Context: an optimization exercise on an open-source flow, tuned for small area. The choices shown serve that exercise and are no tape-out recipe. In this exercise RTL edits were held to simulation tests only and were not proved equivalent to the original. Some runs may be left out. An edit can pass the tests and still lose a function that they never use.

## config.mk

```make
export PLATFORM = sky130hd
export DESIGN_NAME = top_module
export DESIGN_NICKNAME = top_module
export VERILOG_FILES = /design/flow/design.v
export SDC_FILE = /design/flow/constraint.sdc
export NUM_CORES = 4
export LEC_CHECK = 0
export CAP_MARGIN = 20
export CORE_MARGIN = 2
export CORE_UTILIZATION = 40
export SLEW_MARGIN = 20
```

## design.v

```verilog
`timescale 1ns / 1ns
module mux #(
    parameter SIZE = 32,
    parameter CHANNELS = 3
) (
    input [SIZE*CHANNELS-1:0] in,
    input [$clog2(CHANNELS)-1:0] sel,
    output reg [SIZE-1:0] out
);
  integer i;
  always_comb begin
    out = {SIZE{1'b0}};
    for (i = 0; i < CHANNELS; i = i + 1) begin
      if (sel == i) out = in[i*SIZE+:SIZE];
    end
  end
endmodule
`timescale 1ns / 1ns
module alu (
    input [31:0] a,
    input [31:0] b,
    input [1:0] ctrl,
    output reg [31:0] out,
    output [3:0] flags
);
  localparam ALU_ADD_CODE = 2'd0;
  localparam ALU_SUB_CODE = 2'd1;
  localparam ALU_AND_CODE = 2'd2;
  localparam ALU_ORR_CODE = 2'd3;
  always_comb begin
    case (ctrl)
      ALU_ADD_CODE: out = a + b;
      ALU_SUB_CODE: out = a - b;
      ALU_AND_CODE: out = a & b;
      ALU_ORR_CODE: out = a | b;
      default:  out = 32'd0;
    endcase
  end
  assign flags = 4'b0;
endmodule
`timescale 1ns / 1ns
module control_unit (
    input [3:0] cond,
    input [1:0] op,
    input [5:0] funct,
    input [3:0] rd,
    input [3:0] alu_flags,
    output pc_ctrl,
    output mem_to_reg,
    output mem_we,
    output [1:0] alu_ctrl,
    output alu_src,
    output [1:0] imm_src,
    output reg_we,
    output [1:0] reg_src
);
  localparam OP_CODE_DP = 2'b00;
  localparam OP_CODE_MEM = 2'b01;
  localparam OP_CODE_B = 2'b10;
  localparam REG_NUM_PC = 4'd15;
  localparam FUNCT_0_STR = 1'b0;
  localparam FUNCT_0_LDR = 1'b1;
  localparam FUNCT_4_1_ADD = 4'b0100;
  localparam FUNCT_4_1_SUB = 4'b0010;
  localparam FUNCT_4_1_AND = 4'b0000;
  localparam FUNCT_4_1_ORR = 4'b1100;
  localparam FUNCT_5_DP_REG = 1'b0;
  localparam FUNCT_5_DP_IMM = 1'b1;
  localparam FLAGW_1_0_IDLE = 2'b00;
  localparam FLAGW_1_0_UPDATE_CV = 2'b01;
  localparam FLAGW_1_0_UPDATE_NZ = 2'b10;
  localparam FLAGW_1_0_UPDATE_NZCV = 2'b11;
  localparam ALU_ADD_CODE = 2'd0;
  localparam ALU_SUB_CODE = 2'd1;
  localparam ALU_AND_CODE = 2'd2;
  localparam ALU_ORR_CODE = 2'd3;
  wire reg_we_i;
  reg  cond_ex_i;
  wire pc_ctrl_i = (op == OP_CODE_B) || (rd == REG_NUM_PC && reg_we_i);
  wire mem_to_reg_i = (op == OP_CODE_MEM) && (funct[0] == FUNCT_0_LDR);
  wire mem_we_i = (op == OP_CODE_MEM) && (funct[0] == FUNCT_0_STR);
  wire alu_src_i = !((op == OP_CODE_DP) && (funct[5] == FUNCT_5_DP_REG));
  wire [1:0] imm_src_i = op;
  assign reg_we_i = (op == OP_CODE_DP) || (op == OP_CODE_MEM && funct[0] == FUNCT_0_LDR);
  wire [1:0] reg_src_i = {(op == OP_CODE_MEM && funct[0] == FUNCT_0_STR), (op == OP_CODE_B)};
  wire alu_op_i = (op == OP_CODE_DP);
  reg [1:0] alu_ctrl_i;
  reg [1:0] flag_w_i;
  always_comb begin
    if (alu_op_i) begin
      case (funct[4:1])
        FUNCT_4_1_ADD: begin
          alu_ctrl_i = ALU_ADD_CODE;
          if (funct[0]) flag_w_i = FLAGW_1_0_UPDATE_NZCV;
          else flag_w_i = FLAGW_1_0_IDLE;
        end
        FUNCT_4_1_SUB: begin
          alu_ctrl_i = ALU_SUB_CODE;
          if (funct[0]) flag_w_i = FLAGW_1_0_UPDATE_NZCV;
          else flag_w_i = FLAGW_1_0_IDLE;
        end
        FUNCT_4_1_AND: begin
          alu_ctrl_i = ALU_AND_CODE;
          if (funct[0]) flag_w_i = FLAGW_1_0_UPDATE_NZ;
          else flag_w_i = FLAGW_1_0_IDLE;
        end
        FUNCT_4_1_ORR: begin
          alu_ctrl_i = ALU_ORR_CODE;
          if (funct[0]) flag_w_i = FLAGW_1_0_UPDATE_NZ;
          else flag_w_i = FLAGW_1_0_IDLE;
        end
        default: begin
          alu_ctrl_i = ALU_ADD_CODE;
          flag_w_i   = FLAGW_1_0_IDLE;
        end
      endcase
    end else begin
      alu_ctrl_i = ALU_ADD_CODE;
      flag_w_i   = FLAGW_1_0_IDLE;
    end
  end
  wire neg, zero, carry, overflow, ge;
  assign {neg, zero, carry, overflow} = alu_flags;
  assign ge = neg == overflow;
  always_comb begin
    case (cond)
      4'b0000: cond_ex_i = zero;
      4'b0001: cond_ex_i = ~zero;
      4'b0010: cond_ex_i = carry;
      4'b0011: cond_ex_i = ~carry;
      4'b0100: cond_ex_i = neg;
      4'b0101: cond_ex_i = ~neg;
      4'b0110: cond_ex_i = overflow;
      4'b0111: cond_ex_i = ~overflow;
      4'b1000: cond_ex_i = carry & ~zero;
      4'b1001: cond_ex_i = ~(carry & ~zero);
      4'b1010: cond_ex_i = ge;
      4'b1011: cond_ex_i = ~ge;
      4'b1100: cond_ex_i = ~zero & ge;
      4'b1101: cond_ex_i = ~(~zero & ge);
      4'b1110: cond_ex_i = 1'b1;
      default: cond_ex_i = 1'b0;
    endcase
  end
  assign pc_ctrl = cond_ex_i & pc_ctrl_i;
  assign reg_we = cond_ex_i & reg_we_i;
  assign mem_we = cond_ex_i & mem_we_i;
  assign mem_to_reg = mem_to_reg_i;
  assign alu_ctrl = alu_ctrl_i;
  assign alu_src = alu_src_i;
  assign imm_src = imm_src_i;
  assign reg_src = reg_src_i;
endmodule
`timescale 1ns / 1ns
module pc (
    input clk,
    input reset,
    input we,
    input [31:0] wd,
    output reg [31:0] rd
);
  always_ff @(posedge clk) begin
    if (reset) begin
      rd <= 32'h00000000;
    end else begin
      if (we) rd <= wd;
      else rd <= rd + 'd4;
    end
  end
endmodule
`timescale 1ns / 1ns
module reg_file (
    input clk,
    input reset,
    input [3:0] a1,
    input [3:0] a2,
    input [3:0] a3,
    input [31:0] wd3,
    input we3,
    input [31:0] rpc,
    output [31:0] rd1,
    output [31:0] rd2
);
  localparam NUM_OF_REGS = 16;
  localparam PC_REG_ADDR = 15;
  reg [31:0] regs[NUM_OF_REGS-2:0];
  integer i;
  always_ff @(posedge clk) begin
    if (reset) begin
      for (i = 0; i < NUM_OF_REGS - 1; i = i + 1) begin
        regs[i] <= 32'd0;
      end
    end else begin
      if (we3) begin
        if (a1 < 4'd15 && a3 < 4'd15) begin
          regs[a3] <= wd3;
        end
      end
    end
  end
  assign rd1 = a1 == 4'd15 ? rpc : regs[a1];
  assign rd2 = a2 == 4'd15 ? rpc : regs[a2];
endmodule
`timescale 1ns / 1ns
module data_mem #(
    parameter SIZE = 32
) (
    input clk,
    input reset,
    input we,
    input [31:0] a,
    input [31:0] wd,
    output [31:0] rd
);
  reg [31:0] reg_mem_i[SIZE-1:0];
  integer i;
  always_ff @(posedge clk) begin
    if (reset) begin
      for (i = 0; i < SIZE; i = i + 1) begin
        reg_mem_i[i] <= 32'd0;
      end
    end else begin
      if (a < SIZE) begin
        if (we) begin
          reg_mem_i[a[$clog2(SIZE)-1:0]] <= wd;
        end
      end
    end
  end
  assign rd = (a < SIZE) ? reg_mem_i[a[$clog2(SIZE)-1:0]] : 32'd0;
endmodule
`timescale 1ns / 1ns
`default_nettype none
module top_module (
    input wire clk,
    input wire reset,
    output wire [31:0] mem_pc,
    input wire [31:0] inst
);
  wire [3:0] inst_cond = inst[31:28];
  wire [1:0] inst_op = inst[27:26];
  wire [5:0] inst_funct = inst[25:20];
  wire [3:0] inst_rn = inst[19:16];
  wire [3:0] inst_rd = inst[15:12];
  wire [3:0] inst_rm = inst[3:0];
  wire [7:0] inst_imm8 = inst[7:0];
  wire [11:0] inst_imm12 = inst[11:0];
  wire [23:0] inst_imm24 = inst[23:0];
  wire pc_ctrl;
  wire mem_to_reg;
  wire mem_we;
  wire [1:0] alu_ctrl;
  wire alu_src;
  wire [1:0] imm_src;
  wire reg_we;
  wire [1:0] reg_src;
  wire [3:0] alu_flags;
  control_unit u_control_unit (
      .cond      (inst_cond),
      .op        (inst_op),
      .funct     (inst_funct),
      .rd        (inst_rd),
      .alu_flags (alu_flags),
      .pc_ctrl   (pc_ctrl),
      .mem_to_reg(mem_to_reg),
      .mem_we    (mem_we),
      .alu_ctrl  (alu_ctrl),
      .alu_src   (alu_src),
      .imm_src   (imm_src),
      .reg_we    (reg_we),
      .reg_src   (reg_src)
  );
  wire [31:0] alu_out;
  wire [31:0] data_mem_out;
  wire [31:0] data_mem_out_mux = mem_to_reg ? data_mem_out : alu_out;
  wire [31:0] pc;
  assign mem_pc = pc;
  pc u_pc (
      .clk  (clk),
      .reset(reset),
      .we   (pc_ctrl),
      .wd   (data_mem_out_mux),
      .rd   (pc)
  );
  wire [31:0] pc_reg_file = pc + 32'd8;
  wire [ 3:0] reg_file_a1_mux = reg_src[0] ? 4'd15 : inst_rn;
  wire [ 3:0] reg_file_a2_mux = reg_src[1] ? inst_rd : inst_rm;
  wire [31:0] reg_file_rd1;
  wire [31:0] reg_file_rd2;
  reg_file u_reg_file (
      .clk  (clk),
      .reset(reset),
      .a1   (reg_file_a1_mux),
      .a2   (reg_file_a2_mux),
      .a3   (inst_rd),
      .wd3  (data_mem_out_mux),
      .we3  (reg_we),
      .rpc  (pc_reg_file),
      .rd1  (reg_file_rd1),
      .rd2  (reg_file_rd2)
  );
  wire [31:0] ext_imm_out;
  wire [3*32-1:0] ext_imm_in;
  assign ext_imm_in[0*32+:32] = {{24{inst_imm8[7]}}, inst_imm8};
  assign ext_imm_in[1*32+:32] = {{20{inst_imm12[11]}}, inst_imm12};
  assign ext_imm_in[2*32+:32] = {{6{inst_imm24[23]}}, inst_imm24, 2'b00};
  mux #(
      .SIZE    (32),
      .CHANNELS(3)
  ) u_ext_imm (
      .in (ext_imm_in),
      .sel(imm_src),
      .out(ext_imm_out)
  );
  wire [31:0] alu_src_a_mux = reg_file_rd1;
  wire [31:0] alu_src_b_mux = alu_src ? ext_imm_out : reg_file_rd2;
  alu u_alu (
      .a   (alu_src_a_mux),
      .b   (alu_src_b_mux),
      .ctrl(alu_ctrl),
      .out (alu_out),
      .flags(alu_flags)
  );
  data_mem #(
      .SIZE(32)
  ) u_data_mem (
      .clk  (clk),
      .reset(reset),
      .we   (mem_we),
      .a    (alu_out),
      .wd   (reg_file_rd2),
      .rd   (data_mem_out)
  );
endmodule
`default_nettype wire
```

## constraint.sdc

```tcl
create_clock -name core_clock -period 12.0 [get_ports {clk}]
set_input_delay 2.4000 -clock core_clock [delete_from_list [all_inputs] [get_ports {clk}]]
set_output_delay 2.4000 -clock core_clock [all_outputs]
set_load 0.01 [all_outputs]
```

## run.sh

```bash
#!/bin/bash
# synth_recipe.tcl (not shown) runs the flow's synth.tcl, then flattens the netlist and writes it again
# the make line also repeats each setting of config.mk as NAME=value (left out here)
make -C /OpenROAD-flow-scripts/flow DESIGN_CONFIG=/design/flow/config.mk WORK_HOME=/design/flow/orfs CLKGATE_MAP_FILE= SYNTH_SCRIPT=/design/flow/synth_recipe.tcl finish
```

==> impl_metrics.csv, run 1 <==
group,metric,value,unit
die,coreArea,211900,um^2
die,initial_utilization,40.23,%
global_route,busiest_layer,"met2",
sta,hold_viol,0,
cts,clkSinkCount,1568,
sta,fin_ws,0.7972,ns
sta,setup_violations,0,
route,dr_total_vias,76620,
global_route,grt_pass1_wl,538000,um
place,post-place-ws,0.4227,ns
yosys,synth_area,85240,um^2
place,port_buffers,65,
worst_setup_path,worstPathRequired,12.59,ns
sta,rsz0062_at_grt,"false",
sta,tightest_slew,1.299,ns
yosys,synthFlopType,"edfxtp_1",
worst_setup_path,cp_top_family,"compound AO/OA/AOI/OAI gates",
route,ant_nets,0,
sta,period_share,93.36,%
worst_setup_path,critPathBufInv,8,
yosys,synth-seq-cells,1568,
die,chipHeight,465.6,um
global_route,grt_max_degree,224,
sta,setup_tns,0,ns
place,place.gp.congestion,1.067,
die,chipWidth,465.6,um
sta,slew_headroom,12.62,%
worst_hold_path,hold_end,"u_pc.rd[7]",
yosys,yosysSeqAreaShare,54.86,%
worst_setup_path,crit_path_end_kind,"flip-flop",
worst_hold_path,hold_class,"reg -> reg",
route,drt-initial-drc-count,13840,
route,routed_via_density,6.933,
yosys,yosysWarnings,6,
cts,cts_root_buf,"clkbuf_16",
finish,drive_gt1_share,14.19,%
place,dp_hpwl,240100,um
worst_setup_path,max_stage_delay,0.87,ns
run_status,outcome,"complete, no violations",
cts,post_cts.repair.setup_buffers,0,
sta,min_period,11.20,ns
worst_setup_path,r2r_setup_slack,2.73,ns
global_route,grt_pass1_vias,71460,
cts,cts_resized,0,
worst_setup_path,timing.rr.end,"u_reg_file.regs[10][11]",
worst_setup_path,startpoint_type,"primary input",
global_route,gr-usage-met1,43.24,%
worst_setup_path,ff2ff_path_depth,29,
route,wl_per_cell,34.89,um
cts,cts-buffers-inserted,174,
worst_setup_path,worstReg2RegStart,"u_pc.rd[3]",
cts,clockBufferDepth,3,
## run 1: how the worst max path moves through the flow
| stage | from | end | slack (ns) | cells after the start |
|---|---|---|---|---|
| floorplan | inst[13] | u_data_mem.reg_mem_i[21][0] | 2.44 | 28 |
| global placement | inst[26] | u_reg_file.regs[13][11] | 0.51 | 31 |
| detailed placement | inst[26] | u_reg_file.regs[10][11] | 0.42 | 31 |
| CTS | inst[26] | u_reg_file.regs[10][11] | 1.25 | 31 |
| global route | inst[26] | u_reg_file.regs[3][11] | 0.59 | 30 |
| finish | inst[27] | u_reg_file.regs[10][11] | 0.80 | 31 |
## run 1: routing by layer
| layer | wire (um) | vias to the layer above |
|---|---|---|
| met3 | 51750 | 1526 |
| met2 | 165600 | 6177 |
| met5 | 96 | - |
| li1 | - | 31410 |
| met1 | 137700 | 37490 |
| met4 | 30420 | 16 |
## run 1: sequential cells by signal, indices dropped and copies added, names as in the netlist
name and cells:
u_data_mem.reg_mem_i 1024, u_pc.rd 32, u_reg_file.regs 512
## run 1: cell usage after synthesis, drive strengths merged (12+ instances only)
library cell  count  area, um^2
and2             37       231.5
mux2i           271        2713
o21a             14       105.1
xnor2            50       437.9
a2111oi          22       193.9
o211ai           68       510.5
o31ai            22       175.2
maj3             12       122.6
xor2             51       446.7
o22ai           123       769.5
mux4             66        1486
o2111ai          14       122.6
edfxtp         1536       46120
buf             347        1800
o211a            15       150.1
a211oi          110       835.8
a32oi            33       289.0
and3             26       162.7
nor2b            42       262.8
nand2b           40       250.2
or2              12       75.07
nand4            42       269.0
o21ai           177       893.4
nor2            719        2699
a221oi           61       534.3
a21o             64       480.5
dfxtp            32       640.6
ha               36       450.4
nor3b            12       90.09
or3              26       162.7
a22oi           226        1737
nand2           907        3405
o221ai           37       324.1
nor3             77       390.4
nor4           1079        6763
clkbuf          546        2049
a221o            14       140.1
mux2             69       780.7
a21oi           626        3231
a31oi            36       231.5
o32ai            12       112.6
inv              88       330.3
nand3           159       795.8
## run 1: per-stage QoR
stage	hold WS [ns]	util [%]	area, um^2
floorplan	0.5487	-	85350
global placement	0.6718	43.66	92510
finish	0.7031	46.27	98030
detailed placement	0.6733	43.66	92510
CTS	0.6898	46.25	97990
global route	0.7017	46.26	98010
## run 1: area by class of cell
class / instances / area [um^2]
Fill cell: 19680 / 113800
Clock buffer: 217 / 4557
Tap cell: 2821 / 3530
Inverter: 89 / 334.1
Multi-Input combinational cell: 5599 / 34980
Sequential cell: 1568 / 46760
Antenna cell: 7 / 17.52
Clock inverter: 99 / 927.1
Timing Repair Buffer: 651 / 6923
## run 1: logic make-up (layout without fill, tap and decap cells)
kind of cell             after synthesis  in the layout  synth area share [%]
XOR/XNOR                             101            101                 1.038
adder cells (fa/ha/maj)               49             49                0.6958
AND/OR/NAND/NOR                     3221           3221                 18.69
multiplexers                         406            406                 5.842
flip-flops                          1568           1568                 54.86
other                                  1             39              0.004400
buffers and inverters                982           1056                 4.909
AO/OA/AOI/OAI                       1790           1790                 13.96
## run 1: worst register-to-register path, delay by kind of cell (launching register included)
family | cells | cell delay, ns
AOI/OAI and AO/OA | 12 | 3.87
buffers and inverters | 4 | 1.34
xor gates and xnor gates | 3 | 0.72
and+or+nand+nor | 8 | 1.72
adders and majority gates | 2 | 0.61
DFF | 1 | 0.69
run_1/m3.png
Drawn at 1 px/um.
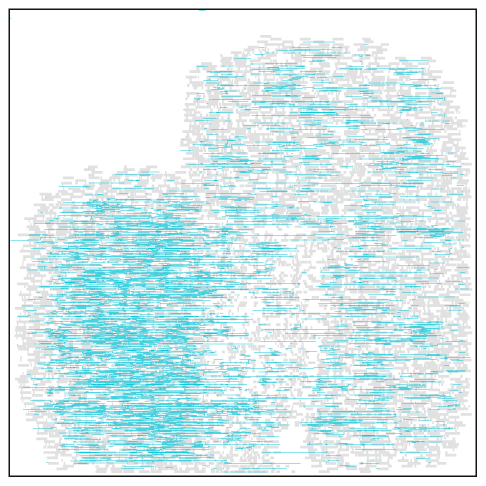
main direction: horizontal
nets with wire on the layer: 1219
wire length on this layer: 51.8 mm

run_1/ff_map.png
Drawn at 1.5 px/um. Other cells in gray.
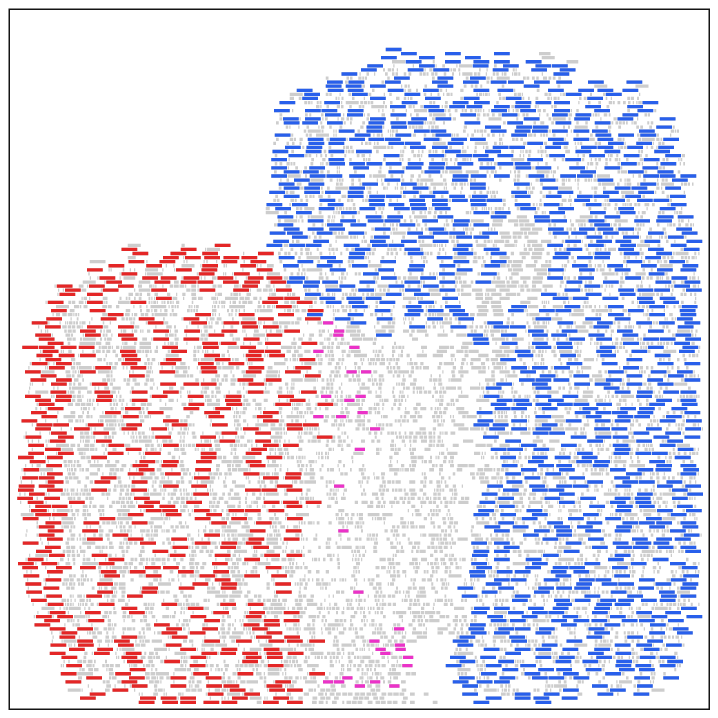
legend:
  u_reg_file.regs:
    color: red
    flops: 512
  u_data_mem.reg_mem_i:
    color: blue
    flops: 1024
  u_pc.rd:
    color: magenta
    flops: 32

run_1/clock_wires.png
Drawn at 1 px/um.
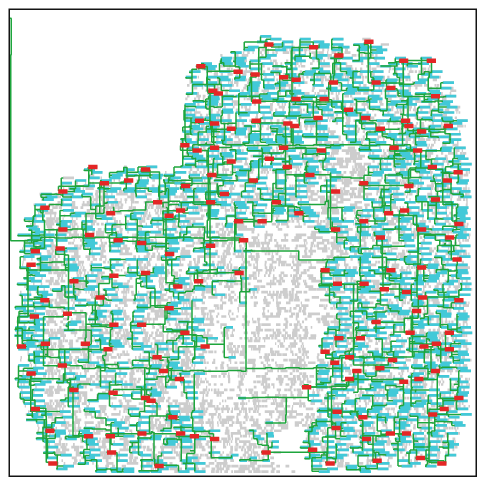
legend:
  clock wires:
    color: green
    length: 21.1 mm
  clock-net drivers:
    color: red
    count: 174
  flip-flops:
    color: cyan
    count: 1568
flops lie: widely spread
Clk Latency, worst-skew pair: 0.90 ns
Layout Skew: 0.05644 ns

run_1/critical_path.png
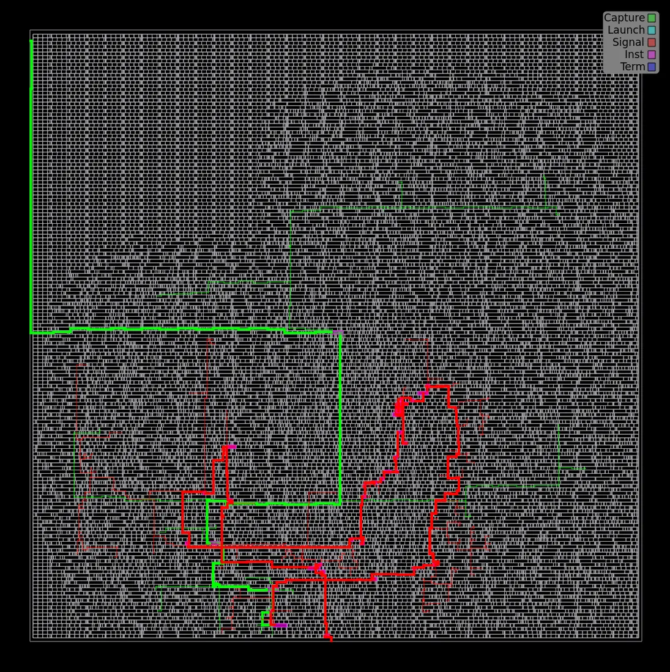

--- run 2 (changed files replaced; the others as in run 1) ---
==> design.v <==
`timescale 1ns / 1ns
module hold_cell (
    input  wire ld,
    input  wire d,
    input  wire keep,
    input  wire q,
    output wire y
);
  assign y = (ld & d) | (keep & q);
endmodule
module aoi222_cell (
    input  wire a0,
    input  wire s0,
    input  wire a1,
    input  wire s1,
    input  wire a2,
    input  wire s2,
    output wire y
);
  assign y = ~((a0 & s0) | (a1 & s1) | (a2 & s2));
endmodule
module nand2_cell (
    input  wire a,
    input  wire b,
    output wire y
);
  assign y = ~(a & b);
endmodule
module nand3_cell (
    input  wire a,
    input  wire b,
    input  wire c,
    output wire y
);
  assign y = ~(a & b & c);
endmodule
module nand4_cell (
    input  wire a,
    input  wire b,
    input  wire c,
    input  wire d,
    output wire y
);
  assign y = ~(a & b & c & d);
endmodule
module sel32 (
    input  wire [31:0] d,
    input  wire [31:0] s,
    output wire [2:0]  y
);
  wire [10:0] t;
  genvar g;
  generate
    for (g = 0; g < 10; g = g + 1) begin : g_a
      aoi222_cell u (
          .a0(d[3*g]), .s0(s[3*g]), .a1(d[3*g+1]), .s1(s[3*g+1]),
          .a2(d[3*g+2]), .s2(s[3*g+2]), .y(t[g]));
    end
  endgenerate
  nand2_cell u_n30 (.a(d[30]), .b(s[30]), .y(t[10]));
  wire t31;
  nand2_cell u_n31 (.a(d[31]), .b(s[31]), .y(t31));
  nand4_cell u_o0 (.a(t[0]), .b(t[1]), .c(t[2]), .d(t[3]), .y(y[0]));
  nand4_cell u_o1 (.a(t[4]), .b(t[5]), .c(t[6]), .d(t[7]), .y(y[1]));
  nand4_cell u_o2 (.a(t[8]), .b(t[9]), .c(t[10]), .d(t31), .y(y[2]));
endmodule
module sel16 (
    input  wire [15:0] d,
    input  wire [15:0] s,
    output wire [1:0]  y
);
  wire [5:0] t;
  genvar g;
  generate
    for (g = 0; g < 5; g = g + 1) begin : g_a
      aoi222_cell u (
          .a0(d[3*g]), .s0(s[3*g]), .a1(d[3*g+1]), .s1(s[3*g+1]),
          .a2(d[3*g+2]), .s2(s[3*g+2]), .y(t[g]));
    end
  endgenerate
  nand2_cell u_n15 (.a(d[15]), .b(s[15]), .y(t[5]));
  nand3_cell u_o0 (.a(t[0]), .b(t[1]), .c(t[2]), .y(y[0]));
  nand3_cell u_o1 (.a(t[3]), .b(t[4]), .c(t[5]), .y(y[1]));
endmodule
`timescale 1ns / 1ns
`default_nettype none
module top_module (
    input wire clk,
    input wire reset,
    output wire [31:0] mem_pc,
    input wire [31:0] inst
);
  wire [3:0] cond = inst[31:28];
  wire [1:0] op = inst[27:26];
  wire [5:0] funct = inst[25:20];
  wire [3:0] rn = inst[19:16];
  wire [3:0] rd = inst[15:12];
  wire [3:0] rm = inst[3:0];
  reg [31:0] pc;
  reg [31:0] regs[0:14];
  reg [31:0] mem[0:31];
  assign mem_pc = pc;
  reg ex;
  always @(*) begin
    case (cond)
      4'b0001, 4'b0011, 4'b0101, 4'b0111, 4'b1001, 4'b1010, 4'b1100, 4'b1110: ex = 1'b1;
      default: ex = 1'b0;
    endcase
  end
  wire [28:0] pc_hi_inc = pc[31:3] + 29'd1;
  wire [31:0] pc8 = {pc_hi_inc, pc[2:0]};
  wire [3:0] bsel = op[0] ? rd : rm;
  wire [15:0] sa, sb;
  genvar i, j;
  generate
    for (i = 0; i < 15; i = i + 1) begin : g_sel
      assign sa[i] = !op[1] && rn == i;
      assign sb[i] = bsel == i;
    end
  endgenerate
  assign sa[15] = op[1] || rn == 4'd15;
  assign sb[15] = bsel == 4'd15;
  wire [31:0] ra, rb;
  generate
    for (j = 0; j < 32; j = j + 1) begin : g_rd
      wire [15:0] col;
      for (i = 0; i < 15; i = i + 1) begin : g_c
        assign col[i] = regs[i][j];
      end
      assign col[15] = pc8[j];
      wire [1:0] ya, yb;
      sel16 u_a (.d(col), .s(sa), .y(ya));
      sel16 u_b (.d(col), .s(sb), .y(yb));
      assign ra[j] = |ya;
      assign rb[j] = |yb;
    end
  endgenerate
  reg [31:0] imm;
  always @(*) begin
    case (op)
      2'b00:   imm = {{24{inst[7]}}, inst[7:0]};
      2'b01:   imm = {{20{inst[11]}}, inst[11:0]};
      default: imm = {{6{inst[23]}}, inst[23:0], 2'b00};
    endcase
  end
  wire use_rb = op == 2'b00 && !funct[5];
  wire [31:0] b = use_rb ? rb : imm;
  wire is_dp = op == 2'b00;
  wire do_sub = is_dp && funct[4:1] == 4'b0010;
  wire do_and = is_dp && funct[4:1] == 4'b0000;
  wire do_orr = is_dp && funct[4:1] == 4'b1100;
  wire [31:0] sum = ra + (do_sub ? ~b : b) + {31'd0, do_sub};
  wire [31:0] alu = do_and ? (ra & b) : do_orr ? (ra | b) : sum;
  wire in_range = alu[31:5] == 27'd0;
  wire [31:0] sm;
  generate
    for (i = 0; i < 32; i = i + 1) begin : g_msel
      assign sm[i] = alu[4:0] == i;
    end
  endgenerate
  wire [31:0] mraw;
  generate
    for (j = 0; j < 32; j = j + 1) begin : g_mrd
      wire [31:0] col;
      for (i = 0; i < 32; i = i + 1) begin : g_c
        assign col[i] = mem[i][j];
      end
      wire [2:0] y;
      sel32 u_m (.d(col), .s(sm), .y(y));
      assign mraw[j] = |y;
    end
  endgenerate
  wire [31:0] wval = op[0] ? (in_range ? mraw : 32'd0) : alu;
  wire is_ldr = op == 2'b01 && funct[0];
  wire is_str = op == 2'b01 && !funct[0];
  wire wr_res = ex && (is_dp || is_ldr);
  wire pc_we = (ex && op == 2'b10) || (wr_res && rd == 4'd15);
  wire reg_we = wr_res && rn != 4'd15 && rd != 4'd15;
  wire mem_we = ex && is_str && in_range;
  wire [31:0] pc4 = pc[2] ? {pc_hi_inc, 1'b0, pc[1:0]} : {pc[31:3], 1'b1, pc[1:0]};
  wire pc_ld = !reset && pc_we;
  wire pc_inc = !reset && !pc_we;
  wire [31:0] pc_nx;
  generate
    for (j = 0; j < 32; j = j + 1) begin : g_pc
      hold_cell u (.ld(pc_ld), .d(wval[j]), .keep(pc_inc), .q(pc4[j]), .y(pc_nx[j]));
    end
  endgenerate
  always @(posedge clk) pc <= pc_nx;
  generate
    for (i = 0; i < 15; i = i + 1) begin : g_reg
      wire w = reg_we && rd == i;
      wire ld = !reset && w;
      wire keep = !reset && !w;
      wire [31:0] nx;
      for (j = 0; j < 32; j = j + 1) begin : g_b
        hold_cell u (.ld(ld), .d(wval[j]), .keep(keep), .q(regs[i][j]), .y(nx[j]));
      end
      always @(posedge clk) regs[i] <= nx;
    end
  endgenerate
  generate
    for (i = 0; i < 32; i = i + 1) begin : g_mem
      wire w = mem_we && sm[i];
      wire ld = !reset && w;
      wire keep = !reset && !w;
      wire [31:0] nx;
      for (j = 0; j < 32; j = j + 1) begin : g_b
        hold_cell u (.ld(ld), .d(rb[j]), .keep(keep), .q(mem[i][j]), .y(nx[j]));
      end
      always @(posedge clk) mem[i] <= nx;
    end
  endgenerate
endmodule
`default_nettype wire
==> config.mk <==
export PLATFORM = sky130hd
export DESIGN_NAME = top_module
export DESIGN_NICKNAME = top_module
export VERILOG_FILES = /design/flow/design.v
export SDC_FILE = /design/flow/constraint.sdc
export NUM_CORES = 4
export LEC_CHECK = 0
export CAP_MARGIN = 20
export CORE_MARGIN = 2
export CORE_UTILIZATION = 60
export SLEW_MARGIN = 20
export SYNTH_HIERARCHICAL = 1
export SYNTH_MINIMUM_KEEP_SIZE = 0
run_2/critical_path.png
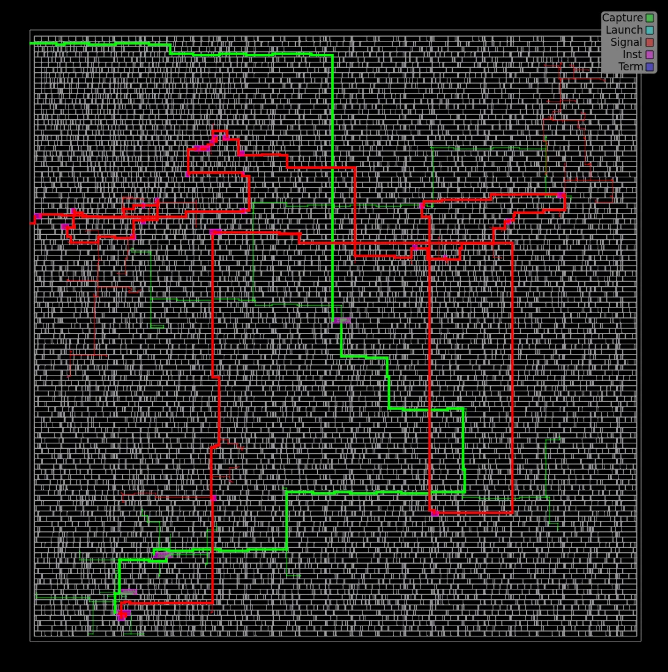
Layout Cells excl Fill: 7040
Final Core Density: 71.10%
Setup WS post-layout: 0.9955 ns
min cycle time layout: 11.00 ns

run_2/sizing.png
Drawn at 1.5 px/um.
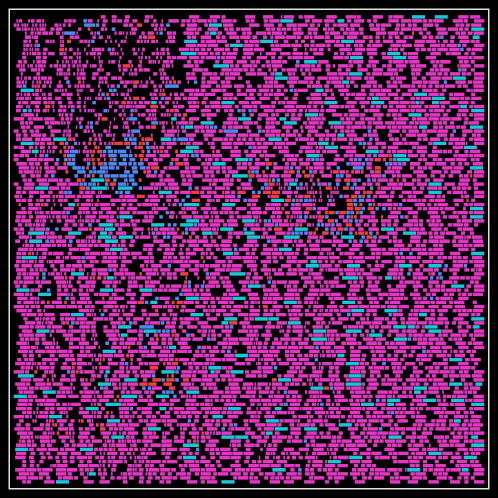
legend:
  x2:
    color: red
    cells: 226
    share: 3.9%
  x1 and smaller:
    color: magenta
    cells: 4969
    share: 86%
  x6 and larger:
    color: cyan
    cells: 224
    share: 3.9%
  x3 and x4:
    color: blue
    cells: 333
    share: 5.8%
nonclk buf count: 365
design area: 69870 um^2
Layout area overhead: 17.56%

run_2/clock_wires.png
Drawn at 1.5 px/um.
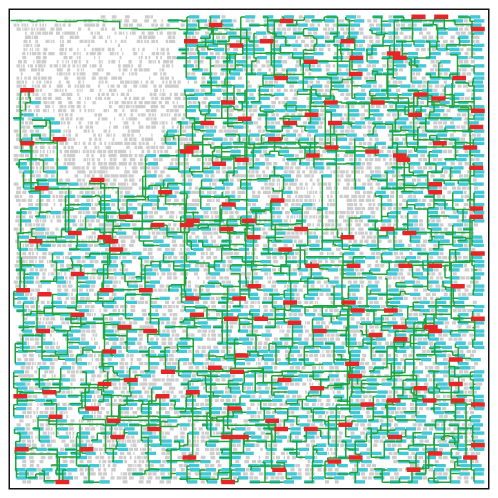
legend:
  clock wires:
    color: green
    length: 16600 um
  clock-net drivers:
    color: red
    count: 152
  flip-flops:
    color: cyan
    count: 1536
routed clock nets: 153
Clk Latency, worst-skew pair: 0.81 ns

==> impl_metrics.csv, run 2 <==
group,metric,value,unit
run_status,outcome,"complete, no violations",
yosys,yosysWarnings,11,
yosys,synthFlopType,"dfxtp_1",
die,chipHeight,318.7,um
worst_setup_path,ff2ff_path_depth,29,
yosys,synth_area,59440,um^2
sta,setup_violations,0,
yosys,synth_top_area_cell,"dfxtp_1",
die,coreArea,98280,um^2
yosys,yosysMostFrequentCell,"a22o_1",
global_route,grt_pass1_vias,52510,
die,chipWidth,318.7,um
yosys,yosysSeqAreaShare,51.74,%
cts,post_cts.repair.setup_buffers,0,
cts,clockBufferDepth,3,
worst_setup_path,worstPathRequired,12.69,ns
cts,cts_resized,0,
route,wl_per_cell,36.12,um
sta,slew_headroom,12.51,%
sta,whs,0.4700,ns
place,dp_hpwl,156600,um
worst_hold_path,hold_class,"reg -> reg",
global_route,grt_max_degree,79,
place,port_buffers,65,
sta,setup_tns,0,ns
route,dr_total_vias,56890,
finish,drive_gt1_share,13.61,%
worst_setup_path,crit_path_end_kind,"flip-flop",
yosys,synth-seq-cells,1536,
place,place_area,64530,um^2
finish,reg_top3,"mem x1024, regs x480, pc x32",
finish,largest_register_ffs,1024,
sta,hold_viol,0,
worst_setup_path,worstReg2RegStart,"pc[3]",
worst_setup_path,startpoint_type,"primary input",
route,routed_via_density,8.081,
place,place.gp.congestion,1.052,
route,ant_nets,0,
yosys,yosys-top-cells-count,"a22o_1, dfxtp_1, a222oi_1, nand2_1, nand3_1",
die,initial_utilization,60.48,%
## run 2: cell count changes after synthesis, moves of 491 or more
cell,before,now
a21oi_1,602,82
a222oi_1,3,640
a22o_1,6,1539
clkbuf_1,546,55
dfxtp_1,32,1536
edfxtp_1,1536,0
nand2_1,907,244
nor2_1,719,142
nor4_1,1077,38
## run 2: cell families (layout without fill, tap and decap cells)
| group | count (synthesis) | after routing | synth area share (%) |
|---|---|---|---|
| fa+ha+maj | 32 | 32 | 0.6863 |
| simple gates | 892 | 892 | 7.488 |
| compound gates | 2507 | 2507 | 37.47 |
| other cells | 0 | 1 | 0 |
| flops | 1536 | 1536 | 51.74 |
| xor+xnor | 105 | 105 | 1.547 |
| mux | 15 | 15 | 0.2610 |
| buf+inv | 112 | 665 | 0.8168 |
## run 2: path summary, 6_finish.rpt
check                 end  slack [ns]
max          regs[11][14]         1.0
min           mem[16][12]        0.47
max reg2reg   mem[20][10]        2.52
min reg2reg   mem[16][12]        0.47
## run 2: worst max-delay path: stages
cell and delay (ns):
clkdlybuf4s50_1 0.68, nor2_1 0.13, a21oi_1 0.66, nor2_2 0.15
buf_4 0.25, a222oi_1 0.36, nand3_1 0.30, or2_2 0.40
nand2_1 0.10, o21ai_0 0.18, xnor2_1 0.32, ha_1 0.32
and3_1 0.19, o211ai_1 0.12, a31o_2 0.20, o221ai_1 0.43
nor2b_1 0.36, nand2_1 0.28, nor2_2 0.30, a222oi_1 0.78
nand4_1 0.57, nor3_2 1.16, o32ai_2 0.47, buf_4 0.33
a22o_1 0.22
## run 2: final cells by class
| type | count | area (um^2) |
|---|---|---|
| antenna | 1 | 2.502 |
| inverter | 24 | 90.09 |
| multi-input combinational | 3551 | 29180 |
| timing repair buffer | 365 | 3030 |
| fill | 7217 | 28400 |
| sequential | 1536 | 30750 |
| tap | 1287 | 1610 |
| clock buffer | 220 | 4389 |
| clock inverter | 56 | 819.5 |
## run 2: layer usage
layer,track usage (%),share of wire (%),vias to the layer above
met1,60.37,35,27570
met4,35.41,9.1,22
li1,-,-,23460
met3,17.41,15,1044
met2,67.47,40,4797
met5,0,0.053,-
## run 2: metrics by stage
step                      util, %  setup WS (ns)  std cells
after floorplan                 -         0.9322       5199
after detailed placement    65.66         0.7240       6757
after global placement      65.56         0.6202       6754
final                       71.10         0.9955       7040
after CTS                   70.96          1.546       7033
after global routing        71.09         0.9405       7039
## run 2: Yosys stat by module, one instance, submodules excluded, excerpt
| module | cells | flops+latches | cell area (um^2) | copies in the design |
|---|---|---|---|---|
| aoi222_cell | 1 | 0 | 10.01 | 640 |
| hold_cell | 1 | 0 | 8.758 | 1536 |
| nand2_cell | 1 | 0 | 3.754 | 128 |
| nand3_cell | 1 | 0 | 5.005 | 128 |
| nand4_cell | 1 | 0 | 6.256 | 96 |
| top_module | 2671 | 1536 | 37860 | 1 |
run_2/m3.png
Drawn at 1.5 px/um.
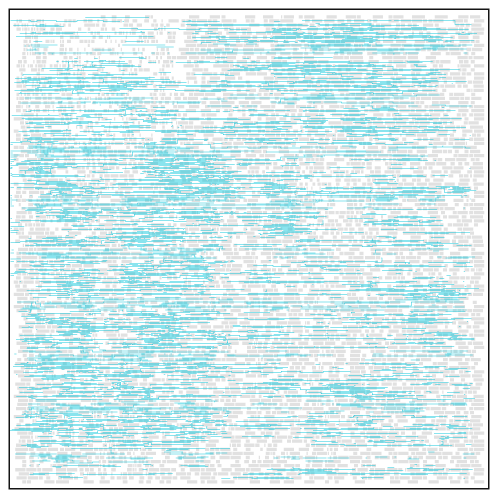

==> run 2 -> run 3 <==
--- a/design.v
+++ b/design.v
@@ -82,4 +82,109 @@
   nand3_cell u_o0 (.a(t[0]), .b(t[1]), .c(t[2]), .y(y[0]));
   nand3_cell u_o1 (.a(t[3]), .b(t[4]), .c(t[5]), .y(y[1]));
+endmodule
+module ha_cell (
+    input  wire a,
+    input  wire b,
+    output wire p,
+    output wire g
+);
+  assign p = a ^ b;
+  assign g = a & b;
+endmodule
+module ao21_cell (
+    input  wire a,
+    input  wire b,
+    input  wire c,
+    output wire y
+);
+  assign y = (a & b) | c;
+endmodule
+module xnor2_cell (
+    input  wire a,
+    input  wire b,
+    output wire y
+);
+  assign y = ~(a ^ b);
+endmodule
+module alu_bit (
+    input  wire p,
+    input  wire g,
+    input  wire c,
+    input  wire s_c,
+    input  wire s_p,
+    input  wire s_g,
+    output wire y
+);
+  wire nk;
+  aoi222_cell u_k (.a0(c), .s0(s_c), .a1(p), .s1(s_p), .a2(g), .s2(s_g), .y(nk));
+  xnor2_cell u_x (.a(p), .b(nk), .y(y));
+endmodule
+module alu4 (
+    input  wire [3:0] a,
+    input  wire [3:0] b,
+    input  wire       ci,
+    input  wire       s_c,
+    input  wire       s_p,
+    input  wire       s_g,
+    output wire [3:0] y,
+    output wire       gg,
+    output wire       pp
+);
+  wire [3:0] p, g;
+  genvar i;
+  generate
+    for (i = 0; i < 4; i = i + 1) begin : g_h
+      ha_cell u (.a(a[i]), .b(b[i]), .p(p[i]), .g(g[i]));
+    end
+  endgenerate
+  wire g1, g2;
+  ao21_cell u_g1 (.a(p[1]), .b(g[0]), .c(g[1]), .y(g1));
+  ao21_cell u_g2 (.a(p[2]), .b(g1), .c(g[2]), .y(g2));
+  ao21_cell u_g3 (.a(p[3]), .b(g2), .c(g[3]), .y(gg));
+  assign pp = &p;
+  wire [3:0] c;
+  assign c[0] = ci;
+  ao21_cell u_c1 (.a(p[0]), .b(c[0]), .c(g[0]), .y(c[1]));
+  ao21_cell u_c2 (.a(p[1]), .b(c[1]), .c(g[1]), .y(c[2]));
+  ao21_cell u_c3 (.a(p[2]), .b(c[2]), .c(g[2]), .y(c[3]));
+  generate
+    for (i = 0; i < 4; i = i + 1) begin : g_o
+      alu_bit u (.p(p[i]), .g(g[i]), .c(c[i]), .s_c(s_c), .s_p(s_p), .s_g(s_g), .y(y[i]));
+    end
+  endgenerate
+endmodule
+module alu32 (
+    input  wire [31:0] a,
+    input  wire [31:0] b,
+    input  wire        ci,
+    input  wire        s_c,
+    input  wire        s_p,
+    input  wire        s_g,
+    output wire [31:0] y
+);
+  wire [8:0] c;
+  assign c[0] = ci;
+  genvar k;
+  generate
+    for (k = 0; k < 8; k = k + 1) begin : g_s
+      wire gg, pp;
+      alu4 u (.a(a[4*k+:4]), .b(b[4*k+:4]), .ci(c[k]), .s_c(s_c), .s_p(s_p), .s_g(s_g),
+              .y(y[4*k+:4]), .gg(gg), .pp(pp));
+      ao21_cell u_c (.a(pp), .b(c[k]), .c(gg), .y(c[k+1]));
+    end
+  endgenerate
+endmodule
+module ao222_cell (
+    input  wire a0,
+    input  wire s0,
+    input  wire a1,
+    input  wire s1,
+    input  wire a2,
+    input  wire s2,
+    output wire y
+);
+  wire ny;
+  aoi222_cell u (.a0(a0), .s0(s0), .a1(a1), .s1(s1), .a2(a2), .s2(s2), .y(ny));
+  assign y = ~ny;
 endmodule
 `timescale 1ns / 1ns
@@ -150,6 +255,7 @@
   wire do_and = is_dp && funct[4:1] == 4'b0000;
   wire do_orr = is_dp && funct[4:1] == 4'b1100;
-  wire [31:0] sum = ra + (do_sub ? ~b : b) + {31'd0, do_sub};
-  wire [31:0] alu = do_and ? (ra & b) : do_orr ? (ra | b) : sum;
+  wire [31:0] alu;
+  alu32 u_alu (.a(ra), .b(do_sub ? ~b : b), .ci(do_sub), .s_c(!do_and && !do_orr), .s_p(do_and),
+               .s_g(do_and || do_orr), .y(alu));
   wire in_range = alu[31:5] == 27'd0;
   wire [31:0] sm;
@@ -178,11 +284,16 @@
   wire reg_we = wr_res && rn != 4'd15 && rd != 4'd15;
   wire mem_we = ex && is_str && in_range;
-  wire [31:0] pc4 = pc[2] ? {pc_hi_inc, 1'b0, pc[1:0]} : {pc[31:3], 1'b1, pc[1:0]};
   wire pc_ld = !reset && pc_we;
   wire pc_inc = !reset && !pc_we;
+  wire pc_inc_hi = pc_inc && pc[2];
+  wire pc_inc_lo = pc_inc && !pc[2];
   wire [31:0] pc_nx;
   generate
-    for (j = 0; j < 32; j = j + 1) begin : g_pc
-      hold_cell u (.ld(pc_ld), .d(wval[j]), .keep(pc_inc), .q(pc4[j]), .y(pc_nx[j]));
+    for (j = 3; j < 32; j = j + 1) begin : g_pc
+      ao222_cell u (.a0(wval[j]), .s0(pc_ld), .a1(pc_hi_inc[j-3]), .s1(pc_inc_hi), .a2(pc[j]),
+                    .s2(pc_inc_lo), .y(pc_nx[j]));
+    end
+    for (j = 0; j < 3; j = j + 1) begin : g_pcl
+      hold_cell u (.ld(pc_ld), .d(wval[j]), .keep(pc_inc), .q(j == 2 ? !pc[j] : pc[j]), .y(pc_nx[j]));
     end
   endgenerate
--- a/config.mk
+++ b/config.mk
@@ -8,5 +8,8 @@
 export CAP_MARGIN = 20
 export CORE_MARGIN = 2
-export CORE_UTILIZATION = 60
+export CORE_UTILIZATION = 70
+export CTS_BUF_LIST = sky130_fd_sc_hd__clkbuf_8
+export CTS_CLUSTER_DIAMETER = 60
+export CTS_CLUSTER_SIZE = 14
 export SLEW_MARGIN = 20
 export SYNTH_HIERARCHICAL = 1
run_3/m3.png
Drawn at 1.5 px/um.
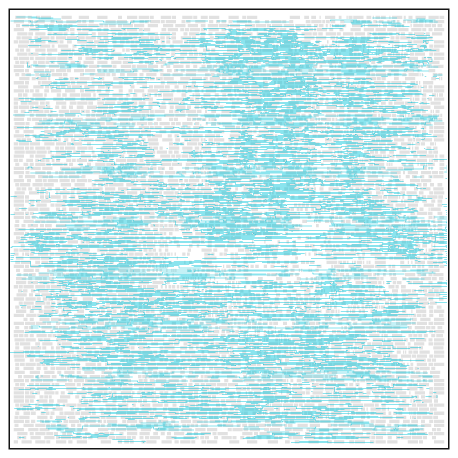
nets with wire on the layer: 1053
wire length on this layer: 44.0 mm
share of all routed wire: 18%
Total Wirelength: 238900 um
met3 track demand over resource: 26.82%
DR vias: 55670

run_3/ff_map.png
Drawn at 3 px/um. Other cells in gray.
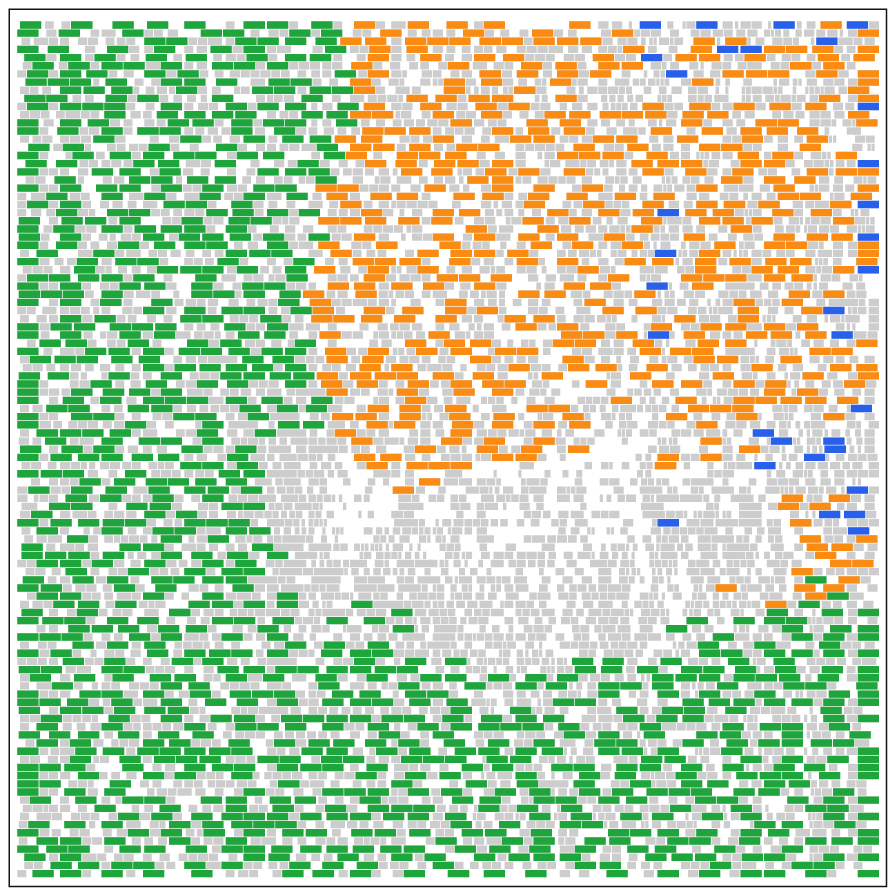
legend:
  pc:
    color: blue
    flops: 32
  regs:
    color: orange
    flops: 480
  mem:
    color: green
    flops: 1024
    where: widely spread
FF+latch area: 30750 um^2
Final Core Density: 79.28%
register share of the cell area: 47.24%

==> impl_metrics.csv, run 3 <==
group,metric,value,unit
worst_setup_path,arrival,11.99,ns
worst_hold_path,hold_class,"reg -> reg",
sta,setup_tns,0,ns
worst_setup_path,crit_path_end_kind,"flip-flop",
worst_setup_path,max_stage_delay,0.90,ns
sta,min_period,11.19,ns
finish,drive_gt1_share,11.85,%
cts,post_cts.repair.setup_buffers,0,
yosys,synth_area,58040,um^2
worst_setup_path,startpoint_type,"primary input",
worst_setup_path,worst_path_max_delay_cell,"o22ai_2",
route,routed_via_density,8.642,
finish,top_register,"mem",
sta,rsz0062_at_grt,"false",
route,ant_nets,0,
cts,cts_resized,0,
sta,whs,0.4770,ns
die,initial_utilization,70.68,%
run_status,outcome,"complete, no violations",
worst_setup_path,cp_top_family,"simple AND/OR/NAND/NOR gates",
cts,cts_root_buf,"clkbuf_8",
sta,setup_violations,0,
yosys,yosysWarnings,11,
place,place.gp.congestion,1.066,
global_route,grt_pass1_wl,344500,um
die,chipHeight,291.9,um
cts,clkSinkCount,1536,
global_route,grt_pass1_vias,52320,
die,chipWidth,291.9,um
route,drt-initial-drc-count,13590,
cts,clockBufferDepth,3,
place,dp_hpwl,140000,um
place,dp.cells,6261,
finish,reg_top3,"mem x1024, regs x480, pc x32",
worst_setup_path,worstPathRequired,12.80,ns
finish,fin_cells,6442,
die,coreArea,82110,um^2
cts,cts_tree,"done",
worst_setup_path,critPathBufInv,5,
global_route,grt_max_degree,71,
cts,cts-buffers-inserted,131,
sta,tightest_slew,1.233,ns
run_3/clock_wires.png
Drawn at 1.5 px/um.
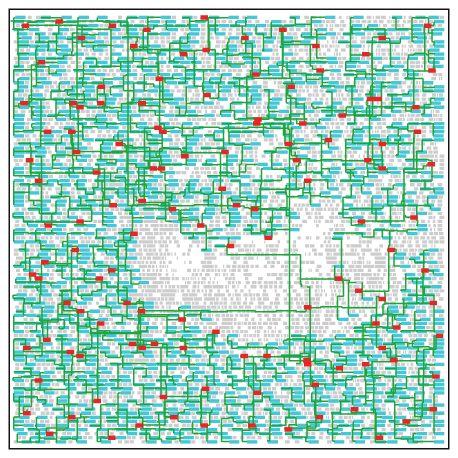
legend:
  clock-net drivers:
    color: red
    count: 131
  clock wires:
    color: green
    length: 15300 um
  flip-flops:
    color: cyan
    count: 1536
routed clock nets: 132
Clk Latency, worst-skew pair: 0.90 ns
Layout Skew: 0.05513 ns

## run 3: cell type report
class,count,area [um^2]
antenna,5,12.51
clock buffer,135,1858
clock inverter,24,219.0
fill,5261,17010
inverter,70,262.8
multi-input combinational,3299,27860
sequential,1536,30750
tap,1070,1339
timing repair buffer,303,2801
## run 3: worst register-to-register path, delay by kind of cell, from the launching register on
| kind | cells | cell delay (ns) |
|---|---|---|
| compound gates | 13 | 3.38 |
| fa+ha+maj | 2 | 0.78 |
| simple gates | 10 | 3.07 |
| buf+inv | 1 | 0.09 |
| flops | 1 | 0.71 |
| xor+xnor | 3 | 0.48 |
## run 3: worst paths after layout
path | startpoint | end | slack, ns | depth (start not counted)
worst max-delay path | inst[12] | regs[14][2] | 0.81 | 27
worst min-delay path | mem[4][14] | mem[4][14] | 0.48 | 1
worst max register to register | pc[3] | pc[31] | 3.42 | 29
worst min register to register | mem[4][14] | mem[4][14] | 0.48 | 1
## run 3: layer usage
layer | up-vias | wire [um] | track usage (%)
li1 | 22400 | - | -
met1 | 26550 | 79810 | 64.68
met2 | 5414 | 92940 | 73.19
met3 | 1286 | 44030 | 26.82
met4 | 20 | 21830 | 39.56
met5 | - | 255 | 0.3971
## run 3: stage by stage
step,setup WS (ns),area (um^2)
6_report,0.8122,65100
4_1_cts,1.343,64630
3_3_place_gp,0.6149,62460
5_1_grt,0.4817,65090
3_5_place_dp,0.4689,62560
2_1_floorplan,1.390,58040
run_3/sizing.png
Drawn at 1.5 px/um.
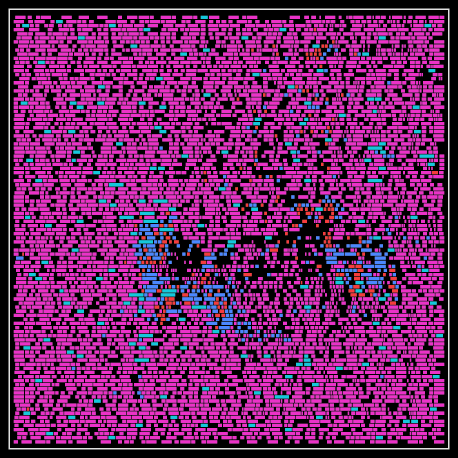

==> run 3 -> run 4 <==
--- a/config.mk
+++ b/config.mk
@@ -9,7 +9,7 @@
 export CORE_MARGIN = 2
 export CORE_UTILIZATION = 70
-export CTS_BUF_LIST = sky130_fd_sc_hd__clkbuf_8
+export CTS_BUF_LIST = sky130_fd_sc_hd__clkbuf_16
 export CTS_CLUSTER_DIAMETER = 60
-export CTS_CLUSTER_SIZE = 14
+export CTS_CLUSTER_SIZE = 24
 export SLEW_MARGIN = 20
 export SYNTH_HIERARCHICAL = 1
run_4/sizing.png
Drawn at 1.5 px/um.
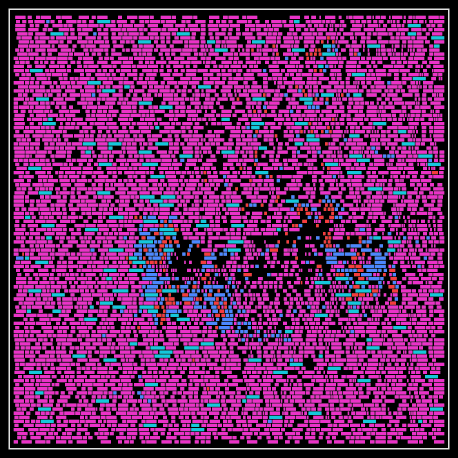
legend:
  x1 and smaller:
    color: magenta
    cells: 4737
    share: 88%
  x6 and larger:
    color: cyan
    cells: 164
    share: 3.1%
  x3 and x4:
    color: blue
    cells: 283
    share: 5.3%
  x2:
    color: red
    cells: 188
    share: 3.5%

run_4/ff_map.png
Drawn at 3 px/um. Other cells in gray.
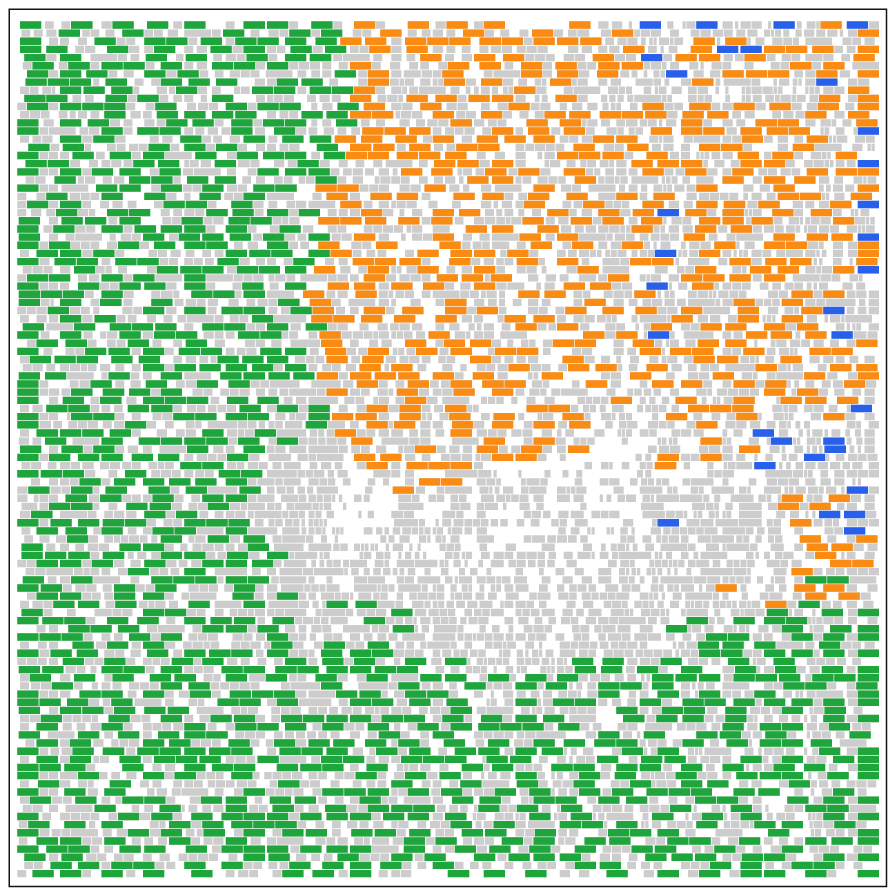
legend:
  regs:
    color: orange
    flops: 480
  pc:
    color: blue
    flops: 32
  mem:
    color: green
    flops: 1024
    where: widely spread
register share of the cell area: 46.37%
Final Core Density: 80.76%

==> impl_metrics.csv, run 4 <==
group,metric,value,unit
run_status,outcome,"complete, no violations",
sta,period_share,94.81,%
die,initial_utilization,70.68,%
worst_setup_path,worst_path_max_delay_cell,"nor3_2",
worst_hold_path,hold_end,"mem[14][27]",
die,chipHeight,291.9,um
route,ant_nets,0,
worst_setup_path,arrival,12.03,ns
global_route,grt_max_degree,71,
place,place.gp.congestion,1.066,
sta,hold_viol,0,
worst_setup_path,critPathBufInv,5,
place,port_buffers,65,
finish,stdcell_area,66310,um^2
worst_setup_path,crit_path_frequent_cell,"buf_4",
yosys,yosysWarnings,11,
worst_setup_path,r2r_setup_slack,3.48,ns
worst_setup_path,startpoint_type,"primary input",
sta,rsz0062_at_grt,"false",
worst_setup_path,crit_path_end_kind,"flip-flop",
worst_setup_path,ff2ff_path_depth,27,
worst_hold_path,hold_start,"mem[14][27]",
yosys,synth_area,58040,um^2
cts,clockBufferDepth,3,
worst_setup_path,worstReg2RegStart,"pc[3]",
sta,worst_clock_skew,0.06171,ns
route,drt-initial-drc-count,13650,
finish,largest_register_ffs,1024,
cts,cts_root_buf,"clkbuf_16",
die,chipWidth,291.9,um
finish,multi_input_area,27870,um^2
cts,worstSkewPairLatency,0.73,ns
finish,top_register,"mem",
route,wl_per_cell,37.75,um
finish,fillCellCount,5028,
worst_setup_path,worstPathRequired,12.66,ns
route,dr_total_vias,56120,
die,coreArea,82110,um^2
worst_setup_path,timing.rr.end,"mem[22][14]",
worst_hold_path,holdPathStages,1,
run_4/critical_path.png
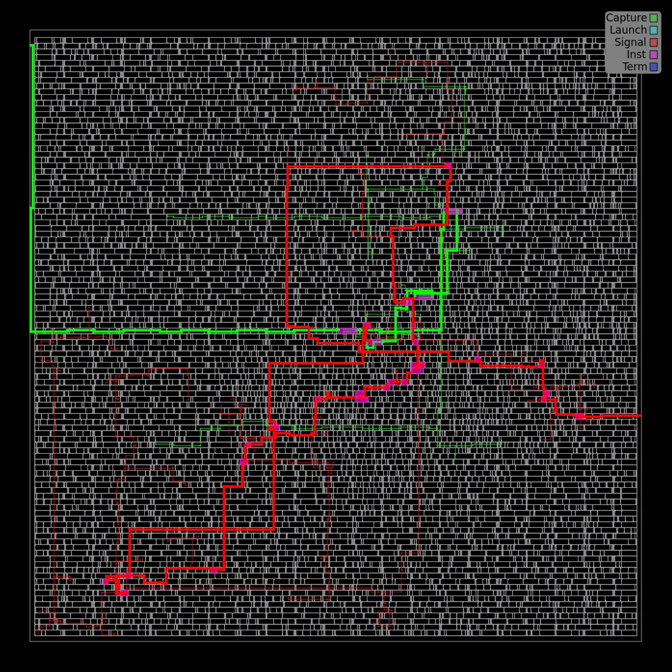
Layout Cells excl Fill: 6449
setup total negative slack: 0 ns
Setup WS post-layout: 0.6230 ns
min cycle time layout: 11.38 ns

==> run 4: cell types whose count changed in the layout (fill, tap and decap cells not counted), moves of 6 or more <==
cell	before	now
clkinv_8	3	9
clkbuf_8	135	0
clkbuf_16	0	95
clkinv_1	0	7
inv_12	1	8
==> run 4: per-stage QoR <==
step	utilization (%)	hold slack (ns)
floorplan	-	0.4391
global placement	76.07	0.4511
detailed placement	76.19	0.4522
CTS	80.16	0.4770
global route	80.74	0.4863
finish	80.76	0.4768
==> run 4: area by class of cell <==
class                           count  area share (%)
Antenna cell                        7         0.02642
Clock buffer                       95           3.585
Clock inverter                     69           1.334
Inverter                           70          0.3962
Multi-Input combinational cell   3299           42.02
Sequential cell                  1536           46.37
Tap cell                         1070           2.019
Timing Repair Buffer              303           4.244
==> run 4: worst max-delay path by stage <==
| stage | from | endpoint | slack, ns | depth (start not counted) |
|---|---|---|---|---|
| 2_1_floorplan | inst[27] | mem[16][0] | 1.39 | 30 |
| 3_3_place_gp | inst[12] | mem[1][13] | 0.61 | 31 |
| 3_5_place_dp | inst[14] | mem[22][5] | 0.47 | 31 |
| 4_1_cts | inst[14] | mem[22][14] | 1.11 | 31 |
| 5_1_grt | inst[12] | mem[22][14] | 0.34 | 33 |
| 6_report | inst[12] | regs[5][2] | 0.62 | 27 |
==> run 4: worst register-to-register path, stage by stage (launching register included) <==
cell and delay [ns]:
dfxtp_1 0.66, and4_1 0.34, nand4_1 0.55, nor2_1 0.30
xor2_1 0.31, nand2_1 0.09, nand3_1 0.15, or2_2 0.86
nand2_1 0.19, o21ai_0 0.14, xnor2_1 0.19, ha_1 0.34
a21o_1 0.21, a21o_1 0.15, a21o_1 0.17, a21o_1 0.19
a21o_1 0.18, a21o_1 0.17, a21o_1 0.16, a21o_1 0.15
a222oi_1 0.37, xnor2_1 0.17, nor4_1 0.19, and4_1 0.31
and2_2 0.63, and3_1 0.66, buf_4 0.39, a22o_1 0.24
==> run 4: routing by layer <==
layer  track usage [%]  up-vias  wire length, um
met5            0.3971        -               98
met4             39.20       10            22510
met3             27.23     1331            45190
met2             74.43     5517            95080
met1             65.49    26860            80600
li1                  -    22400                -
run_4/clock_wires.png
Drawn at 1.5 px/um.
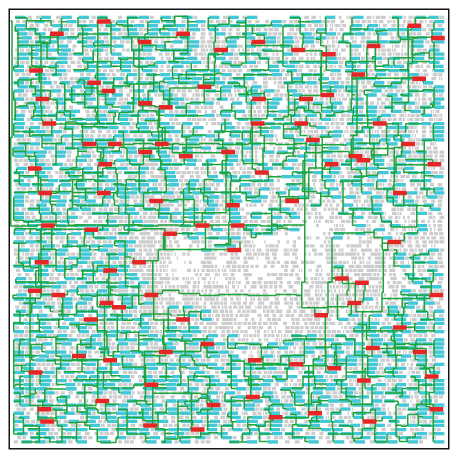

==> run 4 -> run 5 <==
--- a/config.mk
+++ b/config.mk
@@ -9,7 +9,7 @@
 export CORE_MARGIN = 2
 export CORE_UTILIZATION = 70
-export CTS_BUF_LIST = sky130_fd_sc_hd__clkbuf_16
-export CTS_CLUSTER_DIAMETER = 60
-export CTS_CLUSTER_SIZE = 24
+export CTS_BUF_LIST = sky130_fd_sc_hd__clkbuf_8
+export CTS_CLUSTER_DIAMETER = 80
+export CTS_CLUSTER_SIZE = 16
 export SLEW_MARGIN = 20
 export SYNTH_HIERARCHICAL = 1
run_5/clock_wires.png
Drawn at 1.5 px/um.
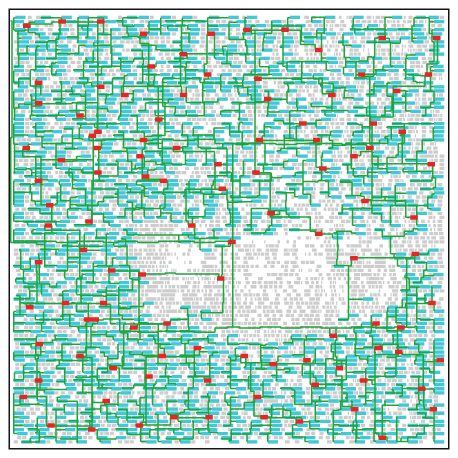
legend:
  clock wires:
    color: green
    length: 14300 um
  clock-net drivers:
    color: red
    count: 108
  flip-flops:
    color: cyan
    count: 1536
flops lie: widely spread
routed clock nets: 109

run_5/ff_map.png
Drawn at 3 px/um. Other cells in gray.
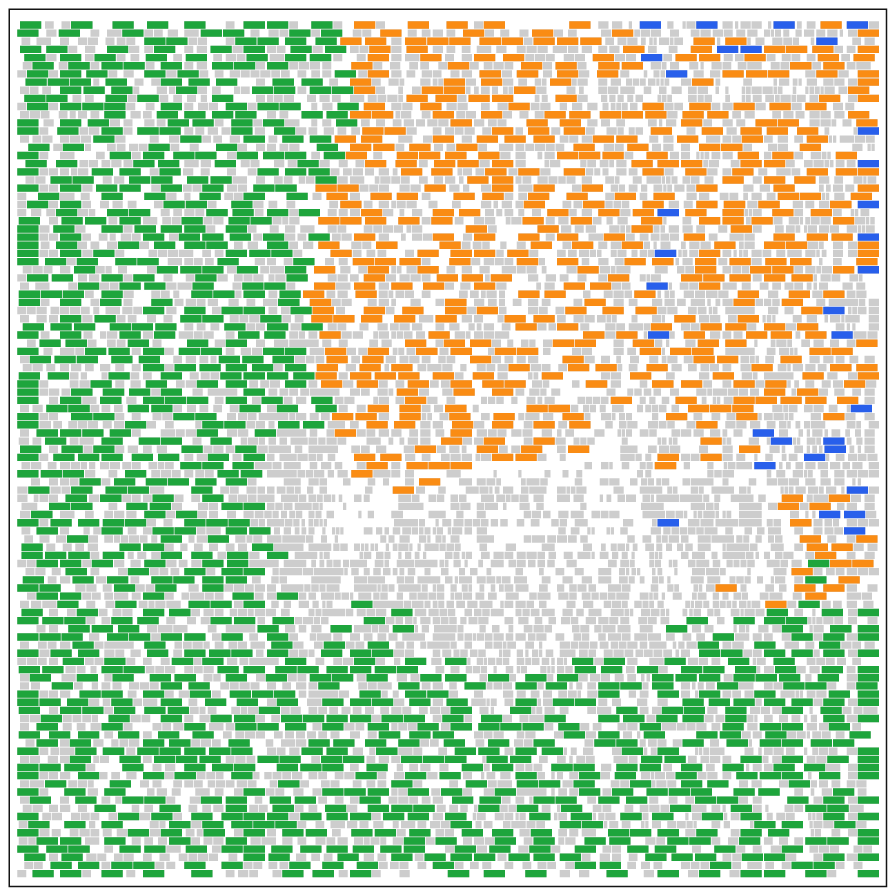
legend:
  pc:
    color: blue
    flops: 32
  regs:
    color: orange
    flops: 480
  mem:
    color: green
    flops: 1024
    where: widely spread

run_5/sizing.png
Drawn at 1.5 px/um.
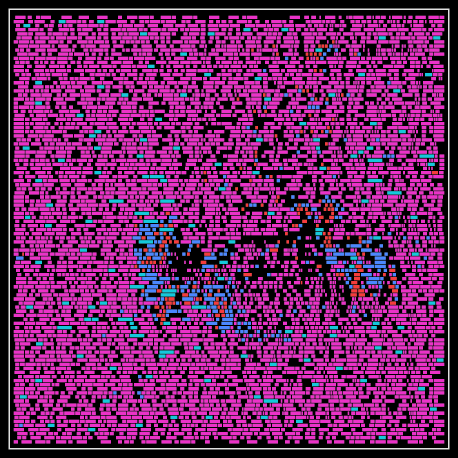
legend:
  x6 and larger:
    color: cyan
    cells: 141
    share: 2.6%
  x3 and x4:
    color: blue
    cells: 274
    share: 5.1%
  x1 and smaller:
    color: magenta
    cells: 4730
    share: 89%
  x2:
    color: red
    cells: 183
    share: 3.4%

==> impl_metrics.csv, run 5 <==
group,metric,value,unit
worst_setup_path,crit_path_end,"pc[31]",
die,coreArea,82110,um^2
worst_setup_path,worstSetupStartpoint,"inst[12]",
cts,cts_tree,"done",
worst_setup_path,worstPathRequired,12.77,ns
global_route,grt_pass1_vias,52070,
place,place.gp.congestion,1.066,
global_route,grt_pass1_wl,343200,um
cts,cts-buffers-inserted,108,
sta,setup_violations,0,
finish,top_register,"mem",
worst_setup_path,timing.rr.end,"pc[31]",
worst_hold_path,holdPathStages,1,
worst_setup_path,ff2ff_path_depth,29,
yosys,synth_area,58040,um^2
worst_setup_path,arrival,11.98,ns
place,dp_hpwl,140000,um
sta,whs,0.4778,ns
worst_setup_path,startpoint_type,"primary input",
route,wl_per_cell,37.26,um
worst_setup_path,r2r_setup_slack,3.50,ns
place,port_buffers,65,
worst_setup_path,worst_path_max_delay_cell,"o22ai_2",
die,initial_utilization,70.68,%
sta,worst_clock_skew,0.08004,ns
cts,post_cts.repair.setup_buffers,0,
worst_setup_path,max_stage_delay,1.08,ns
sta,slew_headroom,13.77,%
sta,period_share,93.48,%
cts,worstSkewPairLatency,0.86,ns
die,chipWidth,291.9,um
cts,cts_root_buf,"clkbuf_8",
global_route,grt_max_degree,71,
finish,largest_register_ffs,1024,
cts,clockBufferDepth,3,
worst_setup_path,worstReg2RegStart,"pc[3]",
worst_setup_path,crit_path_frequent_cell,"a21o_1",
run_status,outcome,"complete, no violations",
finish,reg_top3,"mem x1024, regs x480, pc x32",
sta,setup_tns,0,ns
sta,min_period,11.22,ns
finish,fillCellCount,5354,
die,chipHeight,291.9,um
cts,cts_resized,0,
finish,area_delta_synth_final,11.48,%
sta,hold_viol,0,
finish,drive_gt1_share,11.22,%
yosys,yosysWarnings,11,
worst_hold_path,hold_class,"reg -> reg",
cts,clkSinkCount,1536,
route,drt-initial-drc-count,13040,
route,dr_total_vias,55270,
route,routed_via_density,8.626,
worst_setup_path,crit_path_end_kind,"flip-flop",
[run 5: cell count changes in the layout (fill, tap and decap cells not counted), sizes merged]
cell	delta
clkinv	-26
clkinvlp	-5
buf	+1
clkbuf	+14
bufinv	-3
diode	+2
inv	-25
[run 5: how the worst min path moves through the flow]
| stage | start | endpoint |
|---|---|---|
| 6_report | mem[7][27] | mem[7][27] |
| 5_1_grt | mem[27][3] | mem[27][3] |
| 4_1_cts | mem[24][9] | mem[24][9] |
| 3_5_place_dp | mem[21][24] | mem[21][24] |
| 3_3_place_gp | mem[0][2] | mem[0][2] |
| 2_1_floorplan | mem[0][0] | mem[0][0] |
[run 5: area by class of cell]
type	count	area (um^2)	area share [%]
Clock buffer	109	1500	2.319
Inverter	70	262.8	0.4061
Antenna cell	9	22.52	0.03481
Sequential cell	1536	30750	47.53
Clock inverter	10	116.4	0.1798
Multi-Input combinational cell	3299	27860	43.05
Tap cell	1070	1339	2.069
Timing Repair Buffer	304	2854	4.411
[run 5: stage by stage]
| stage | area, um^2 | setup slack [ns] | util, % | std cells |
|---|---|---|---|---|
| 2_1_floorplan | 58040 | 1.390 | - | 4958 |
| 3_3_place_gp | 62460 | 0.6149 | 76.07 | 6257 |
| 3_5_place_dp | 62560 | 0.4689 | 76.19 | 6261 |
| 4_1_cts | 64170 | 1.286 | 78.16 | 6380 |
| 5_1_grt | 64680 | 0.4711 | 78.78 | 6401 |
| 6_report | 64700 | 0.7824 | 78.80 | 6407 |
[run 5: critical path, delay by kind of cell]
family	cells	cell delay (ns)
AND/OR/NAND/NOR	8	3.05
AO/OA/AOI/OAI	18	4.40
adder cells (fa/ha/maj)	1	0.38
XOR/XNOR	2	0.25
buffers and inverters	4	1.42
[run 5: metal layers]
metal / part of all wire (%) / track usage [%] / vias up
met4: 9.0 / 39.31 / 30
met5: 0.083 / 0.05672 / -
met3: 19 / 26.25 / 1180
li1: - / - / 22320
met1: 33 / 64.87 / 26390
met2: 39 / 72.51 / 5344
run_5/m3.png
Drawn at 1.5 px/um.
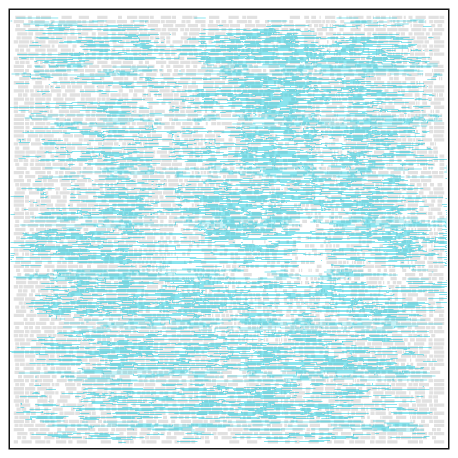

==> run 5 -> run 6 <==
--- a/design.v
+++ b/design.v
@@ -65,8 +65,16 @@
   nand4_cell u_o2 (.a(t[8]), .b(t[9]), .c(t[10]), .d(t31), .y(y[2]));
 endmodule
+module and3_cell (
+    input  wire a,
+    input  wire b,
+    input  wire c,
+    output wire y
+);
+  assign y = a & b & c;
+endmodule
 module sel16 (
     input  wire [15:0] d,
     input  wire [15:0] s,
-    output wire [1:0]  y
+    output wire        y
 );
   wire [5:0] t;
@@ -80,6 +88,7 @@
   endgenerate
   nand2_cell u_n15 (.a(d[15]), .b(s[15]), .y(t[5]));
-  nand3_cell u_o0 (.a(t[0]), .b(t[1]), .c(t[2]), .y(y[0]));
-  nand3_cell u_o1 (.a(t[3]), .b(t[4]), .c(t[5]), .y(y[1]));
+  wire u;
+  and3_cell u_a (.a(t[0]), .b(t[1]), .c(t[2]), .y(u));
+  nand4_cell u_o (.a(t[3]), .b(t[4]), .c(t[5]), .d(u), .y(y));
 endmodule
 module ha_cell (
@@ -234,9 +243,6 @@
       end
       assign col[15] = pc8[j];
-      wire [1:0] ya, yb;
-      sel16 u_a (.d(col), .s(sa), .y(ya));
-      sel16 u_b (.d(col), .s(sb), .y(yb));
-      assign ra[j] = |ya;
-      assign rb[j] = |yb;
+      sel16 u_a (.d(col), .s(sa), .y(ra[j]));
+      sel16 u_b (.d(col), .s(sb), .y(rb[j]));
     end
   endgenerate
run_6/m3.png
Drawn at 1.5 px/um.
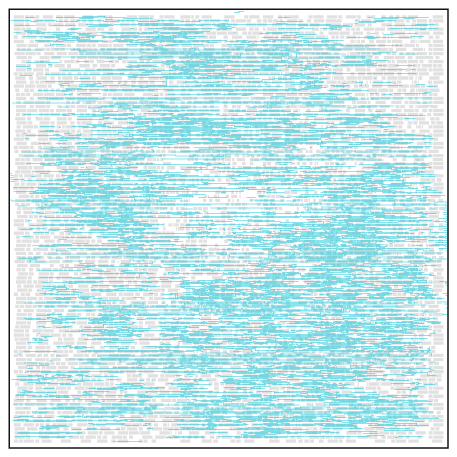
main direction: horizontal
share of all routed wire: 19%
wire length on this layer: 46.3 mm
nets with wire on the layer: 1023

run_6/clock_wires.png
Drawn at 1.5 px/um.
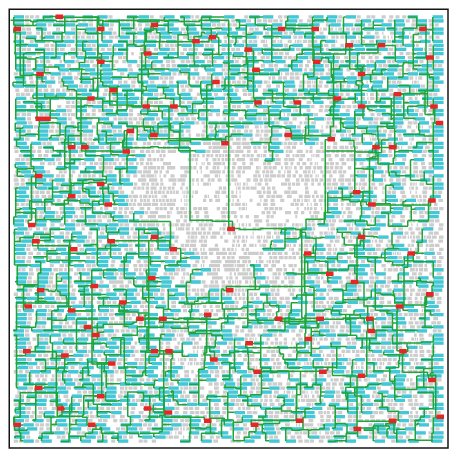
legend:
  clock wires:
    color: green
    length: 14600 um
  clock-net drivers:
    color: red
    count: 106
  flip-flops:
    color: cyan
    count: 1536
routed clock nets: 107
flops lie: widely spread
Clk Latency, worst-skew pair: 0.88 ns

run_6/ff_map.png
Drawn at 3 px/um. Other cells in gray.
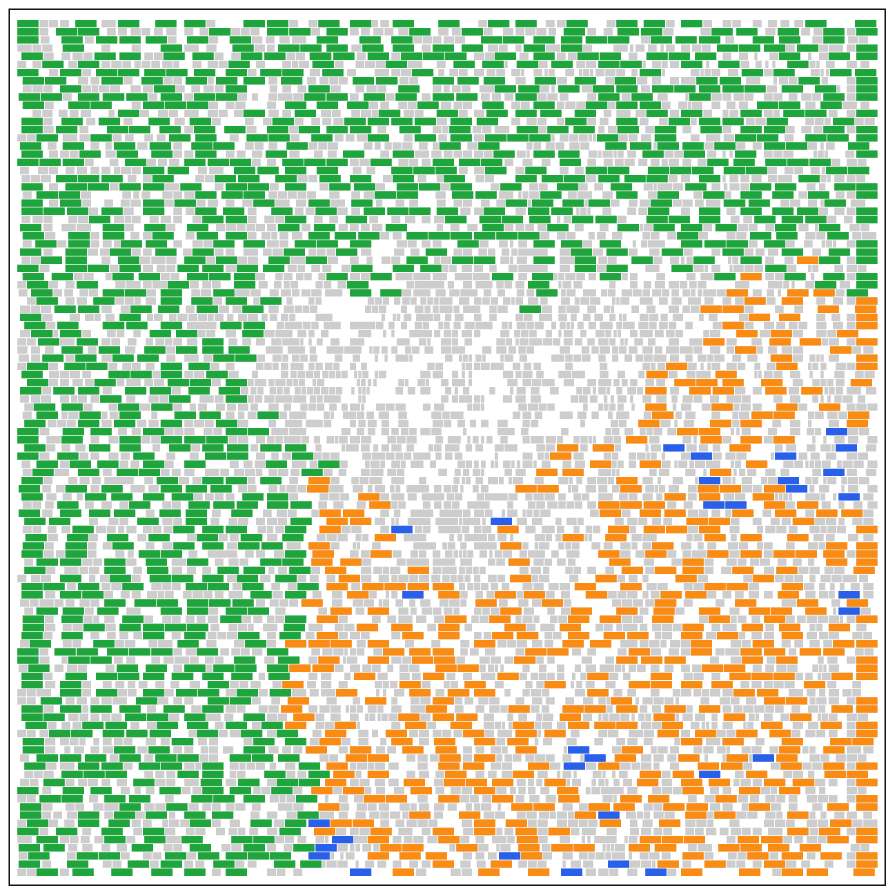
legend:
  regs:
    color: orange
    flops: 480
  pc:
    color: blue
    flops: 32
  mem:
    color: green
    flops: 1024
    where: widely spread

==> impl_metrics.csv, run 6 <==
group,metric,value,unit
run_status,outcome,"complete, no violations",
global_route,grt_pass1_vias,53570,
route,dr_total_vias,56390,
global_route,grt_pass1_wl,352600,um
global_route,grt_max_degree,53,
die,chipHeight,291.5,um
sta,hold_viol,0,
finish,stdcell_area,64070,um^2
yosys,synth_area_per_cell,11.83,um^2
yosys,synth_area,57860,um^2
worst_setup_path,arrival,11.78,ns
place,dp_hpwl,142500,um
finish,drive_gt1_share,10.23,%
cts,cts-buffers-inserted,106,
worst_hold_path,hold_class,"reg -> reg",
sta,worst_clock_skew,0.07258,ns
finish,area_delta_synth_final,10.73,%
finish,fin_cells,6337,
sta,setup_tns,0,ns
cts,cts_tree,"done",
sta,slew_headroom,16.42,%
finish,reg_top3,"mem x1024, regs x480, pc x32",
route,ant_nets,0,
die,chipWidth,291.5,um
place,place.gp.congestion,1.063,
sta,setup_violations,0,
route,routed_via_density,8.898,
route,drt-pass1-iter-count,23,
cts,clockBufferDepth,3,
worst_setup_path,max_stage_delay,0.81,ns
sta,rsz0062_at_grt,"false",
finish,fillCellCount,5385,
place,dp.cells,6206,
finish,fin_nets,5317,
die,initial_utilization,70.58,%
cts,cts_root_buf,"clkbuf_8",
place,port_buffers,65,
sta,period_share,91.87,%
sta,finalMaxSlewViolations,0,
cts,cts_resized,0,
worst_setup_path,crit_path_end_kind,"flip-flop",
route,drt-initial-drc-count,14520,
cts,post_cts.repair.setup_buffers,0,
route,wirelength,243700,um
worst_setup_path,worstPathRequired,12.75,ns
route,wl_per_cell,38.45,um
finish,top_register,"mem",
die,coreArea,81980,um^2
route,post-route-drc-count,0,
worst_setup_path,crit_path_frequent_cell,"a21o_1",
worst_setup_path,worst_path_max_delay_cell,"nor2_2",
sta,tightest_slew,1.251,ns
sta,whs,0.4792,ns
place,place_area,62300,um^2
finish,largest_register_ffs,1024,
worst_setup_path,startpoint_type,"primary input",
yosys,yosysWarnings,11,
cts,clkSinkCount,1536,
sta,min_period,11.02,ns
[run 6: final cells by class]
type / count / area (um^2) / area share (%)
Timing Repair Buffer: 307 / 2577 / 4.023
Clock buffer: 107 / 1473 / 2.299
Multi-Input combinational cell: 3229 / 27550 / 43.01
Clock inverter: 8 / 86.33 / 0.1348
Sequential cell: 1536 / 30750 / 48.00
Tap cell: 1070 / 1339 / 2.090
Inverter: 70 / 262.8 / 0.4101
Antenna cell: 10 / 25.02 / 0.03906
[run 6: critical path, delay by kind of cell]
family          cells  cell delay [ns]
simple gates        8             3.24
compound gates     16             3.34
buf+inv             4             1.99
fa+ha+maj           1             0.38
xor+xnor            2             0.33
[run 6: path summary, 6_finish.rpt]
check	startpoint	end	slack (ns)	depth (start not counted)
worst max-delay path	inst[12]	mem[27][16]	0.98	31
worst min-delay path	mem[7][15]	mem[7][15]	0.48	1
worst max register to register	pc[3]	mem[27][16]	3.19	27
worst min register to register	mem[7][15]	mem[7][15]	0.48	1
[run 6: metal layers]
metal	share of wire, %	track usage (%)
met2	38	73.25
met4	9.7	41.79
met5	0.19	3.403
met3	19	26.85
met1	33	66.86
[run 6: stage by stage]
stage / setup WS, ns / util (%)
after CTS: 1.484 / 77.90
after detailed placement: 0.7371 / 76.00
after floorplan: -0.2349 / -
after global routing: 0.9440 / 78.13
final: 0.9755 / 78.15
after global placement: 0.9279 / 76.00
run_6/sizing.png
Drawn at 1.5 px/um.
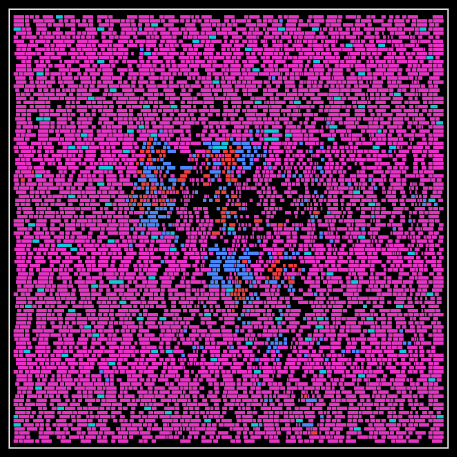

==> run 6 -> run 7 <==
--- a/config.mk
+++ b/config.mk
@@ -10,6 +10,6 @@
 export CORE_UTILIZATION = 70
 export CTS_BUF_LIST = sky130_fd_sc_hd__clkbuf_8
-export CTS_CLUSTER_DIAMETER = 80
-export CTS_CLUSTER_SIZE = 16
+export CTS_CLUSTER_DIAMETER = 60
+export CTS_CLUSTER_SIZE = 14
 export SLEW_MARGIN = 20
 export SYNTH_HIERARCHICAL = 1
run_7/sizing.png
Drawn at 1.5 px/um.
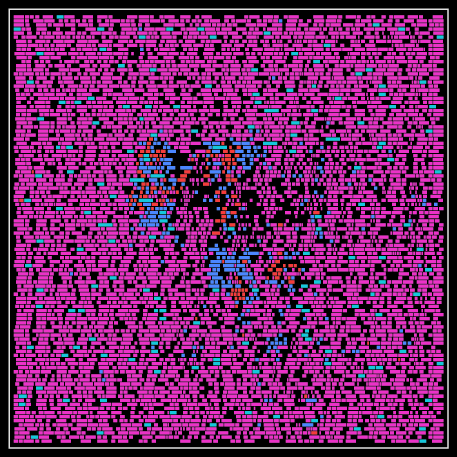
legend:
  x2:
    color: red
    cells: 132
    share: 2.5%
  x1 and smaller:
    color: magenta
    cells: 4726
    share: 89%
  x6 and larger:
    color: cyan
    cells: 159
    share: 3.0%
  x3 and x4:
    color: blue
    cells: 295
    share: 5.6%
nonclk buf count: 310
Layout area overhead: 11.85%
design area: 64720 um^2

run_7/m3.png
Drawn at 1.5 px/um.
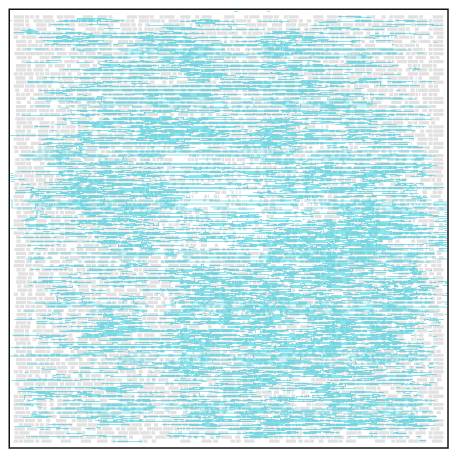
share of all routed wire: 19%
main direction: horizontal
wire length on this layer: 47.2 mm
nets with wire on the layer: 1033
met3 track demand over resource: 30.98%
DR vias: 56540

==> impl_metrics.csv, run 7 <==
group,metric,value,unit
run_status,outcome,"complete, no violations",
finish,fin_nets,5346,
sta,worst_clock_skew,0.04859,ns
route,routed_via_density,8.838,
finish,final_util,78.94,%
route,drt-pass1-iter-count,22,
worst_setup_path,worst_path_max_delay_cell,"nand4_1",
global_route,grt_max_degree,53,
die,initial_utilization,70.58,%
worst_setup_path,max_stage_delay,1.03,ns
worst_setup_path,critPathBufInv,7,
sta,tightest_slew,1.269,ns
finish,largest_register_ffs,1024,
sta,hold_viol,0,
global_route,grt_pass1_vias,53830,
worst_setup_path,startpoint_type,"primary input",
yosys,synth_area_per_cell,11.83,um^2
worst_setup_path,crit_path_end_kind,"flip-flop",
die,chipWidth,291.5,um
global_route,gr-usage-met1,65.66,%
sta,slew_headroom,15.23,%
worst_setup_path,critPathMaxFanout,32,
die,coreArea,81980,um^2
cts,post_cts.repair.setup_buffers,0,
worst_setup_path,worstPathRequired,12.79,ns
die,chipHeight,291.5,um
finish,drive_gt1_share,11.03,%
place,dp.cells,6206,
cts,cts-buffers-inserted,132,
sta,period_share,92.10,%
sta,setup_violations,0,
die,io_pins,66,
cts,clockBufferDepth,3,
global_route,grt_pass1_wl,355000,um
global_route,gr-total-overflow,0,
worst_hold_path,hold_class,"reg -> reg",
finish,reg_top3,"mem x1024, regs x480, pc x32",
finish,top_register,"mem",
place,port_buffers,65,
cts,cts_tree,"done",
worst_setup_path,cp_top_family,"simple AND/OR/NAND/NOR gates",
route,post-route-drc-count,0,
yosys,yosysWarnings,11,
place,dp_hpwl,142500,um
sta,min_period,11.05,ns
finish,fillCellCount,5287,
place,place.gp.congestion,1.063,
yosys,synth_area,57860,um^2
run_7/critical_path.png
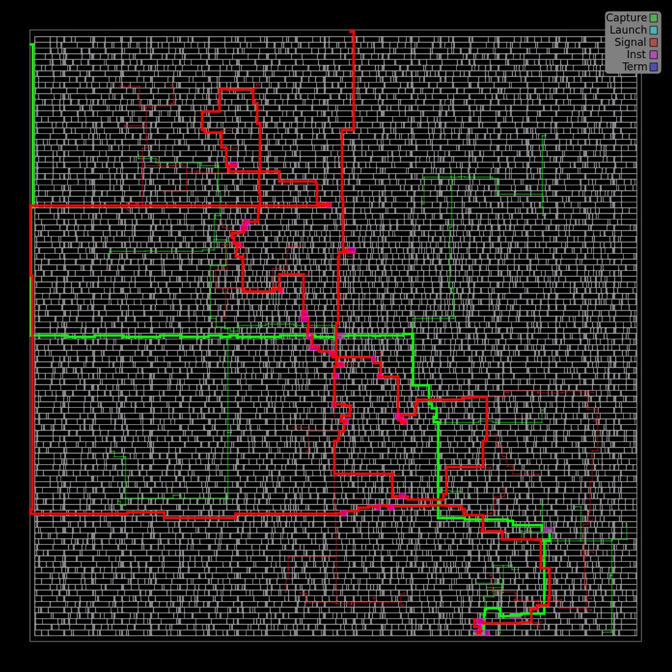
Setup WS post-layout: 0.9485 ns
Layout Cells excl Fill: 6398

-- run 7: per-layer routing --
metal / vias up / part of all wire [%]
met5: - / 0.11
met4: 22 / 9.6
met3: 1602 / 19
met2: 5814 / 38
met1: 26820 / 33
li1: 22290 / -
-- run 7: worst paths after layout --
path,cells after the start,slack (ns),from,to
max,26,0.95,inst[13],pc[13]
max reg2reg,27,3.21,pc[3],mem[27][30]
min,1,0.48,mem[27][13],mem[27][13]
min reg2reg,1,0.48,mem[27][13],mem[27][13]
-- run 7: area by class of cell --
type / count / area (um^2) / share of cell area [%]
diodes: 16 / 40.04 / 0.06187
clock inverters: 29 / 241.5 / 0.3731
clock buffers: 138 / 1899 / 2.935
flip-flops and latches: 1536 / 30750 / 47.51
multi-input cells: 3229 / 27550 / 42.57
repair buffers: 310 / 2638 / 4.076
well taps: 1070 / 1339 / 2.069
inverters: 70 / 262.8 / 0.4060
-- run 7: through the flow --
step                hold slack [ns]  TNS, ns  area, um^2  worst slack (ns)
floorplan                    0.4391   -30.06       57860           -0.2349
global placement             0.4510        0       62300            0.9279
detailed placement           0.4523        0       62300            0.7371
CTS                          0.4777        0       64440             1.593
global route                 0.4832        0       64690            0.9290
finish                       0.4763        0       64720            0.9485

## static timing again, ports no longer ideal
Ports are ideal in the flow. The routed layouts listed here were re-timed in OpenROAD. Step 1 assumes that a clkbuf_16 drives the clock port and a buf_2 every other input. Step 2, shift: input delay + t, output delay - t, t = (earliest + latest rising clock arrival at the registers) / 2. This alone moves slack from input paths to output paths. a / b / c = ideal ports / drivers / drivers and shift; a / b = the first two.
run | t (ns) | setup slack, ns | worst setup path after step 2 | worst register clock-pin slew, ns | worst slew at a driven data input, ns
run 1 | 0.952 | 0.797 / 0.855 / -0.097 | input to register | 0.07 / 0.07 | 0.07
run 2 | 0.867 | 0.995 / 1.037 / 0.170 | input to register | 0.07 / 0.07 | 0.06
run 3 | 0.947 | 0.812 / 0.839 / -0.108 | input to register | 0.10 / 0.10 | 0.12
run 4 | 0.774 | 0.623 / 0.642 / -0.133 | input to register | 0.10 / 0.10 | 0.14
run 5 | 0.889 | 0.782 / 0.799 / -0.090 | input to register | 0.11 / 0.11 | 0.11
run 6 | 0.916 | 0.976 / 0.907 / -0.009 | input to register | 0.12 / 0.12 | 0.14
run 7 | 0.956 | 0.949 / 0.901 / -0.055 | input to register | 0.11 / 0.11 | 0.12
With both steps, setup timing fails in 6 of these runs, where it was met with ideal ports. The setup slack of run 7, which loses most, moves by -0.048 ns with the drivers and by -1.004 ns with both steps.
